Source: an optimization exercise on an open RTL-to-GDS flow (aim: small area and a short achievable clock period). Production flows keep margins and buffers that such runs may drop.
At most, simulation tests tie the RTL to the original design; equivalence was not proved.
The series may have gaps, and a smaller design here may also do less where the tests do not look.
Function not checked in runs 2 to 4: the RTL went through the layout flow alone.

`flow/design.v`:
```
`timescale 1 ns / 1 ns
module DF_Fir_Tree
               (
                clk,
                clk_enable,
                reset,
                filter_in,
                filter_out
                );
  input   clk; 
  input   clk_enable; 
  input   reset; 
  input   signed [15:0] filter_in; 
  output  signed [32:0] filter_out;
  parameter signed [15:0] coeff1 = 16'b1111111011110100;
  parameter signed [15:0] coeff2 = 16'b0000000111111000;
  parameter signed [15:0] coeff3 = 16'b0001011011011010;
  parameter signed [15:0] coeff4 = 16'b0011111001001011;
  parameter signed [15:0] coeff5 = 16'b0101001111011110;
  parameter signed [15:0] coeff6 = 16'b0011111001001011;
  parameter signed [15:0] coeff7 = 16'b0001011011011010;
  parameter signed [15:0] coeff8 = 16'b0000000111111000;
  parameter signed [15:0] coeff9 = 16'b1111111011110100;
  reg  signed [15:0] delay_pipeline [0:8];
  wire signed [30:0] product9, product8, product7,
                     product6, product5, product4,
                     product3, product2, product1;
  wire signed [31:0] mul_temp, mul_temp_1, mul_temp_2,
                     mul_temp_3, mul_temp_4, mul_temp_5,
                     mul_temp_6,mul_temp_7, mul_temp_8;
  wire signed [32:0] sum1_1, sum1_2, sum1_3,
                     sum1_4, sum2_1, sum2_2,
                     sum3_1, sum4_1;
  wire signed [30:0] add_signext, add_signext_1,  add_signext_2,
                     add_signext_3,  add_signext_4,  add_signext_5,  
                     add_signext_6,  add_signext_7; 
  wire signed [32:0] add_signext_8, add_signext_9, add_signext_10, 
                     add_signext_11, add_signext_12, add_signext_13, 
                     add_signext_14, add_signext_15; 
  wire signed [31:0] add_temp, add_temp_1, add_temp_2, add_temp_3;
  wire signed [33:0] add_temp_4, add_temp_5, add_temp_6, add_temp_7; 
  reg  signed [32:0] output_register; 
  always @( posedge clk or posedge reset)
    begin
      if (reset == 1'b1) begin
        delay_pipeline[0] <= 0;
        delay_pipeline[1] <= 0;
        delay_pipeline[2] <= 0;
        delay_pipeline[3] <= 0;
        delay_pipeline[4] <= 0;
        delay_pipeline[5] <= 0;
        delay_pipeline[6] <= 0;
        delay_pipeline[7] <= 0;
        delay_pipeline[8] <= 0;
        output_register <= 0;
      end
      else begin
        if (clk_enable == 1'b1) begin
          delay_pipeline[0] <= filter_in;
          delay_pipeline[1] <= delay_pipeline[0];
          delay_pipeline[2] <= delay_pipeline[1];
          delay_pipeline[3] <= delay_pipeline[2];
          delay_pipeline[4] <= delay_pipeline[3];
          delay_pipeline[5] <= delay_pipeline[4];
          delay_pipeline[6] <= delay_pipeline[5];
          delay_pipeline[7] <= delay_pipeline[6];
          delay_pipeline[8] <= delay_pipeline[7];
          output_register <= sum4_1;
        end
      end
    end 
  assign mul_temp = delay_pipeline[8] * coeff9;
  assign product9 = mul_temp[30:0];
  assign mul_temp_1 = delay_pipeline[7] * coeff8;
  assign product8 = mul_temp_1[30:0];
  assign mul_temp_2 = delay_pipeline[6] * coeff7;
  assign product7 = mul_temp_2[30:0];
  assign mul_temp_3 = delay_pipeline[5] * coeff6;
  assign product6 = mul_temp_3[30:0];
  assign mul_temp_4 = delay_pipeline[4] * coeff5;
  assign product5 = mul_temp_4[30:0];
  assign mul_temp_5 = delay_pipeline[3] * coeff4;
  assign product4 = mul_temp_5[30:0];
  assign mul_temp_6 = delay_pipeline[2] * coeff3;
  assign product3 = mul_temp_6[30:0];
  assign mul_temp_7 = delay_pipeline[1] * coeff2;
  assign product2 = mul_temp_7[30:0];
  assign mul_temp_8 = delay_pipeline[0] * coeff1;
  assign product1 = mul_temp_8[30:0];
  assign add_signext = product9;
  assign add_signext_1 = product8;
  assign add_temp = add_signext + add_signext_1;
  assign sum1_1 = $signed({{1{add_temp[31]}}, add_temp});
  assign add_signext_2 = product7;
  assign add_signext_3 = product6;
  assign add_temp_1 = add_signext_2 + add_signext_3;
  assign sum1_2 = $signed({{1{add_temp_1[31]}}, add_temp_1});
  assign add_signext_4 = product5;
  assign add_signext_5 = product4;
  assign add_temp_2 = add_signext_4 + add_signext_5;
  assign sum1_3 = $signed({{1{add_temp_2[31]}}, add_temp_2});
  assign add_signext_6 = product3;
  assign add_signext_7 = product2;
  assign add_temp_3 = add_signext_6 + add_signext_7;
  assign sum1_4 = $signed({{1{add_temp_3[31]}}, add_temp_3});
  assign add_signext_8 = sum1_1;
  assign add_signext_9 = sum1_2;
  assign add_temp_4 = add_signext_8 + add_signext_9;
  assign sum2_1 = add_temp_4[32:0];
  assign add_signext_10 = sum1_3;
  assign add_signext_11 = sum1_4;
  assign add_temp_5 = add_signext_10 + add_signext_11;
  assign sum2_2 = add_temp_5[32:0];
  assign add_signext_12 = sum2_1;
  assign add_signext_13 = sum2_2;
  assign add_temp_6 = add_signext_12 + add_signext_13;
  assign sum3_1 = add_temp_6[32:0];
  assign add_signext_14 = sum3_1;
  assign add_signext_15 = $signed({{2{product1[30]}}, product1});
  assign add_temp_7 = add_signext_14 + add_signext_15;
  assign sum4_1 = add_temp_7[32:0];
  assign filter_out = output_register;
endmodule   
```
`flow/run.sh`:
```
#!/bin/bash
# synth_recipe.tcl (not shown) runs the flow's synth.tcl, then flattens the netlist and writes it again
# the make line also repeats each setting of config.mk as NAME=value (left out here)
make -C /OpenROAD-flow-scripts/flow DESIGN_CONFIG=/design/flow/config.mk WORK_HOME=/design/flow/orfs CLKGATE_MAP_FILE= SYNTH_SCRIPT=/design/flow/synth_recipe.tcl finish
```
`flow/config.mk`:
```
export PLATFORM = sky130hd
export DESIGN_NAME = DF_Fir_Tree
export DESIGN_NICKNAME = DF_Fir_Tree
export VERILOG_FILES = /design/flow/design.v
export SDC_FILE = /design/flow/constraint.sdc
export NUM_CORES = 4
export LEC_CHECK = 0
export CAP_MARGIN = 20
export CORE_MARGIN = 2
export CORE_UTILIZATION = 40
export PLACE_DENSITY = 0.6
export SLEW_MARGIN = 20
```
`flow/constraint.sdc`:
```
create_clock -name core_clock -period 13.0 [get_ports {clk}]
set_input_delay 2.6000 -clock core_clock [delete_from_list [all_inputs] [get_ports {clk}]]
set_output_delay 2.6000 -clock core_clock [all_outputs]
set_load 0.01 [all_outputs]
```
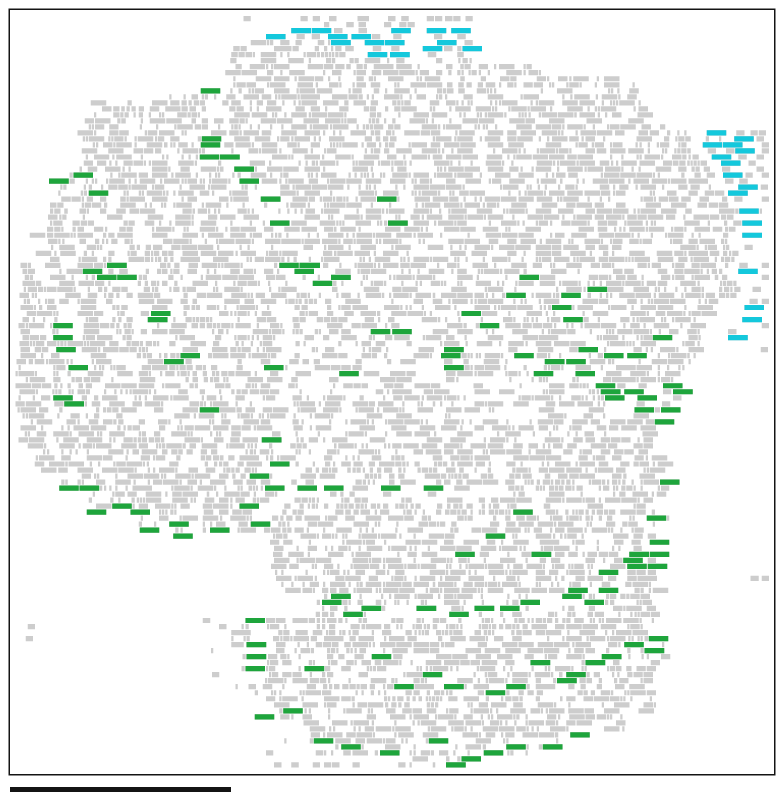
(run_1/registers.png)
Scale bar: 100 um. Other cells in gray.
| name in the netlist | color | sequential cells |
|---|---|---|
| output_register | cyan | 33 |
| delay_pipeline | green | 144 |

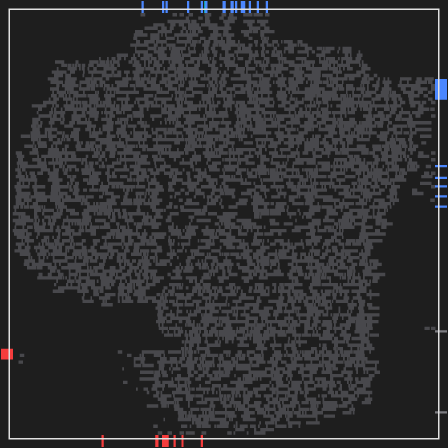
(run_1/pins.png)
Pins as bars across the die edge, other pins in gray.
| port | color | pins | direction | edge |
|---|---|---|---|---|
| filter_out | blue | 33 | output | 17 right, 16 top |
| clk_enable | cyan | 1 | input | top |
| filter_in | red | 16 | input | 10 bottom, 6 left |
all pins by edge: 19 right, 17 top, 10 bottom, 6 left
I/O Buffers: 51
Die W: 345 um
Die H: 345 um

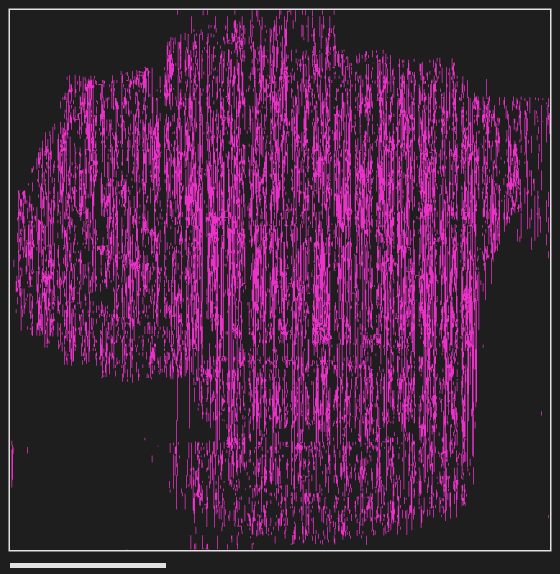
(run_1/met2.png)
Scale bar: 100 um.
main direction: vertical
wire length on this layer: 58.8 mm

==> flow_metrics.tcl, run 1 <==
set metrics [dict create \
    dpl-instance-area_um2 49100 \
    hold_viol_final 0 \
    num_rows 125 \
    grt_max_degree 116 \
    numCtsBuffers 17 \
    synth.most_common_cell "inv_1" \
    grt_pass1_wl_um 192000 \
    clock_buffers 18 \
    path_class "reg -> reg" \
    critPathCapture "output_register[32]" \
    cp.depth 41 \
    slowest_delay_ps 600 \
    reg2reg_depth 41 \
    pre_cts_ws_ps 234 \
    outcome "no timing/DRC/antenna violations" \
    core-area_um2 116000 \
    finalCriticalPeriod_ps 12440 \
    netlist_instances 4662 \
    syn_area_per_cell_um2 9.99 \
    design_area_um2 49700 \
    largest_reg_flops 144 \
    worstHoldPathType "reg -> reg" \
    arrival_ps 12920 \
]
## run 1: metrics by stage
stage / util, % / hold slack, ps / cells
6_report: 42.9 / 507 / 6257
5_1_grt: 42.9 / 521 / 6256
4_1_cts: 42.8 / 513 / 6256
3_5_place_dp: 42.3 / 497 / 6224
3_3_place_gp: 42.3 / 492 / 6224
2_1_floorplan: - / 524 / 4662
## run 1: cells by family (layout without fill, tap and decap cells)
| family | after synthesis | after routing | synth area share (%) |
|---|---|---|---|
| flops | 177 | 177 | 9.51 |
| other cells | 0 | 1 | 0 |
| compound gates | 500 | 500 | 6.61 |
| fa+ha+maj | 1668 | 1668 | 60.8 |
| buf+inv | 1602 | 1672 | 12.9 |
| simple gates | 415 | 415 | 4.07 |
| xor+xnor | 219 | 219 | 4.15 |
| mux | 81 | 81 | 1.93 |
## run 1: layer usage
layer | track usage, % | routed length (um) | vias up
li1 | - | - | 14025
met3 | 2.02 | 4040 | 88
met2 | 36.3 | 58800 | 485
met1 | 29.3 | 54200 | 15460
met4 | 5.87 | 3160 | 2
met5 | 0 | 13 | -
==> run_1/cell_classes.png <==
Scale bar: 100 um. Fill, decap, tap and diode cells in gray.
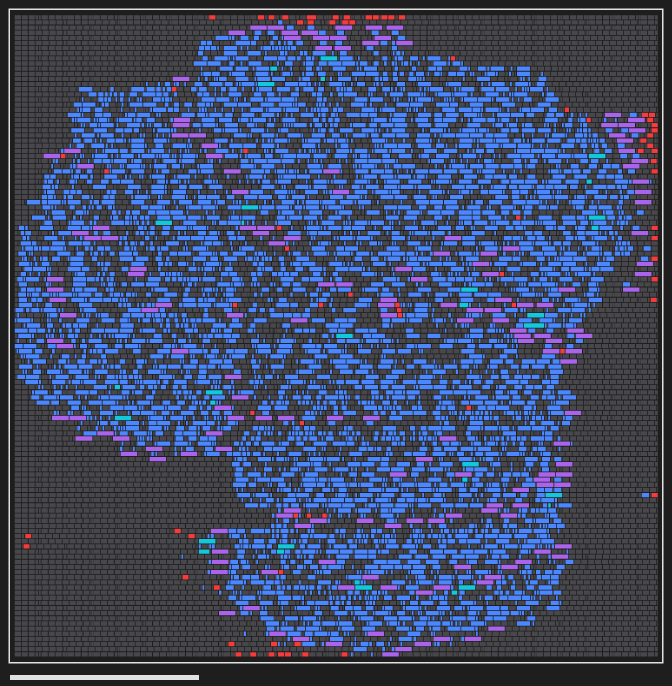

==> run 2: a larger rewrite; changed files in full <==
==> flow/design.v <==
`timescale 1 ns / 1 ns
module DF_Fir_Tree (clk, clk_enable, reset, filter_in, filter_out);
  input clk;
  input clk_enable;
  input reset;
  input signed [15:0] filter_in;
  output signed [32:0] filter_out;
  reg signed [15:0] d0, d1, d2, d3, d4, d5, d6, d7, d8;
  reg signed [32:0] output_register;
  wire signed [16:0] a1 = d0 + d8;
  wire signed [16:0] a2 = d1 + d7;
  wire signed [16:0] a3 = d2 + d6;
  wire signed [16:0] a4 = d3 + d5;
  wire t_1 = a1[11] ^ ~a1[9];
  wire t_2 = a1[11] & ~a1[9];
  wire t_3 = a1[12] ^ ~a1[10] ^ ~a1[6];
  wire t_4 = (a1[12] & ~a1[10]) | (a1[12] & ~a1[6]) | (~a1[10] & ~a1[6]);
  wire t_5 = ~a2[11] ^ a2[5] ^ a3[13];
  wire t_6 = (~a2[11] & a2[5]) | (~a2[11] & a3[13]) | (a2[5] & a3[13]);
  wire t_7 = a1[13] ^ ~a1[11] ^ ~a1[7];
  wire t_8 = (a1[13] & ~a1[11]) | (a1[13] & ~a1[7]) | (~a1[11] & ~a1[7]);
  wire t_9 = ~a2[12] ^ a2[6] ^ a3[14];
  wire t_10 = (~a2[12] & a2[6]) | (~a2[12] & a3[14]) | (a2[6] & a3[14]);
  wire t_11 = ~a3[12] ^ ~a3[10];
  wire t_12 = ~a3[12] & ~a3[10];
  wire t_13 = a1[14] ^ ~a1[12] ^ ~a1[8];
  wire t_14 = (a1[14] & ~a1[12]) | (a1[14] & ~a1[8]) | (~a1[12] & ~a1[8]);
  wire t_15 = ~a2[13] ^ a2[7] ^ a3[15];
  wire t_16 = (~a2[13] & a2[7]) | (~a2[13] & a3[15]) | (a2[7] & a3[15]);
  wire t_17 = ~a3[13] ^ ~a3[11] ^ ~a3[8];
  wire t_18 = (~a3[13] & ~a3[11]) | (~a3[13] & ~a3[8]) | (~a3[11] & ~a3[8]);
  wire t_19 = a1[15] ^ ~a1[13] ^ ~a1[9];
  wire t_20 = (a1[15] & ~a1[13]) | (a1[15] & ~a1[9]) | (~a1[13] & ~a1[9]);
  wire t_21 = ~a2[14] ^ a2[8] ^ ~a3[16];
  wire t_22 = (~a2[14] & a2[8]) | (~a2[14] & ~a3[16]) | (a2[8] & ~a3[16]);
  wire t_23 = 1'b1 ^ ~a1[16] ^ ~a1[14];
  wire t_24 = (1'b1 & ~a1[16]) | (1'b1 & ~a1[14]) | (~a1[16] & ~a1[14]);
  wire t_25 = ~a1[10] ^ ~a2[15];
  wire t_26 = ~a1[10] & ~a2[15];
  wire t_27 = a1[6] ^ ~a1[4];
  wire t_28 = a1[6] & ~a1[4];
  wire t_29 = a1[7] ^ ~a1[5] ^ ~a1[1];
  wire t_30 = (a1[7] & ~a1[5]) | (a1[7] & ~a1[1]) | (~a1[5] & ~a1[1]);
  wire t_31 = ~a2[6] ^ a2[0] ^ a3[8];
  wire t_32 = (~a2[6] & a2[0]) | (~a2[6] & a3[8]) | (a2[0] & a3[8]);
  wire t_33 = 1'b1 ^ a1[8] ^ ~a1[6];
  wire t_34 = (1'b1 & a1[8]) | (1'b1 & ~a1[6]) | (a1[8] & ~a1[6]);
  wire t_35 = ~a1[2] ^ ~a2[7] ^ a2[1];
  wire t_36 = (~a1[2] & ~a2[7]) | (~a1[2] & a2[1]) | (~a2[7] & a2[1]);
  wire t_37 = a3[9] ^ ~a3[7] ^ ~a3[5];
  wire t_38 = (a3[9] & ~a3[7]) | (a3[9] & ~a3[5]) | (~a3[7] & ~a3[5]);
  wire t_39 = ~a3[2] ^ ~a4[10];
  wire t_40 = ~a3[2] & ~a4[10];
  wire t_41 = 1'b1 ^ a1[9] ^ ~a1[7];
  wire t_42 = (1'b1 & a1[9]) | (1'b1 & ~a1[7]) | (a1[9] & ~a1[7]);
  wire t_43 = ~a1[3] ^ ~a2[8] ^ a2[2];
  wire t_44 = (~a1[3] & ~a2[8]) | (~a1[3] & a2[2]) | (~a2[8] & a2[2]);
  wire t_45 = a3[10] ^ ~a3[8] ^ ~a3[6];
  wire t_46 = (a3[10] & ~a3[8]) | (a3[10] & ~a3[6]) | (~a3[8] & ~a3[6]);
  wire t_47 = ~a3[3] ^ ~a3[0] ^ ~a4[11];
  wire t_48 = (~a3[3] & ~a3[0]) | (~a3[3] & ~a4[11]) | (~a3[0] & ~a4[11]);
  wire t_49 = ~a4[9] ^ a4[7] ^ a4[5];
  wire t_50 = (~a4[9] & a4[7]) | (~a4[9] & a4[5]) | (a4[7] & a4[5]);
  wire t_51 = a1[10] ^ ~a1[8] ^ ~a1[4];
  wire t_52 = (a1[10] & ~a1[8]) | (a1[10] & ~a1[4]) | (~a1[8] & ~a1[4]);
  wire t_53 = ~a2[9] ^ a2[3] ^ a3[11];
  wire t_54 = (~a2[9] & a2[3]) | (~a2[9] & a3[11]) | (a2[3] & a3[11]);
  wire t_55 = ~a3[9] ^ ~a3[7] ^ ~a3[4];
  wire t_56 = (~a3[9] & ~a3[7]) | (~a3[9] & ~a3[4]) | (~a3[7] & ~a3[4]);
  wire t_57 = ~a3[1] ^ ~a4[12] ^ ~a4[10];
  wire t_58 = (~a3[1] & ~a4[12]) | (~a3[1] & ~a4[10]) | (~a4[12] & ~a4[10]);
  wire t_59 = a4[8] ^ a4[6] ^ ~a4[3];
  wire t_60 = (a4[8] & a4[6]) | (a4[8] & ~a4[3]) | (a4[6] & ~a4[3]);
  wire t_61 = ~d4[11] ^ ~d4[7];
  wire t_62 = ~d4[11] & ~d4[7];
  wire t_63 = ~a1[5] ^ ~a2[10] ^ a2[4];
  wire t_64 = (~a1[5] & ~a2[10]) | (~a1[5] & a2[4]) | (~a2[10] & a2[4]);
  wire t_65 = a3[12] ^ ~a3[10] ^ ~a3[8];
  wire t_66 = (a3[12] & ~a3[10]) | (a3[12] & ~a3[8]) | (~a3[10] & ~a3[8]);
  wire t_67 = ~a3[5] ^ ~a3[2] ^ a3[0];
  wire t_68 = (~a3[5] & ~a3[2]) | (~a3[5] & a3[0]) | (~a3[2] & a3[0]);
  wire t_69 = ~a4[13] ^ ~a4[11] ^ a4[9];
  wire t_70 = (~a4[13] & ~a4[11]) | (~a4[13] & a4[9]) | (~a4[11] & a4[9]);
  wire t_71 = a4[7] ^ ~a4[4] ^ ~d4[12];
  wire t_72 = (a4[7] & ~a4[4]) | (a4[7] & ~d4[12]) | (~a4[4] & ~d4[12]);
  wire t_73 = ~d4[8] ^ d4[3] ^ d4[1];
  wire t_74 = (~d4[8] & d4[3]) | (~d4[8] & d4[1]) | (d4[3] & d4[1]);
  wire t_75 = ~a3[11] ^ ~a3[9] ^ ~a3[6];
  wire t_76 = (~a3[11] & ~a3[9]) | (~a3[11] & ~a3[6]) | (~a3[9] & ~a3[6]);
  wire t_77 = ~a3[3] ^ a3[1] ^ ~a4[14];
  wire t_78 = (~a3[3] & a3[1]) | (~a3[3] & ~a4[14]) | (a3[1] & ~a4[14]);
  wire t_79 = ~a4[12] ^ a4[10] ^ a4[8];
  wire t_80 = (~a4[12] & a4[10]) | (~a4[12] & a4[8]) | (a4[10] & a4[8]);
  wire t_81 = ~a4[5] ^ a4[0] ^ ~d4[13];
  wire t_82 = (~a4[5] & a4[0]) | (~a4[5] & ~d4[13]) | (a4[0] & ~d4[13]);
  wire t_83 = ~d4[9] ^ d4[4] ^ d4[2];
  wire t_84 = (~d4[9] & d4[4]) | (~d4[9] & d4[2]) | (d4[4] & d4[2]);
  wire t_85 = d4[0] ^ t_2 ^ t_3;
  wire t_86 = (d4[0] & t_2) | (d4[0] & t_3) | (t_2 & t_3);
  wire t_87 = ~a3[7] ^ ~a3[4] ^ a3[2];
  wire t_88 = (~a3[7] & ~a3[4]) | (~a3[7] & a3[2]) | (~a3[4] & a3[2]);
  wire t_89 = ~a4[15] ^ ~a4[13] ^ a4[11];
  wire t_90 = (~a4[15] & ~a4[13]) | (~a4[15] & a4[11]) | (~a4[13] & a4[11]);
  wire t_91 = a4[9] ^ ~a4[6] ^ a4[1];
  wire t_92 = (a4[9] & ~a4[6]) | (a4[9] & a4[1]) | (~a4[6] & a4[1]);
  wire t_93 = ~d4[14] ^ ~d4[10] ^ d4[5];
  wire t_94 = (~d4[14] & ~d4[10]) | (~d4[14] & d4[5]) | (~d4[10] & d4[5]);
  wire t_95 = d4[3] ^ d4[1] ^ t_11;
  wire t_96 = (d4[3] & d4[1]) | (d4[3] & t_11) | (d4[1] & t_11);
  wire t_97 = t_4 ^ t_6 ^ t_7;
  wire t_98 = (t_4 & t_6) | (t_4 & t_7) | (t_6 & t_7);
  wire t_99 = ~a3[5] ^ a3[3] ^ a4[16];
  wire t_100 = (~a3[5] & a3[3]) | (~a3[5] & a4[16]) | (a3[3] & a4[16]);
  wire t_101 = ~a4[14] ^ a4[12] ^ a4[10];
  wire t_102 = (~a4[14] & a4[12]) | (~a4[14] & a4[10]) | (a4[12] & a4[10]);
  wire t_103 = ~a4[7] ^ a4[2] ^ d4[15];
  wire t_104 = (~a4[7] & a4[2]) | (~a4[7] & d4[15]) | (a4[2] & d4[15]);
  wire t_105 = ~d4[11] ^ d4[6] ^ d4[4];
  wire t_106 = (~d4[11] & d4[6]) | (~d4[11] & d4[4]) | (d4[6] & d4[4]);
  wire t_107 = d4[2] ^ t_12 ^ t_8;
  wire t_108 = (d4[2] & t_12) | (d4[2] & t_8) | (t_12 & t_8);
  wire t_109 = t_10 ^ t_13 ^ t_15;
  wire t_110 = (t_10 & t_13) | (t_10 & t_15) | (t_13 & t_15);
  wire t_111 = ~a3[14] ^ ~a3[12] ^ ~a3[9];
  wire t_112 = (~a3[14] & ~a3[12]) | (~a3[14] & ~a3[9]) | (~a3[12] & ~a3[9]);
  wire t_113 = ~a3[6] ^ a3[4] ^ ~a4[15];
  wire t_114 = (~a3[6] & a3[4]) | (~a3[6] & ~a4[15]) | (a3[4] & ~a4[15]);
  wire t_115 = a4[13] ^ a4[11] ^ ~a4[8];
  wire t_116 = (a4[13] & a4[11]) | (a4[13] & ~a4[8]) | (a4[11] & ~a4[8]);
  wire t_117 = a4[3] ^ ~d4[12] ^ d4[7];
  wire t_118 = (a4[3] & ~d4[12]) | (a4[3] & d4[7]) | (~d4[12] & d4[7]);
  wire t_119 = d4[5] ^ d4[3] ^ t_14;
  wire t_120 = (d4[5] & d4[3]) | (d4[5] & t_14) | (d4[3] & t_14);
  wire t_121 = t_16 ^ t_18 ^ t_19;
  wire t_122 = (t_16 & t_18) | (t_16 & t_19) | (t_18 & t_19);
  wire t_123 = a2[9] ^ ~a3[15] ^ ~a3[13];
  wire t_124 = (a2[9] & ~a3[15]) | (a2[9] & ~a3[13]) | (~a3[15] & ~a3[13]);
  wire t_125 = ~a3[10] ^ ~a3[7] ^ a3[5];
  wire t_126 = (~a3[10] & ~a3[7]) | (~a3[10] & a3[5]) | (~a3[7] & a3[5]);
  wire t_127 = a4[16] ^ a4[14] ^ a4[12];
  wire t_128 = (a4[16] & a4[14]) | (a4[16] & a4[12]) | (a4[14] & a4[12]);
  wire t_129 = ~a4[9] ^ a4[4] ^ ~d4[13];
  wire t_130 = (~a4[9] & a4[4]) | (~a4[9] & ~d4[13]) | (a4[4] & ~d4[13]);
  wire t_131 = d4[8] ^ d4[6] ^ d4[4];
  wire t_132 = (d4[8] & d4[6]) | (d4[8] & d4[4]) | (d4[6] & d4[4]);
  wire t_133 = t_25 ^ t_20 ^ t_22;
  wire t_134 = (t_25 & t_20) | (t_25 & t_22) | (t_20 & t_22);
  wire t_135 = ~a1[15] ^ ~a1[11] ^ a2[16];
  wire t_136 = (~a1[15] & ~a1[11]) | (~a1[15] & a2[16]) | (~a1[11] & a2[16]);
  wire t_137 = a2[10] ^ a3[16] ^ ~a3[14];
  wire t_138 = (a2[10] & a3[16]) | (a2[10] & ~a3[14]) | (a3[16] & ~a3[14]);
  wire t_139 = ~a3[11] ^ ~a3[8] ^ a3[6];
  wire t_140 = (~a3[11] & ~a3[8]) | (~a3[11] & a3[6]) | (~a3[8] & a3[6]);
  wire t_141 = a4[15] ^ a4[13] ^ ~a4[10];
  wire t_142 = (a4[15] & a4[13]) | (a4[15] & ~a4[10]) | (a4[13] & ~a4[10]);
  wire t_143 = a4[5] ^ ~d4[14] ^ d4[9];
  wire t_144 = (a4[5] & ~d4[14]) | (a4[5] & d4[9]) | (~d4[14] & d4[9]);
  wire t_145 = d4[7] ^ d4[5] ^ t_26;
  wire t_146 = (d4[7] & d4[5]) | (d4[7] & t_26) | (d4[5] & t_26);
  wire t_147 = 1'b1 ^ a1[16] ^ ~a1[12];
  wire t_148 = (1'b1 & a1[16]) | (1'b1 & ~a1[12]) | (a1[16] & ~a1[12]);
  wire t_149 = a2[11] ^ ~a3[15] ^ ~a3[12];
  wire t_150 = (a2[11] & ~a3[15]) | (a2[11] & ~a3[12]) | (~a3[15] & ~a3[12]);
  wire t_151 = ~a3[9] ^ a3[7] ^ ~a4[16];
  wire t_152 = (~a3[9] & a3[7]) | (~a3[9] & ~a4[16]) | (a3[7] & ~a4[16]);
  wire t_153 = a4[14] ^ ~a4[11] ^ a4[6];
  wire t_154 = (a4[14] & ~a4[11]) | (a4[14] & a4[6]) | (~a4[11] & a4[6]);
  wire t_155 = d4[15] ^ d4[10];
  wire t_156 = d4[15] & d4[10];
  wire t_157 = ~a1[13] ^ a2[12] ^ a3[16];
  wire t_158 = (~a1[13] & a2[12]) | (~a1[13] & a3[16]) | (a2[12] & a3[16]);
  wire t_159 = ~a3[13] ^ ~a3[10] ^ a3[8];
  wire t_160 = (~a3[13] & ~a3[10]) | (~a3[13] & a3[8]) | (~a3[10] & a3[8]);
  wire t_161 = 1'b1 ^ ~a1[14];
  wire t_162 = 1'b1 & ~a1[14];
  wire t_163 = 1'b1 ^ a1[3] ^ ~a1[1];
  wire t_164 = (1'b1 & a1[3]) | (1'b1 & ~a1[1]) | (a1[3] & ~a1[1]);
  wire t_165 = ~a2[2] ^ a3[4];
  wire t_166 = ~a2[2] & a3[4];
  wire t_167 = 1'b1 ^ a1[4] ^ ~a1[2];
  wire t_168 = (1'b1 & a1[4]) | (1'b1 & ~a1[2]) | (a1[4] & ~a1[2]);
  wire t_169 = ~a2[3] ^ a3[5] ^ ~a3[3];
  wire t_170 = (~a2[3] & a3[5]) | (~a2[3] & ~a3[3]) | (a3[5] & ~a3[3]);
  wire t_171 = ~a3[1] ^ ~a4[6] ^ ~a4[4];
  wire t_172 = (~a3[1] & ~a4[6]) | (~a3[1] & ~a4[4]) | (~a4[6] & ~a4[4]);
  wire t_173 = a1[5] ^ ~a1[3] ^ ~a2[4];
  wire t_174 = (a1[5] & ~a1[3]) | (a1[5] & ~a2[4]) | (~a1[3] & ~a2[4]);
  wire t_175 = a3[6] ^ ~a3[4] ^ ~a3[2];
  wire t_176 = (a3[6] & ~a3[4]) | (a3[6] & ~a3[2]) | (~a3[4] & ~a3[2]);
  wire t_177 = ~a4[7] ^ ~a4[5] ^ a4[3];
  wire t_178 = (~a4[7] & ~a4[5]) | (~a4[7] & a4[3]) | (~a4[5] & a4[3]);
  wire t_179 = ~a1[0] ^ ~a2[5] ^ a3[7];
  wire t_180 = (~a1[0] & ~a2[5]) | (~a1[0] & a3[7]) | (~a2[5] & a3[7]);
  wire t_181 = ~a3[5] ^ ~a3[3] ^ ~a3[0];
  wire t_182 = (~a3[5] & ~a3[3]) | (~a3[5] & ~a3[0]) | (~a3[3] & ~a3[0]);
  wire t_183 = ~a4[8] ^ ~a4[6] ^ a4[4];
  wire t_184 = (~a4[8] & ~a4[6]) | (~a4[8] & a4[4]) | (~a4[6] & a4[4]);
  wire t_185 = a4[2] ^ ~d4[7];
  wire t_186 = a4[2] & ~d4[7];
  wire t_187 = ~a3[6] ^ ~a3[4] ^ ~a3[1];
  wire t_188 = (~a3[6] & ~a3[4]) | (~a3[6] & ~a3[1]) | (~a3[4] & ~a3[1]);
  wire t_189 = ~a4[9] ^ ~a4[7] ^ a4[5];
  wire t_190 = (~a4[9] & ~a4[7]) | (~a4[9] & a4[5]) | (~a4[7] & a4[5]);
  wire t_191 = a4[3] ^ ~a4[0] ^ ~d4[8];
  wire t_192 = (a4[3] & ~a4[0]) | (a4[3] & ~d4[8]) | (~a4[0] & ~d4[8]);
  wire t_193 = ~d4[4] ^ t_28 ^ t_29;
  wire t_194 = (~d4[4] & t_28) | (~d4[4] & t_29) | (t_28 & t_29);
  wire t_195 = ~a4[8] ^ a4[6] ^ a4[4];
  wire t_196 = (~a4[8] & a4[6]) | (~a4[8] & a4[4]) | (a4[6] & a4[4]);
  wire t_197 = ~a4[1] ^ ~d4[9] ^ ~d4[5];
  wire t_198 = (~a4[1] & ~d4[9]) | (~a4[1] & ~d4[5]) | (~d4[9] & ~d4[5]);
  wire t_199 = d4[0] ^ t_39 ^ t_30;
  wire t_200 = (d4[0] & t_39) | (d4[0] & t_30) | (t_39 & t_30);
  wire t_201 = t_32 ^ t_33 ^ t_35;
  wire t_202 = (t_32 & t_33) | (t_32 & t_35) | (t_33 & t_35);
  wire t_203 = ~a4[2] ^ ~d4[10] ^ ~d4[6];
  wire t_204 = (~a4[2] & ~d4[10]) | (~a4[2] & ~d4[6]) | (~d4[10] & ~d4[6]);
  wire t_205 = d4[1] ^ t_40 ^ t_34;
  wire t_206 = (d4[1] & t_40) | (d4[1] & t_34) | (t_40 & t_34);
  wire t_207 = t_36 ^ t_38 ^ t_41;
  wire t_208 = (t_36 & t_38) | (t_36 & t_41) | (t_38 & t_41);
  wire t_209 = t_43 ^ t_45 ^ t_47;
  wire t_210 = (t_43 & t_45) | (t_43 & t_47) | (t_45 & t_47);
  wire t_211 = d4[2] ^ d4[0] ^ t_61;
  wire t_212 = (d4[2] & d4[0]) | (d4[2] & t_61) | (d4[0] & t_61);
  wire t_213 = t_42 ^ t_44 ^ t_46;
  wire t_214 = (t_42 & t_44) | (t_42 & t_46) | (t_44 & t_46);
  wire t_215 = t_48 ^ t_50 ^ t_51;
  wire t_216 = (t_48 & t_50) | (t_48 & t_51) | (t_50 & t_51);
  wire t_217 = t_53 ^ t_55 ^ t_57;
  wire t_218 = (t_53 & t_55) | (t_53 & t_57) | (t_55 & t_57);
  wire t_219 = t_62 ^ t_1 ^ t_52;
  wire t_220 = (t_62 & t_1) | (t_62 & t_52) | (t_1 & t_52);
  wire t_221 = t_54 ^ t_56 ^ t_58;
  wire t_222 = (t_54 & t_56) | (t_54 & t_58) | (t_56 & t_58);
  wire t_223 = t_60 ^ t_63 ^ t_65;
  wire t_224 = (t_60 & t_63) | (t_60 & t_65) | (t_63 & t_65);
  wire t_225 = t_67 ^ t_69 ^ t_71;
  wire t_226 = (t_67 & t_69) | (t_67 & t_71) | (t_69 & t_71);
  wire t_227 = t_64 ^ t_66 ^ t_68;
  wire t_228 = (t_64 & t_66) | (t_64 & t_68) | (t_66 & t_68);
  wire t_229 = t_70 ^ t_72 ^ t_74;
  wire t_230 = (t_70 & t_72) | (t_70 & t_74) | (t_72 & t_74);
  wire t_231 = t_75 ^ t_77 ^ t_79;
  wire t_232 = (t_75 & t_77) | (t_75 & t_79) | (t_77 & t_79);
  wire t_233 = t_81 ^ t_83 ^ t_5;
  wire t_234 = (t_81 & t_83) | (t_81 & t_5) | (t_83 & t_5);
  wire t_235 = t_76 ^ t_78 ^ t_80;
  wire t_236 = (t_76 & t_78) | (t_76 & t_80) | (t_78 & t_80);
  wire t_237 = t_82 ^ t_84 ^ t_87;
  wire t_238 = (t_82 & t_84) | (t_82 & t_87) | (t_84 & t_87);
  wire t_239 = t_89 ^ t_91 ^ t_93;
  wire t_240 = (t_89 & t_91) | (t_89 & t_93) | (t_91 & t_93);
  wire t_241 = t_9 ^ t_95 ^ t_86;
  wire t_242 = (t_9 & t_95) | (t_9 & t_86) | (t_95 & t_86);
  wire t_243 = t_88 ^ t_90 ^ t_92;
  wire t_244 = (t_88 & t_90) | (t_88 & t_92) | (t_90 & t_92);
  wire t_245 = t_94 ^ t_99 ^ t_101;
  wire t_246 = (t_94 & t_99) | (t_94 & t_101) | (t_99 & t_101);
  wire t_247 = t_103 ^ t_105 ^ t_17;
  wire t_248 = (t_103 & t_105) | (t_103 & t_17) | (t_105 & t_17);
  wire t_249 = t_96 ^ t_98 ^ t_107;
  wire t_250 = (t_96 & t_98) | (t_96 & t_107) | (t_98 & t_107);
  wire t_251 = t_100 ^ t_102 ^ t_104;
  wire t_252 = (t_100 & t_102) | (t_100 & t_104) | (t_102 & t_104);
  wire t_253 = t_106 ^ t_111 ^ t_113;
  wire t_254 = (t_106 & t_111) | (t_106 & t_113) | (t_111 & t_113);
  wire t_255 = t_115 ^ t_117 ^ t_21;
  wire t_256 = (t_115 & t_117) | (t_115 & t_21) | (t_117 & t_21);
  wire t_257 = t_108 ^ t_110 ^ t_119;
  wire t_258 = (t_108 & t_110) | (t_108 & t_119) | (t_110 & t_119);
  wire t_259 = t_112 ^ t_114 ^ t_116;
  wire t_260 = (t_112 & t_114) | (t_112 & t_116) | (t_114 & t_116);
  wire t_261 = t_118 ^ t_123 ^ t_125;
  wire t_262 = (t_118 & t_123) | (t_118 & t_125) | (t_123 & t_125);
  wire t_263 = t_127 ^ t_129 ^ t_131;
  wire t_264 = (t_127 & t_129) | (t_127 & t_131) | (t_129 & t_131);
  wire t_265 = t_23 ^ t_120 ^ t_122;
  wire t_266 = (t_23 & t_120) | (t_23 & t_122) | (t_120 & t_122);
  wire t_267 = t_124 ^ t_126 ^ t_128;
  wire t_268 = (t_124 & t_126) | (t_124 & t_128) | (t_126 & t_128);
  wire t_269 = t_130 ^ t_132 ^ t_135;
  wire t_270 = (t_130 & t_132) | (t_130 & t_135) | (t_132 & t_135);
  wire t_271 = t_137 ^ t_139 ^ t_141;
  wire t_272 = (t_137 & t_139) | (t_137 & t_141) | (t_139 & t_141);
  wire t_273 = t_143 ^ t_24 ^ t_145;
  wire t_274 = (t_143 & t_24) | (t_143 & t_145) | (t_24 & t_145);
  wire t_275 = d4[8] ^ d4[6] ^ t_155;
  wire t_276 = (d4[8] & d4[6]) | (d4[8] & t_155) | (d4[6] & t_155);
  wire t_277 = t_136 ^ t_138 ^ t_140;
  wire t_278 = (t_136 & t_138) | (t_136 & t_140) | (t_138 & t_140);
  wire t_279 = t_142 ^ t_144 ^ t_147;
  wire t_280 = (t_142 & t_144) | (t_142 & t_147) | (t_144 & t_147);
  wire t_281 = t_149 ^ t_151 ^ t_153;
  wire t_282 = (t_149 & t_151) | (t_149 & t_153) | (t_151 & t_153);
  wire t_283 = a4[15] ^ ~a4[12] ^ a4[7];
  wire t_284 = (a4[15] & ~a4[12]) | (a4[15] & a4[7]) | (~a4[12] & a4[7]);
  wire t_285 = d4[11] ^ d4[9] ^ d4[7];
  wire t_286 = (d4[11] & d4[9]) | (d4[11] & d4[7]) | (d4[9] & d4[7]);
  wire t_287 = t_156 ^ t_148 ^ t_150;
  wire t_288 = (t_156 & t_148) | (t_156 & t_150) | (t_148 & t_150);
  wire t_289 = t_152 ^ t_154 ^ t_157;
  wire t_290 = (t_152 & t_154) | (t_152 & t_157) | (t_154 & t_157);
  wire t_291 = a2[13] ^ ~a3[14] ^ ~a3[11];
  wire t_292 = (a2[13] & ~a3[14]) | (a2[13] & ~a3[11]) | (~a3[14] & ~a3[11]);
  wire t_293 = a3[9] ^ ~a4[16] ^ ~a4[13];
  wire t_294 = (a3[9] & ~a4[16]) | (a3[9] & ~a4[13]) | (~a4[16] & ~a4[13]);
  wire t_295 = a4[8] ^ d4[12] ^ d4[10];
  wire t_296 = (a4[8] & d4[12]) | (a4[8] & d4[10]) | (d4[12] & d4[10]);
  wire t_297 = d4[8] ^ t_161 ^ t_158;
  wire t_298 = (d4[8] & t_161) | (d4[8] & t_158) | (t_161 & t_158);
  wire t_299 = ~a1[15] ^ a2[14] ^ ~a3[15];
  wire t_300 = (~a1[15] & a2[14]) | (~a1[15] & ~a3[15]) | (a2[14] & ~a3[15]);
  wire t_301 = ~a3[12] ^ a3[10] ^ ~a4[14];
  wire t_302 = (~a3[12] & a3[10]) | (~a3[12] & ~a4[14]) | (a3[10] & ~a4[14]);
  wire t_303 = a4[9] ^ d4[13] ^ d4[11];
  wire t_304 = (a4[9] & d4[13]) | (a4[9] & d4[11]) | (d4[13] & d4[11]);
  wire t_305 = 1'b1 ^ a1[16] ^ a2[15];
  wire t_306 = (1'b1 & a1[16]) | (1'b1 & a2[15]) | (a1[16] & a2[15]);
  wire t_307 = a3[16] ^ ~a3[13] ^ a3[11];
  wire t_308 = (a3[16] & ~a3[13]) | (a3[16] & a3[11]) | (~a3[13] & a3[11]);
  wire t_309 = ~a4[15] ^ a4[10];
  wire t_310 = ~a4[15] & a4[10];
  wire t_311 = 1'b1 ^ ~a2[16] ^ ~a3[14];
  wire t_312 = (1'b1 & ~a2[16]) | (1'b1 & ~a3[14]) | (~a2[16] & ~a3[14]);
  wire t_313 = a3[12] ^ a4[16];
  wire t_314 = a3[12] & a4[16];
  wire t_315 = a1[1] ^ ~a2[0];
  wire t_316 = a1[1] & ~a2[0];
  wire t_317 = a1[2] ^ ~a1[0] ^ ~a2[1];
  wire t_318 = (a1[2] & ~a1[0]) | (a1[2] & ~a2[1]) | (~a1[0] & ~a2[1]);
  wire t_319 = a3[3] ^ ~a3[1] ^ ~a4[4];
  wire t_320 = (a3[3] & ~a3[1]) | (a3[3] & ~a4[4]) | (~a3[1] & ~a4[4]);
  wire t_321 = ~a3[2] ^ ~a3[0] ^ ~a4[5];
  wire t_322 = (~a3[2] & ~a3[0]) | (~a3[2] & ~a4[5]) | (~a3[0] & ~a4[5]);
  wire t_323 = ~a4[3] ^ a4[1] ^ ~d4[4];
  wire t_324 = (~a4[3] & a4[1]) | (~a4[3] & ~d4[4]) | (a4[1] & ~d4[4]);
  wire t_325 = ~d4[0] ^ t_165;
  wire t_326 = ~d4[0] & t_165;
  wire t_327 = a4[2] ^ a4[0] ^ ~d4[5];
  wire t_328 = (a4[2] & a4[0]) | (a4[2] & ~d4[5]) | (a4[0] & ~d4[5]);
  wire t_329 = ~d4[1] ^ t_166 ^ t_164;
  wire t_330 = (~d4[1] & t_166) | (~d4[1] & t_164) | (t_166 & t_164);
  wire t_331 = t_167 ^ t_169 ^ t_171;
  wire t_332 = (t_167 & t_169) | (t_167 & t_171) | (t_169 & t_171);
  wire t_333 = a4[1] ^ ~d4[6] ^ ~d4[2];
  wire t_334 = (a4[1] & ~d4[6]) | (a4[1] & ~d4[2]) | (~d4[6] & ~d4[2]);
  wire t_335 = t_168 ^ t_170 ^ t_172;
  wire t_336 = (t_168 & t_170) | (t_168 & t_172) | (t_170 & t_172);
  wire t_337 = t_173 ^ t_175 ^ t_177;
  wire t_338 = (t_173 & t_175) | (t_173 & t_177) | (t_175 & t_177);
  wire t_339 = ~d4[3] ^ t_185 ^ t_27;
  wire t_340 = (~d4[3] & t_185) | (~d4[3] & t_27) | (t_185 & t_27);
  wire t_341 = t_174 ^ t_176 ^ t_178;
  wire t_342 = (t_174 & t_176) | (t_174 & t_178) | (t_176 & t_178);
  wire t_343 = t_179 ^ t_181 ^ t_183;
  wire t_344 = (t_179 & t_181) | (t_179 & t_183) | (t_181 & t_183);
  wire t_345 = t_186 ^ t_180 ^ t_182;
  wire t_346 = (t_186 & t_180) | (t_186 & t_182) | (t_180 & t_182);
  wire t_347 = t_184 ^ t_187 ^ t_189;
  wire t_348 = (t_184 & t_187) | (t_184 & t_189) | (t_187 & t_189);
  wire t_349 = t_191 ^ t_31 ^ t_193;
  wire t_350 = (t_191 & t_31) | (t_191 & t_193) | (t_31 & t_193);
  wire t_351 = t_188 ^ t_190 ^ t_192;
  wire t_352 = (t_188 & t_190) | (t_188 & t_192) | (t_190 & t_192);
  wire t_353 = t_195 ^ t_197 ^ t_37;
  wire t_354 = (t_195 & t_197) | (t_195 & t_37) | (t_197 & t_37);
  wire t_355 = t_194 ^ t_199 ^ t_201;
  wire t_356 = (t_194 & t_199) | (t_194 & t_201) | (t_199 & t_201);
  wire t_357 = t_196 ^ t_198 ^ t_203;
  wire t_358 = (t_196 & t_198) | (t_196 & t_203) | (t_198 & t_203);
  wire t_359 = t_49 ^ t_200 ^ t_202;
  wire t_360 = (t_49 & t_200) | (t_49 & t_202) | (t_200 & t_202);
  wire t_361 = t_205 ^ t_207 ^ t_209;
  wire t_362 = (t_205 & t_207) | (t_205 & t_209) | (t_207 & t_209);
  wire t_363 = t_204 ^ t_59 ^ t_211;
  wire t_364 = (t_204 & t_59) | (t_204 & t_211) | (t_59 & t_211);
  wire t_365 = t_206 ^ t_208 ^ t_210;
  wire t_366 = (t_206 & t_208) | (t_206 & t_210) | (t_208 & t_210);
  wire t_367 = t_213 ^ t_215 ^ t_217;
  wire t_368 = (t_213 & t_215) | (t_213 & t_217) | (t_215 & t_217);
  wire t_369 = t_73 ^ t_212 ^ t_214;
  wire t_370 = (t_73 & t_212) | (t_73 & t_214) | (t_212 & t_214);
  wire t_371 = t_216 ^ t_218 ^ t_219;
  wire t_372 = (t_216 & t_218) | (t_216 & t_219) | (t_218 & t_219);
  wire t_373 = t_221 ^ t_223 ^ t_225;
  wire t_374 = (t_221 & t_223) | (t_221 & t_225) | (t_223 & t_225);
  wire t_375 = t_220 ^ t_222 ^ t_224;
  wire t_376 = (t_220 & t_222) | (t_220 & t_224) | (t_222 & t_224);
  wire t_377 = t_226 ^ t_227 ^ t_229;
  wire t_378 = (t_226 & t_227) | (t_226 & t_229) | (t_227 & t_229);
  wire t_379 = t_231 ^ t_233 ^ t_85;
  wire t_380 = (t_231 & t_233) | (t_231 & t_85) | (t_233 & t_85);
  wire t_381 = t_228 ^ t_230 ^ t_232;
  wire t_382 = (t_228 & t_230) | (t_228 & t_232) | (t_230 & t_232);
  wire t_383 = t_234 ^ t_235 ^ t_237;
  wire t_384 = (t_234 & t_235) | (t_234 & t_237) | (t_235 & t_237);
  wire t_385 = t_239 ^ t_97 ^ t_241;
  wire t_386 = (t_239 & t_97) | (t_239 & t_241) | (t_97 & t_241);
  wire t_387 = t_236 ^ t_238 ^ t_240;
  wire t_388 = (t_236 & t_238) | (t_236 & t_240) | (t_238 & t_240);
  wire t_389 = t_243 ^ t_245 ^ t_247;
  wire t_390 = (t_243 & t_245) | (t_243 & t_247) | (t_245 & t_247);
  wire t_391 = t_109 ^ t_242 ^ t_249;
  wire t_392 = (t_109 & t_242) | (t_109 & t_249) | (t_242 & t_249);
  wire t_393 = t_244 ^ t_246 ^ t_248;
  wire t_394 = (t_244 & t_246) | (t_244 & t_248) | (t_246 & t_248);
  wire t_395 = t_251 ^ t_253 ^ t_255;
  wire t_396 = (t_251 & t_253) | (t_251 & t_255) | (t_253 & t_255);
  wire t_397 = t_121 ^ t_250 ^ t_257;
  wire t_398 = (t_121 & t_250) | (t_121 & t_257) | (t_250 & t_257);
  wire t_399 = t_252 ^ t_254 ^ t_256;
  wire t_400 = (t_252 & t_254) | (t_252 & t_256) | (t_254 & t_256);
  wire t_401 = t_259 ^ t_261 ^ t_263;
  wire t_402 = (t_259 & t_261) | (t_259 & t_263) | (t_261 & t_263);
  wire t_403 = t_133 ^ t_258 ^ t_265;
  wire t_404 = (t_133 & t_258) | (t_133 & t_265) | (t_258 & t_265);
  wire t_405 = t_260 ^ t_262 ^ t_264;
  wire t_406 = (t_260 & t_262) | (t_260 & t_264) | (t_262 & t_264);
  wire t_407 = t_267 ^ t_269 ^ t_271;
  wire t_408 = (t_267 & t_269) | (t_267 & t_271) | (t_269 & t_271);
  wire t_409 = t_134 ^ t_273 ^ t_266;
  wire t_410 = (t_134 & t_273) | (t_134 & t_266) | (t_273 & t_266);
  wire t_411 = t_275 ^ t_146 ^ t_268;
  wire t_412 = (t_275 & t_146) | (t_275 & t_268) | (t_146 & t_268);
  wire t_413 = t_270 ^ t_272 ^ t_277;
  wire t_414 = (t_270 & t_272) | (t_270 & t_277) | (t_272 & t_277);
  wire t_415 = t_279 ^ t_281 ^ t_274;
  wire t_416 = (t_279 & t_281) | (t_279 & t_274) | (t_281 & t_274);
  wire t_417 = t_283 ^ t_285 ^ t_159;
  wire t_418 = (t_283 & t_285) | (t_283 & t_159) | (t_285 & t_159);
  wire t_419 = t_276 ^ t_278 ^ t_280;
  wire t_420 = (t_276 & t_278) | (t_276 & t_280) | (t_278 & t_280);
  wire t_421 = t_282 ^ t_287 ^ t_289;
  wire t_422 = (t_282 & t_287) | (t_282 & t_289) | (t_287 & t_289);
  wire t_423 = t_284 ^ t_286 ^ t_291;
  wire t_424 = (t_284 & t_286) | (t_284 & t_291) | (t_286 & t_291);
  wire t_425 = t_293 ^ t_295 ^ t_160;
  wire t_426 = (t_293 & t_295) | (t_293 & t_160) | (t_295 & t_160);
  wire t_427 = t_288 ^ t_290 ^ t_297;
  wire t_428 = (t_288 & t_290) | (t_288 & t_297) | (t_290 & t_297);
  wire t_429 = d4[9] ^ t_162 ^ t_292;
  wire t_430 = (d4[9] & t_162) | (d4[9] & t_292) | (t_162 & t_292);
  wire t_431 = t_294 ^ t_296 ^ t_299;
  wire t_432 = (t_294 & t_296) | (t_294 & t_299) | (t_296 & t_299);
  wire t_433 = t_301 ^ t_303 ^ t_298;
  wire t_434 = (t_301 & t_303) | (t_301 & t_298) | (t_303 & t_298);
  wire t_435 = d4[14] ^ d4[12] ^ d4[10];
  wire t_436 = (d4[14] & d4[12]) | (d4[14] & d4[10]) | (d4[12] & d4[10]);
  wire t_437 = t_309 ^ t_300 ^ t_302;
  wire t_438 = (t_309 & t_300) | (t_309 & t_302) | (t_300 & t_302);
  wire t_439 = t_304 ^ t_305 ^ t_307;
  wire t_440 = (t_304 & t_305) | (t_304 & t_307) | (t_305 & t_307);
  wire t_441 = a4[11] ^ ~d4[15] ^ d4[13];
  wire t_442 = (a4[11] & ~d4[15]) | (a4[11] & d4[13]) | (~d4[15] & d4[13]);
  wire t_443 = d4[11] ^ t_310 ^ t_313;
  wire t_444 = (d4[11] & t_310) | (d4[11] & t_313) | (t_310 & t_313);
  wire t_445 = t_306 ^ t_308 ^ t_311;
  wire t_446 = (t_306 & t_308) | (t_306 & t_311) | (t_308 & t_311);
  wire t_447 = 1'b1 ^ ~a3[15] ^ a3[13];
  wire t_448 = (1'b1 & ~a3[15]) | (1'b1 & a3[13]) | (~a3[15] & a3[13]);
  wire t_449 = a4[12] ^ d4[14] ^ d4[12];
  wire t_450 = (a4[12] & d4[14]) | (a4[12] & d4[12]) | (d4[14] & d4[12]);
  wire t_451 = t_314 ^ t_312;
  wire t_452 = t_314 & t_312;
  wire t_453 = a3[16] ^ a3[14] ^ a4[13];
  wire t_454 = (a3[16] & a3[14]) | (a3[16] & a4[13]) | (a3[14] & a4[13]);
  wire t_455 = 1'b1 ^ a1[0] ^ a3[1];
  wire t_456 = (1'b1 & a1[0]) | (1'b1 & a3[1]) | (a1[0] & a3[1]);
  wire t_457 = a3[2] ^ ~a3[0] ^ ~a4[3];
  wire t_458 = (a3[2] & ~a3[0]) | (a3[2] & ~a4[3]) | (~a3[0] & ~a4[3]);
  wire t_459 = ~a4[1] ^ ~d4[2];
  wire t_460 = ~a4[1] & ~d4[2];
  wire t_461 = ~a4[2] ^ a4[0] ^ ~d4[3];
  wire t_462 = (~a4[2] & a4[0]) | (~a4[2] & ~d4[3]) | (a4[0] & ~d4[3]);
  wire t_463 = t_316 ^ t_317 ^ t_319;
  wire t_464 = (t_316 & t_317) | (t_316 & t_319) | (t_317 & t_319);
  wire t_465 = t_318 ^ t_320 ^ t_321;
  wire t_466 = (t_318 & t_320) | (t_318 & t_321) | (t_320 & t_321);
  wire t_467 = t_323 ^ t_163 ^ t_325;
  wire t_468 = (t_323 & t_163) | (t_323 & t_325) | (t_163 & t_325);
  wire t_469 = t_322 ^ t_324 ^ t_327;
  wire t_470 = (t_322 & t_324) | (t_322 & t_327) | (t_324 & t_327);
  wire t_471 = t_326 ^ t_329 ^ t_331;
  wire t_472 = (t_326 & t_329) | (t_326 & t_331) | (t_329 & t_331);
  wire t_473 = t_328 ^ t_333 ^ t_330;
  wire t_474 = (t_328 & t_333) | (t_328 & t_330) | (t_333 & t_330);
  wire t_475 = t_332 ^ t_335 ^ t_337;
  wire t_476 = (t_332 & t_335) | (t_332 & t_337) | (t_335 & t_337);
  wire t_477 = t_334 ^ t_339 ^ t_336;
  wire t_478 = (t_334 & t_339) | (t_334 & t_336) | (t_339 & t_336);
  wire t_479 = t_338 ^ t_341 ^ t_343;
  wire t_480 = (t_338 & t_341) | (t_338 & t_343) | (t_341 & t_343);
  wire t_481 = t_340 ^ t_342 ^ t_344;
  wire t_482 = (t_340 & t_342) | (t_340 & t_344) | (t_342 & t_344);
  wire t_483 = t_345 ^ t_347 ^ t_349;
  wire t_484 = (t_345 & t_347) | (t_345 & t_349) | (t_347 & t_349);
  wire t_485 = t_346 ^ t_348 ^ t_351;
  wire t_486 = (t_346 & t_348) | (t_346 & t_351) | (t_348 & t_351);
  wire t_487 = t_353 ^ t_350 ^ t_355;
  wire t_488 = (t_353 & t_350) | (t_353 & t_355) | (t_350 & t_355);
  wire t_489 = t_352 ^ t_354 ^ t_357;
  wire t_490 = (t_352 & t_354) | (t_352 & t_357) | (t_354 & t_357);
  wire t_491 = t_356 ^ t_359 ^ t_361;
  wire t_492 = (t_356 & t_359) | (t_356 & t_361) | (t_359 & t_361);
  wire t_493 = t_358 ^ t_363 ^ t_360;
  wire t_494 = (t_358 & t_363) | (t_358 & t_360) | (t_363 & t_360);
  wire t_495 = t_362 ^ t_365 ^ t_367;
  wire t_496 = (t_362 & t_365) | (t_362 & t_367) | (t_365 & t_367);
  wire t_497 = t_364 ^ t_366 ^ t_368;
  wire t_498 = (t_364 & t_366) | (t_364 & t_368) | (t_366 & t_368);
  wire t_499 = t_369 ^ t_371 ^ t_373;
  wire t_500 = (t_369 & t_371) | (t_369 & t_373) | (t_371 & t_373);
  wire t_501 = t_370 ^ t_372 ^ t_374;
  wire t_502 = (t_370 & t_372) | (t_370 & t_374) | (t_372 & t_374);
  wire t_503 = t_375 ^ t_377 ^ t_379;
  wire t_504 = (t_375 & t_377) | (t_375 & t_379) | (t_377 & t_379);
  wire t_505 = t_376 ^ t_378 ^ t_380;
  wire t_506 = (t_376 & t_378) | (t_376 & t_380) | (t_378 & t_380);
  wire t_507 = t_381 ^ t_383 ^ t_385;
  wire t_508 = (t_381 & t_383) | (t_381 & t_385) | (t_383 & t_385);
  wire t_509 = t_382 ^ t_384 ^ t_387;
  wire t_510 = (t_382 & t_384) | (t_382 & t_387) | (t_384 & t_387);
  wire t_511 = t_389 ^ t_386 ^ t_391;
  wire t_512 = (t_389 & t_386) | (t_389 & t_391) | (t_386 & t_391);
  wire t_513 = t_388 ^ t_390 ^ t_393;
  wire t_514 = (t_388 & t_390) | (t_388 & t_393) | (t_390 & t_393);
  wire t_515 = t_395 ^ t_392 ^ t_397;
  wire t_516 = (t_395 & t_392) | (t_395 & t_397) | (t_392 & t_397);
  wire t_517 = t_394 ^ t_396 ^ t_399;
  wire t_518 = (t_394 & t_396) | (t_394 & t_399) | (t_396 & t_399);
  wire t_519 = t_401 ^ t_398 ^ t_403;
  wire t_520 = (t_401 & t_398) | (t_401 & t_403) | (t_398 & t_403);
  wire t_521 = t_400 ^ t_402 ^ t_405;
  wire t_522 = (t_400 & t_402) | (t_400 & t_405) | (t_402 & t_405);
  wire t_523 = t_407 ^ t_404 ^ t_409;
  wire t_524 = (t_407 & t_404) | (t_407 & t_409) | (t_404 & t_409);
  wire t_525 = t_406 ^ t_408 ^ t_411;
  wire t_526 = (t_406 & t_408) | (t_406 & t_411) | (t_408 & t_411);
  wire t_527 = t_413 ^ t_415 ^ t_410;
  wire t_528 = (t_413 & t_415) | (t_413 & t_410) | (t_415 & t_410);
  wire t_529 = t_417 ^ t_412 ^ t_414;
  wire t_530 = (t_417 & t_412) | (t_417 & t_414) | (t_412 & t_414);
  wire t_531 = t_419 ^ t_421 ^ t_416;
  wire t_532 = (t_419 & t_421) | (t_419 & t_416) | (t_421 & t_416);
  wire t_533 = t_418 ^ t_423 ^ t_425;
  wire t_534 = (t_418 & t_423) | (t_418 & t_425) | (t_423 & t_425);
  wire t_535 = t_420 ^ t_422 ^ t_427;
  wire t_536 = (t_420 & t_422) | (t_420 & t_427) | (t_422 & t_427);
  wire t_537 = t_424 ^ t_426 ^ t_429;
  wire t_538 = (t_424 & t_426) | (t_424 & t_429) | (t_426 & t_429);
  wire t_539 = t_431 ^ t_428 ^ t_433;
  wire t_540 = (t_431 & t_428) | (t_431 & t_433) | (t_428 & t_433);
  wire t_541 = t_435 ^ t_430 ^ t_432;
  wire t_542 = (t_435 & t_430) | (t_435 & t_432) | (t_430 & t_432);
  wire t_543 = t_437 ^ t_439 ^ t_434;
  wire t_544 = (t_437 & t_439) | (t_437 & t_434) | (t_439 & t_434);
  wire t_545 = t_436 ^ t_441 ^ t_443;
  wire t_546 = (t_436 & t_441) | (t_436 & t_443) | (t_441 & t_443);
  wire t_547 = t_438 ^ t_440 ^ t_445;
  wire t_548 = (t_438 & t_440) | (t_438 & t_445) | (t_440 & t_445);
  wire t_549 = t_442 ^ t_447 ^ t_449;
  wire t_550 = (t_442 & t_447) | (t_442 & t_449) | (t_447 & t_449);
  wire t_551 = t_444 ^ t_451 ^ t_446;
  wire t_552 = (t_444 & t_451) | (t_444 & t_446) | (t_451 & t_446);
  wire t_553 = ~d4[15] ^ d4[13] ^ t_448;
  wire t_554 = (~d4[15] & d4[13]) | (~d4[15] & t_448) | (d4[13] & t_448);
  wire t_555 = t_450 ^ t_453 ^ t_452;
  wire t_556 = (t_450 & t_453) | (t_450 & t_452) | (t_453 & t_452);
  wire t_557 = a3[15] ^ a4[14] ^ d4[14];
  wire t_558 = (a3[15] & a4[14]) | (a3[15] & d4[14]) | (a4[14] & d4[14]);
  wire t_559 = 1'b1 ^ ~a3[16];
  wire t_560 = 1'b1 & ~a3[16];
  wire t_561 = 1'b1 ^ a3[0];
  wire t_562 = 1'b1 & a3[0];
  wire t_563 = ~a4[2] ^ ~a4[0] ^ ~d4[1];
  wire t_564 = (~a4[2] & ~a4[0]) | (~a4[2] & ~d4[1]) | (~a4[0] & ~d4[1]);
  wire t_565 = t_459 ^ t_315 ^ t_456;
  wire t_566 = (t_459 & t_315) | (t_459 & t_456) | (t_315 & t_456);
  wire t_567 = t_460 ^ t_458 ^ t_461;
  wire t_568 = (t_460 & t_458) | (t_460 & t_461) | (t_458 & t_461);
  wire t_569 = t_462 ^ t_464 ^ t_465;
  wire t_570 = (t_462 & t_464) | (t_462 & t_465) | (t_464 & t_465);
  wire t_571 = t_466 ^ t_469 ^ t_468;
  wire t_572 = (t_466 & t_469) | (t_466 & t_468) | (t_469 & t_468);
  wire t_573 = t_470 ^ t_472 ^ t_473;
  wire t_574 = (t_470 & t_472) | (t_470 & t_473) | (t_472 & t_473);
  wire t_575 = t_474 ^ t_476 ^ t_477;
  wire t_576 = (t_474 & t_476) | (t_474 & t_477) | (t_476 & t_477);
  wire t_577 = t_478 ^ t_480 ^ t_481;
  wire t_578 = (t_478 & t_480) | (t_478 & t_481) | (t_480 & t_481);
  wire t_579 = t_482 ^ t_485 ^ t_484;
  wire t_580 = (t_482 & t_485) | (t_482 & t_484) | (t_485 & t_484);
  wire t_581 = t_486 ^ t_489 ^ t_488;
  wire t_582 = (t_486 & t_489) | (t_486 & t_488) | (t_489 & t_488);
  wire t_583 = t_490 ^ t_492 ^ t_493;
  wire t_584 = (t_490 & t_492) | (t_490 & t_493) | (t_492 & t_493);
  wire t_585 = t_494 ^ t_496 ^ t_497;
  wire t_586 = (t_494 & t_496) | (t_494 & t_497) | (t_496 & t_497);
  wire t_587 = t_498 ^ t_500 ^ t_501;
  wire t_588 = (t_498 & t_500) | (t_498 & t_501) | (t_500 & t_501);
  wire t_589 = t_502 ^ t_504 ^ t_505;
  wire t_590 = (t_502 & t_504) | (t_502 & t_505) | (t_504 & t_505);
  wire t_591 = t_506 ^ t_509 ^ t_508;
  wire t_592 = (t_506 & t_509) | (t_506 & t_508) | (t_509 & t_508);
  wire t_593 = t_510 ^ t_513 ^ t_512;
  wire t_594 = (t_510 & t_513) | (t_510 & t_512) | (t_513 & t_512);
  wire t_595 = t_514 ^ t_517 ^ t_516;
  wire t_596 = (t_514 & t_517) | (t_514 & t_516) | (t_517 & t_516);
  wire t_597 = t_518 ^ t_521 ^ t_520;
  wire t_598 = (t_518 & t_521) | (t_518 & t_520) | (t_521 & t_520);
  wire t_599 = t_522 ^ t_525 ^ t_524;
  wire t_600 = (t_522 & t_525) | (t_522 & t_524) | (t_525 & t_524);
  wire t_601 = t_526 ^ t_529 ^ t_531;
  wire t_602 = (t_526 & t_529) | (t_526 & t_531) | (t_529 & t_531);
  wire t_603 = t_533 ^ t_530 ^ t_535;
  wire t_604 = (t_533 & t_530) | (t_533 & t_535) | (t_530 & t_535);
  wire t_605 = t_534 ^ t_537 ^ t_536;
  wire t_606 = (t_534 & t_537) | (t_534 & t_536) | (t_537 & t_536);
  wire t_607 = t_538 ^ t_541 ^ t_540;
  wire t_608 = (t_538 & t_541) | (t_538 & t_540) | (t_541 & t_540);
  wire t_609 = t_545 ^ t_542 ^ t_547;
  wire t_610 = (t_545 & t_542) | (t_545 & t_547) | (t_542 & t_547);
  wire t_611 = t_549 ^ t_546 ^ t_548;
  wire t_612 = (t_549 & t_546) | (t_549 & t_548) | (t_546 & t_548);
  wire t_613 = t_550 ^ t_553 ^ t_555;
  wire t_614 = (t_550 & t_553) | (t_550 & t_555) | (t_553 & t_555);
  wire t_615 = t_557 ^ t_454 ^ t_554;
  wire t_616 = (t_557 & t_454) | (t_557 & t_554) | (t_454 & t_554);
  wire t_617 = a4[15] ^ ~d4[15] ^ t_559;
  wire t_618 = (a4[15] & ~d4[15]) | (a4[15] & t_559) | (~d4[15] & t_559);
  wire t_619 = 1'b1 ^ ~a4[16];
  wire t_620 = 1'b1 & ~a4[16];
  wire t_621 = ~a4[1] ^ ~d4[0];
  wire t_622 = ~a4[1] & ~d4[0];
  wire t_623 = t_562 ^ t_563 ^ t_455;
  wire t_624 = (t_562 & t_563) | (t_562 & t_455) | (t_563 & t_455);
  wire t_625 = t_564 ^ t_457 ^ t_565;
  wire t_626 = (t_564 & t_457) | (t_564 & t_565) | (t_457 & t_565);
  wire t_627 = t_566 ^ t_567 ^ t_463;
  wire t_628 = (t_566 & t_567) | (t_566 & t_463) | (t_567 & t_463);
  wire t_629 = t_568 ^ t_467 ^ t_569;
  wire t_630 = (t_568 & t_467) | (t_568 & t_569) | (t_467 & t_569);
  wire t_631 = t_570 ^ t_471 ^ t_571;
  wire t_632 = (t_570 & t_471) | (t_570 & t_571) | (t_471 & t_571);
  wire t_633 = t_475 ^ t_572 ^ t_573;
  wire t_634 = (t_475 & t_572) | (t_475 & t_573) | (t_572 & t_573);
  wire t_635 = t_479 ^ t_574 ^ t_575;
  wire t_636 = (t_479 & t_574) | (t_479 & t_575) | (t_574 & t_575);
  wire t_637 = t_576 ^ t_577 ^ t_483;
  wire t_638 = (t_576 & t_577) | (t_576 & t_483) | (t_577 & t_483);
  wire t_639 = t_578 ^ t_487 ^ t_579;
  wire t_640 = (t_578 & t_487) | (t_578 & t_579) | (t_487 & t_579);
  wire t_641 = t_491 ^ t_580 ^ t_581;
  wire t_642 = (t_491 & t_580) | (t_491 & t_581) | (t_580 & t_581);
  wire t_643 = t_495 ^ t_582 ^ t_583;
  wire t_644 = (t_495 & t_582) | (t_495 & t_583) | (t_582 & t_583);
  wire t_645 = t_499 ^ t_584 ^ t_585;
  wire t_646 = (t_499 & t_584) | (t_499 & t_585) | (t_584 & t_585);
  wire t_647 = t_503 ^ t_586 ^ t_587;
  wire t_648 = (t_503 & t_586) | (t_503 & t_587) | (t_586 & t_587);
  wire t_649 = t_588 ^ t_589 ^ t_507;
  wire t_650 = (t_588 & t_589) | (t_588 & t_507) | (t_589 & t_507);
  wire t_651 = t_590 ^ t_511 ^ t_591;
  wire t_652 = (t_590 & t_511) | (t_590 & t_591) | (t_511 & t_591);
  wire t_653 = t_515 ^ t_592 ^ t_593;
  wire t_654 = (t_515 & t_592) | (t_515 & t_593) | (t_592 & t_593);
  wire t_655 = t_519 ^ t_594 ^ t_595;
  wire t_656 = (t_519 & t_594) | (t_519 & t_595) | (t_594 & t_595);
  wire t_657 = t_523 ^ t_596 ^ t_597;
  wire t_658 = (t_523 & t_596) | (t_523 & t_597) | (t_596 & t_597);
  wire t_659 = t_527 ^ t_598 ^ t_599;
  wire t_660 = (t_527 & t_598) | (t_527 & t_599) | (t_598 & t_599);
  wire t_661 = t_528 ^ t_601 ^ t_600;
  wire t_662 = (t_528 & t_601) | (t_528 & t_600) | (t_601 & t_600);
  wire t_663 = t_532 ^ t_603 ^ t_602;
  wire t_664 = (t_532 & t_603) | (t_532 & t_602) | (t_603 & t_602);
  wire t_665 = t_539 ^ t_604 ^ t_605;
  wire t_666 = (t_539 & t_604) | (t_539 & t_605) | (t_604 & t_605);
  wire t_667 = t_543 ^ t_606 ^ t_607;
  wire t_668 = (t_543 & t_606) | (t_543 & t_607) | (t_606 & t_607);
  wire t_669 = t_609 ^ t_544 ^ t_608;
  wire t_670 = (t_609 & t_544) | (t_609 & t_608) | (t_544 & t_608);
  wire t_671 = t_551 ^ t_610 ^ t_611;
  wire t_672 = (t_551 & t_610) | (t_551 & t_611) | (t_610 & t_611);
  wire t_673 = t_552 ^ t_613 ^ t_612;
  wire t_674 = (t_552 & t_613) | (t_552 & t_612) | (t_613 & t_612);
  wire t_675 = t_556 ^ t_615 ^ t_614;
  wire t_676 = (t_556 & t_615) | (t_556 & t_614) | (t_615 & t_614);
  wire t_677 = t_558 ^ t_617 ^ t_616;
  wire t_678 = (t_558 & t_617) | (t_558 & t_616) | (t_617 & t_616);
  wire t_679 = t_619 ^ t_560 ^ t_618;
  wire t_680 = (t_619 & t_560) | (t_619 & t_618) | (t_560 & t_618);
  wire [32:0] r0 = {1'b1, t_620, t_679, t_677, t_675, t_672, t_671, t_668, t_666, t_665, t_663, t_660, t_658, t_656, t_654, t_652, t_650, t_648, t_646, t_644, t_642, t_640, t_638, t_636, t_634, t_632, t_630, t_628, t_626, t_624, t_622, t_621, 1'b1};
  wire [32:0] r1 = {1'b0, t_680, t_678, t_676, t_674, t_673, t_670, t_669, t_667, t_664, t_662, t_661, t_659, t_657, t_655, t_653, t_651, t_649, t_647, t_645, t_643, t_641, t_639, t_637, t_635, t_633, t_631, t_629, t_627, t_625, t_623, t_561, ~a4[0]};
  wire [32:0] sum = r0 + r1;
  always @(posedge clk or posedge reset)
    if (reset) begin
      d0 <= 0; d1 <= 0; d2 <= 0; d3 <= 0; d4 <= 0; d5 <= 0; d6 <= 0; d7 <= 0; d8 <= 0;
      output_register <= 0;
    end else if (clk_enable) begin
      d0 <= filter_in; d1 <= d0; d2 <= d1; d3 <= d2; d4 <= d3;
      d5 <= d4; d6 <= d5; d7 <= d6; d8 <= d7;
      output_register <= sum;
    end
  assign filter_out = output_register;
endmodule
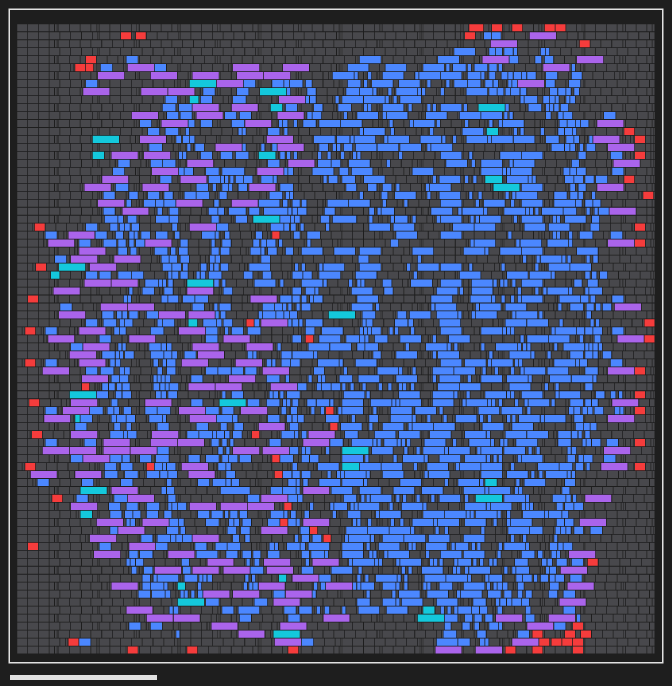
(run_2/cell_classes.png)
Scale bar: 50 um. Fill, decap, tap and diode cells in gray.
| class | color | cells | share of their area |
|---|---|---|---|
| flip-flops | purple | 177 | 22% |
| clock drivers and dummy loads | cyan | 32 | 2.9% |
| other buffers and delay cells | red | 66 | 3.1% |
| all other logic | blue | 1,563 | 72% |
total core area: 46,800 um2
post-layout util: 44.8%
Design Area, Final: 20,900 um2
# rows: 79

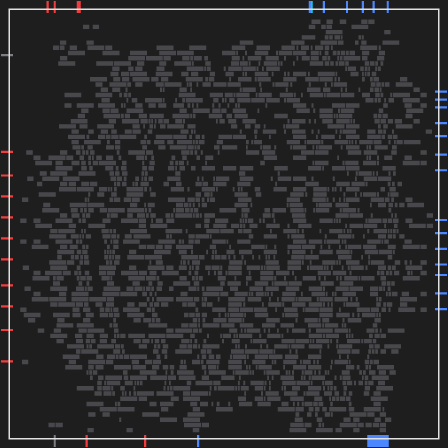
(run_2/pins.png)
Pins as bars across the die edge, other pins in gray.
| port | color | pins | direction | edge |
|---|---|---|---|---|
| filter_out | blue | 33 | output | 14 right, 13 bottom, 6 top |
| clk_enable | cyan | 1 | input | top |
| filter_in | red | 16 | input | 10 left, 4 top, 2 bottom |
all pins by edge: 16 bottom, 14 right, 11 left, 11 top

==> run 2 against run 1 <==
- area after synthesis shrank 59%
- clock skew shrank 13 ps
- via count shrank 58%
- critical path depth shrank 13
- clock-buffer cell count shrank 1
- routed wire length shrank 57%
- design area shrank 58%
- non-clock buffer count shrank 11
- die area shrank 59%
- critical path type unchanged
==> flow_metrics.tcl, run 2 <==
set metrics [dict create \
    crit_required_ps 13440 \
    dp_hpwl_um 43200 \
    layout_common_cells "inv_1, fa_1, dfrtp_1" \
    ctsHtreeMaxLevel 4 \
    synth_adder_area_share_pct 40.1 \
    synth_top_family_by_area "adder cells" \
    start_util_pct 40.8 \
    pre_cts_ws_ps 4180 \
    die_y_um 222 \
    rsz0062_at_grt "no" \
    yosysWarnings 1 \
    route.met3.wl_um 2030 \
    drtIter0Drc 821 \
    met1_length_um 24100 \
    wl_met2_um 23800 \
    io_buffer_count 51 \
    top_layer "met4" \
    synth_compound_area_share_pct 9.58 \
    path_class "reg -> reg" \
    arrival_ps 9260 \
    largest_reg_flops 33 \
    grt.met1_usage_pct 29.4 \
    grt_max_degree 114 \
    numCtsBuffers 17 \
    synth.most_common_cell "inv_1" \
    worst_pin_slew_ps 1060 \
    finalCriticalPeriod_ps 8820 \
    dp_cells 2413 \
    grt_pass1_wl_um 79100 \
    fin_cells 2445 \
    worstHoldPathType "reg -> reg" \
    holdWs_ps 491 \
    finClkSkew_ps 14.3 \
    slowest_delay_ps 590 \
    synthSimpleGateAreaFrac_pct 5.26 \
    hold_viol_final 0 \
    syn_area_per_cell_um2 10.8 \
    dpl-instance-area_um2 20400 \
    netlist_instances 1769 \
    outcome "no timing/DRC/antenna violations" \
    chipWidth_um 222 \
    syn2layout_area_growth_pct 9.87 \
    synthXorXnorAreaFrac_pct 4.82 \
    synthMuxAreaShare_pct 8.45 \
]
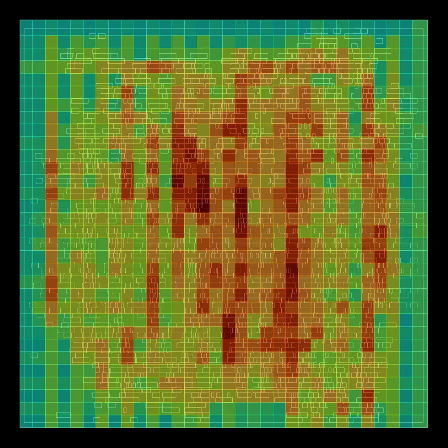
(run_2/final_congestion.png)
GRT busiest layer: met2
met3 usage: 3.64%

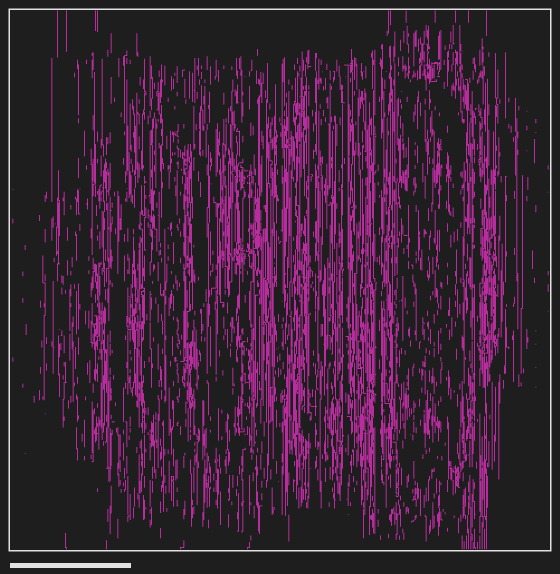
(run_2/met2.png)
Scale bar: 50 um.
met2 usage: 35.2%
Post-Route WL: 51,400 um
via count: 12,543

[run 2: changes by cell type in the layout (fill, tap and decap cells not counted), sizes merged, moves of 34 or more]
cell,before,now
inv,1569,411
fa,993,298
ha,675,128
o21ai,188,50
nand2,179,64
mux2,72,143
xnor2,135,68
xor2,83,31
a21oi,116,76
nor2,86,52
[run 2: final timing paths]
check	start	to	slack [ps]	depth (start not counted)
setup / recovery	d0[0]	output_register[31]	4180	28
hold / removal	output_register[27]	output_register[27]	490	2
setup reg to reg	d0[0]	output_register[31]	4180	28
hold reg to reg	output_register[27]	output_register[27]	490	2
max in group asynchronous	reset	d8[4]	8940	3
min in group asynchronous	reset	d0[0]	2620	2
[run 2: cell type report]
| type | instances | area (um2) | area share (%) |
|---|---|---|---|
| inverter | 404 | 1520 | 7.28 |
| sequential | 177 | 4430 | 21.2 |
| multi-input combinational | 1159 | 13000 | 62.1 |
| timing repair buffer | 66 | 627 | 2.99 |
| clock inverter | 15 | 163 | 0.777 |
| clock buffer | 17 | 425 | 2.03 |
| tap | 607 | 759 | 3.63 |
==> run_2/registers.png <==
Scale bar: 50 um. Other sequential cells in the stronger gray, the rest of the logic in the fainter gray.
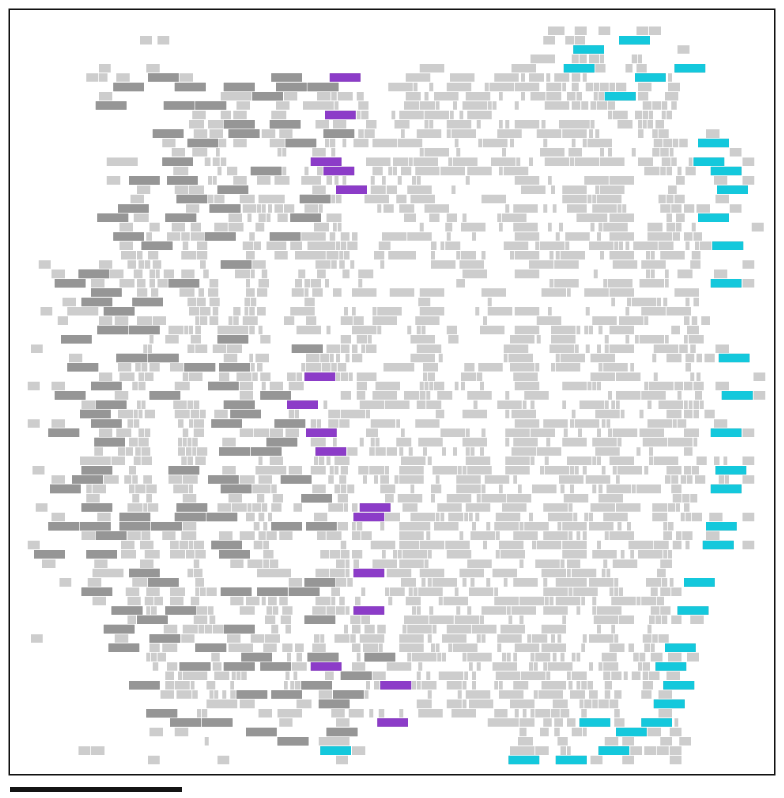

--- run 3: outline of the changes from run 2 ---
flow/design.v: 707 -> 855 lines; modules unchanged: 0
  DF_Fir_Tree: edited, 706 -> 842 lines
  fir_fa: new, 6 lines
  fir_ha: new, 6 lines
==> module fir_ha as of run 3 <==
module fir_ha (a, b, s, co);
  input a, b;
  output s, co;
  assign s = a ^ b;
  assign co = a & b;
endmodule
==> module fir_fa as of run 3 <==
module fir_fa (a, b, c, s, co);
  input a, b, c;
  output s, co;
  assign s = a ^ b ^ c;
  assign co = (a & b) | (a & c) | (b & c);
endmodule
--- a/flow/config.mk
+++ b/flow/config.mk
@@ -11,2 +11,4 @@
 export PLACE_DENSITY = 0.6
 export SLEW_MARGIN = 20
+export SYNTH_HIERARCHICAL = 1
+export SYNTH_MINIMUM_KEEP_SIZE = 0
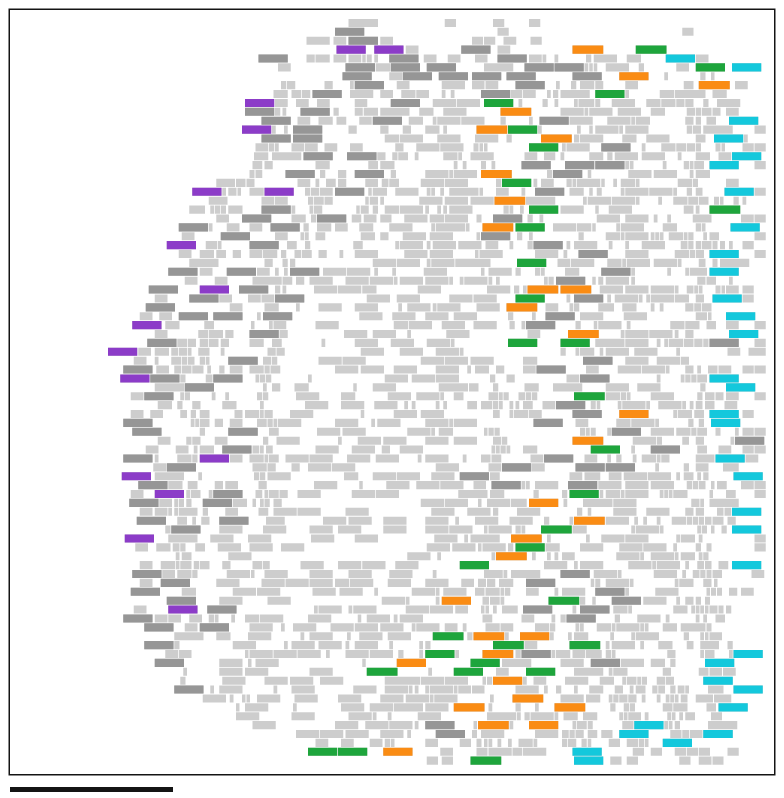
(run_3/registers.png)
Scale bar: 50 um. Other sequential cells in the stronger gray, the rest of the logic in the fainter gray.
| name in the netlist | color | sequential cells |
|---|---|---|
| d4 | purple | 16 |
| output_register | cyan | 33 |
| Rc | green | 32 |
| Rs | orange | 31 |
not colored: 128
post-layout util: 44.9%

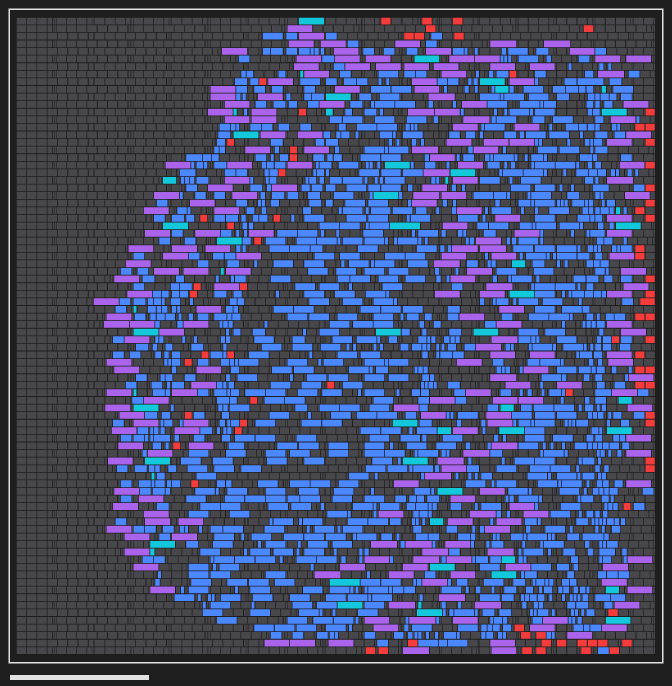
(run_3/cell_classes.png)
Scale bar: 50 um. Fill, decap, tap and diode cells in gray.
| class | color | cells | share of their area |
|---|---|---|---|
| other buffers and delay cells | red | 78 | 3.2% |
| flip-flops | purple | 240 | 27% |
| all other logic | blue | 1,457 | 66% |
| clock drivers and dummy loads | cyan | 52 | 4.2% |

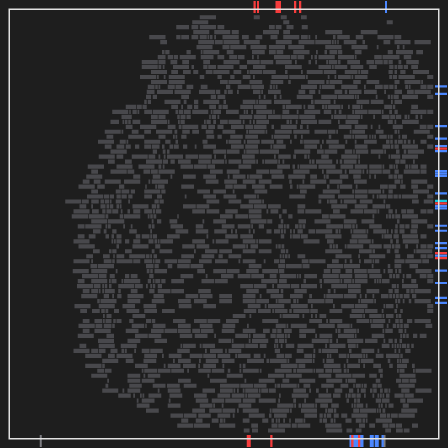
(run_3/pins.png)
Pins as bars across the die edge, other pins in gray.
| port | color | pins | direction | edge |
|---|---|---|---|---|
| clk_enable | cyan | 1 | input | right |
| filter_out | blue | 33 | output | 21 right, 11 bottom, 1 top |
| filter_in | red | 16 | input | 7 top, 5 bottom, 4 right |
Die W: 234 um
Die H: 234 um

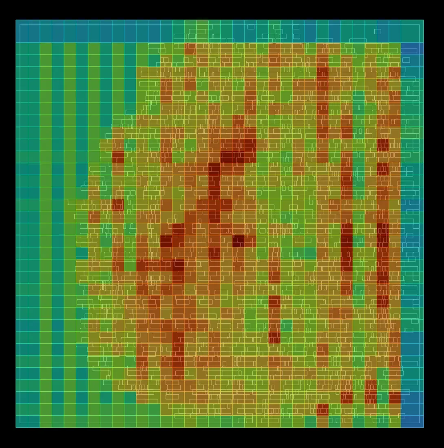
(run_3/final_congestion.png)
GRT Resource Usage Total: 20.8%
met2 usage: 33.9%
M1 GR Usage: 30.1%
Avg WL per Cell: 21.7 um

==> run 3 against run 2 <==
- maximum frequency increased by 37%
- non-clock buffer count increased by 12
- critical path type unchanged
- highest routed layer unchanged
==> flow_metrics.tcl, run 3 <==
set metrics [dict create \
    start_util_pct 40.4 \
    netlist_instances 1737 \
    grt_max_degree 138 \
    wl_met2_um 25500 \
    met1_length_um 25900 \
    rsz0062_at_grt "no" \
    synthSimpleGateAreaFrac_pct 4.50 \
    path_class "reg -> reg" \
    syn_area_per_cell_um2 12.2 \
    synthMuxAreaShare_pct 8.20 \
    outcome "no timing/DRC/antenna violations" \
    synth.most_common_cell "fa_1" \
    finalCriticalPeriod_ps 6460 \
    r2r_start "d1[0]" \
    num-nonclk-inverters 256 \
    grtUsageMet3_pct 1.81 \
    arrival_ps 6900 \
    reg2reg_slack_ps 6540 \
    yosysWarnings 7 \
    route.met3.wl_um 1810 \
    dominant_cells "multi-input gates" \
    multi_input_area_share_pct 59.4 \
    synth_top_family_by_area "adder cells" \
    min_delay_path_depth 2 \
    hold_viol_final 0 \
    tap_cells 688 \
    top_layer "met4" \
    drtIter0Drc 737 \
    cp.depth 18 \
    reg2reg_depth 18 \
    busiest_layer "met2" \
    slowest_delay_ps 570 \
]
-- run 3: logic make-up after synthesis --
| kind of cell | Yosys count |
|---|---|
| multiplexers | 154 |
| AO/OA/AOI/OAI | 272 |
| XOR/XNOR | 70 |
| other | 1 |
| buffers and inverters | 297 |
| flip-flops | 240 |
| adder cells (fa/ha/maj) | 487 |
| AND/OR/NAND/NOR | 216 |
-- run 3: worst max-delay path by stage --
stage	endpoint	slack [ps]	startpoint
floorplan	Rc[10]	3860	reset
global placement	Rc[19]	6320	d1[1]
detailed placement	Rc[19]	6490	d1[0]
CTS	Rc[19]	6480	d1[0]
global route	Rc[18]	6200	d1[0]
finish	Rc[19]	6540	d1[0]
-- run 3: modules after synthesis (local to each module, per instance) --
| module | area (um2) | cells |
|---|---|---|
| fir_fa | 20.0 | 1 |
| DF_Fir_Tree | 13700 | 1362 |
| fir_ha | 12.5 | 1 |
==> run_3/met2.png <==
Scale bar: 50 um.
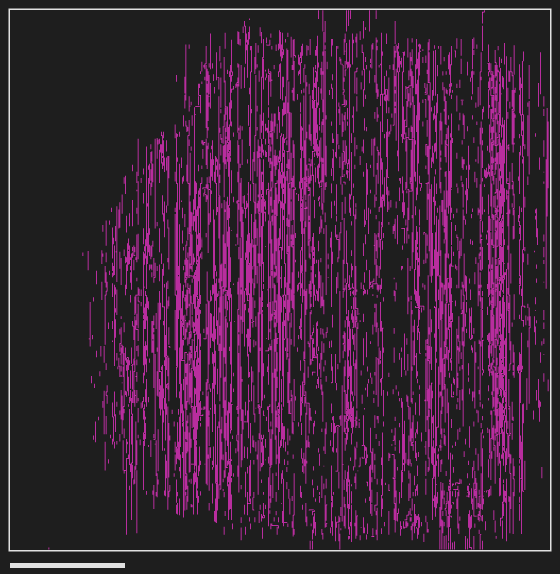

## Run 4: large edit since run 3, in outline
flow/design.v: 855 -> 711 lines; modules unchanged: 2
  DF_Fir_Tree: edited, 842 -> 698 lines
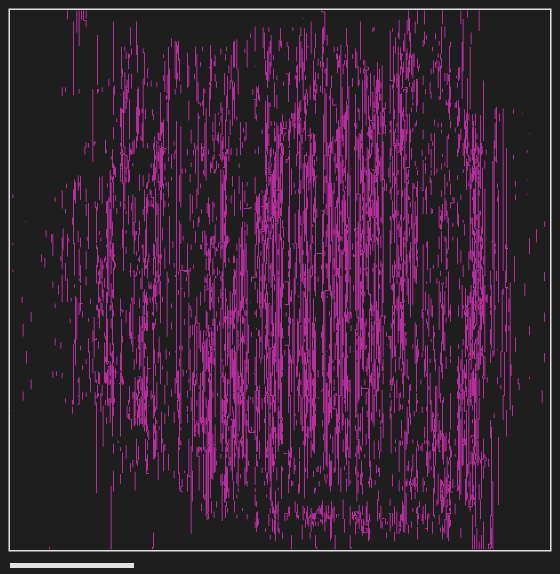
(run_4/met2.png)
Scale bar: 50 um.
Post-Route WL: 47,100 um
via count: 11,715
met2 usage: 35.4%

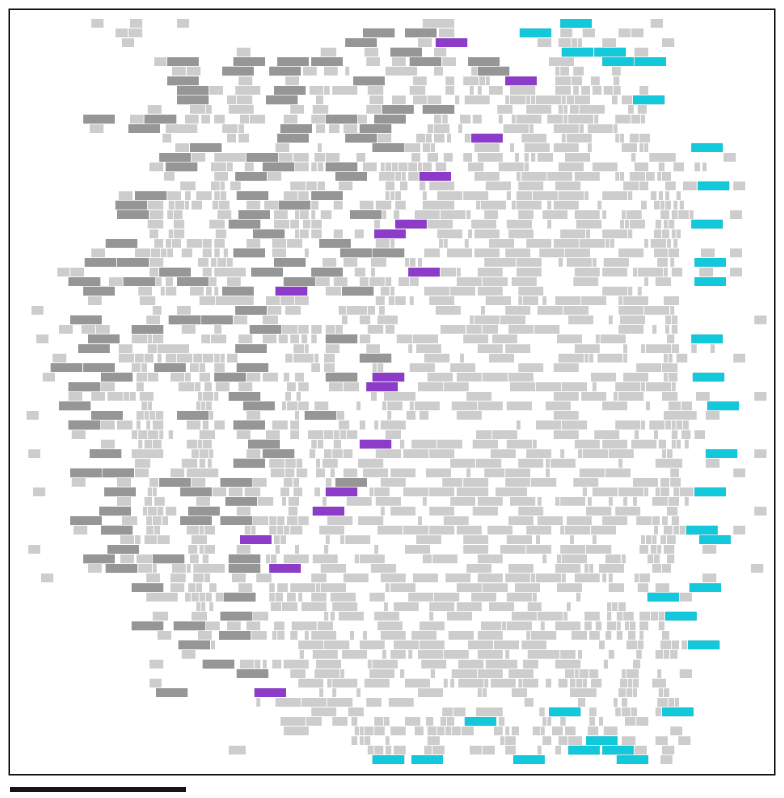
(run_4/registers.png)
Scale bar: 50 um. Other sequential cells in the stronger gray, the rest of the logic in the fainter gray.
| name in the netlist | color | sequential cells |
|---|---|---|
| output_register | cyan | 33 |
| d4 | purple | 16 |

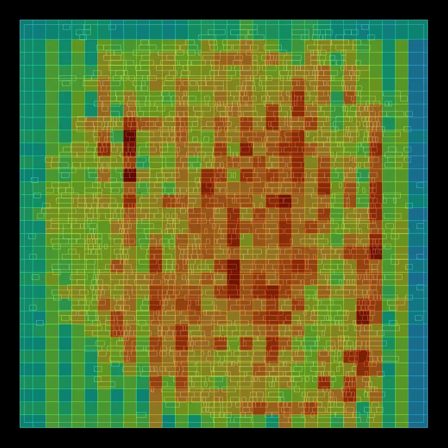
(run_4/final_congestion.png)
post-layout util: 44.5%
M1 GR Usage: 29.1%
met3 usage: 2.38%
Avg WL per Cell: 21.4 um

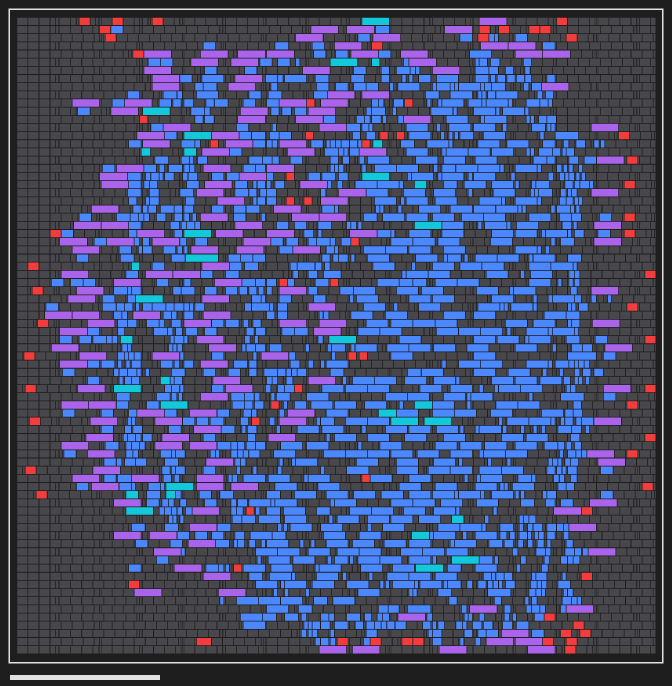
(run_4/cell_classes.png)
Scale bar: 50 um. Fill, decap, tap and diode cells in gray.
Seq/total area: 22.0%
Design Area, Final: 20,100 um2
total core area: 45,200 um2
# rows: 78

==> run 4 against run 3 <==
- sequential cell count decreased by 63
- still clean
- via count decreased by 9.3%
- register-to-register slack got worse by 1800 ps
- hold slack improved by 9.6 ps
- utilization decreased by 0.41 points
- area after synthesis decreased by 14%
- non-clock buffer count decreased by 5
- critical path type unchanged
- global-route usage increased by 0.26 points
- routed wire length decreased by 14%
==> flow_metrics.tcl, run 4 <==
set metrics [dict create \
    crit_required_ps 13360 \
    clock_buffers 17 \
    hold_viol_final 0 \
    busiest_layer "met2" \
    num-multi-input-gates 1124 \
    arrival_ps 8590 \
    grt_usage_pct 21.1 \
    clkCellAreaFrac_pct 3.04 \
    multi_input_area_um2 12900 \
    multi_input_area_share_pct 64.1 \
    wl_met2_um 22900 \
    top_layer "met4" \
    grt_pass1_wl_um 74300 \
    num-nonclk-inverters 196 \
    chipWidth_um 217 \
    finClkSkew_ps 13.4 \
    syn_area_per_cell_um2 11.9 \
    design.seq.count 177 \
    largest_reg_flops 33 \
    synth_edf_count 0 \
    worst_pin_slew_ps 1080 \
    tap_cells 600 \
    buffer_area_share_pct 3.38 \
    outcome "no timing/DRC/antenna violations" \
    path_class "reg -> reg" \
    layout_common_cells "fa_1, inv_1, dfrtp_1" \
    io_buffer_count 51 \
    dp_hpwl_um 38800 \
    ctsHtreeMaxLevel 4 \
    finalCriticalPeriod_ps 8230 \
    synth.most_common_cell "fa_1" \
    grt_max_degree 116 \
    buffers_excl_clock 73 \
    slowest_delay_ps 760 \
    syn2layout_area_growth_pct 10.5 \
    regArea_um2 4430 \
    drtIter0Drc 630 \
    die_y_um 217 \
    met1_length_um 21700 \
    start_util_pct 40.3 \
    netlist_instances 1532 \
    dominant_cells "multi-input gates" \
    rsz0062_at_grt "no" \
    worstHoldPathType "reg -> reg" \
]
-- run 4: path summary, 6_finish.rpt --
kind                                    startpoint  cells after the start  slack (ps)             endpoint
worst max register to register               d2[6]                     22        4770  output_register[31]
min in group asynchronous                    reset                      2        2690                d8[2]
worst max-delay path                         d2[6]                     22        4770  output_register[31]
worst min-delay path            output_register[4]                      1         490   output_register[4]
max in group asynchronous                    reset                      3        8960               d0[15]
worst min register to register  output_register[4]                      1         490   output_register[4]
-- run 4: metrics by stage --
stage	hold slack (ps)	area (um2)	util, %	setup WS, ps	cells
global route	522	20100	44.5	4340	2202
CTS	499	20100	44.5	4880	2202
global placement	477	19500	43.2	5020	2170
finish	492	20100	44.5	4770	2202
floorplan	477	18200	-	5590	1532
detailed placement	480	19500	43.2	4910	2170
-- run 4: Yosys stat by module (local to each module, per instance) --
module,flops+latches,cells inside,copies in the design
fir_ha,0,1,4
DF_Fir_Tree,177,1218,1
fir_fa,0,1,310
-- run 4: cells by family after synthesis --
family,Yosys count,share of synthesized area [%]
buffers and inverters,231,4.91
DFF,177,24.3
adders and majority gates,434,42.8
AOI/OAI and AO/OA,265,9.92
xor gates and xnor gates,69,3.32
and+or+nand+nor,209,5.62
muxes,147,9.09

-- static timing again, ports no longer ideal --
The flow's constraints put no driver on any port. The routed layouts listed below were extracted and timed again, unchanged, in two steps.
Step 1 (the two cells are an assumption about what drives the block):
set clk [get_ports {clk}]
set_driving_cell -lib_cell sky130_fd_sc_hd__clkbuf_16 $clk
set_driving_cell -lib_cell sky130_fd_sc_hd__buf_2 [delete_from_list [all_inputs] $clk]
Step 2 moves the port delays by t, midway between the first and last clock arrival at a register: inputs arrive t later, outputs are due t later. That takes back most of the time a late clock gives input paths.
Slacks: ideal / step 1 / step 2; pairs: ideal / step 1.
run	shift t [ns]	setup slack, ns	latest minus earliest clock arrival (ns)
run 1	0.614	0.557 / 0.557 / 0.557	0.031 / 0.032
run 2	0.550	4.176 / 4.176 / 4.176	0.016 / 0.017
run 3	0.617	6.536 / 6.536 / 6.536	0.017 / 0.017
run 4	0.521	4.771 / 4.771 / 4.771	0.014 / 0.014
After both steps every run listed still meets setup and hold.
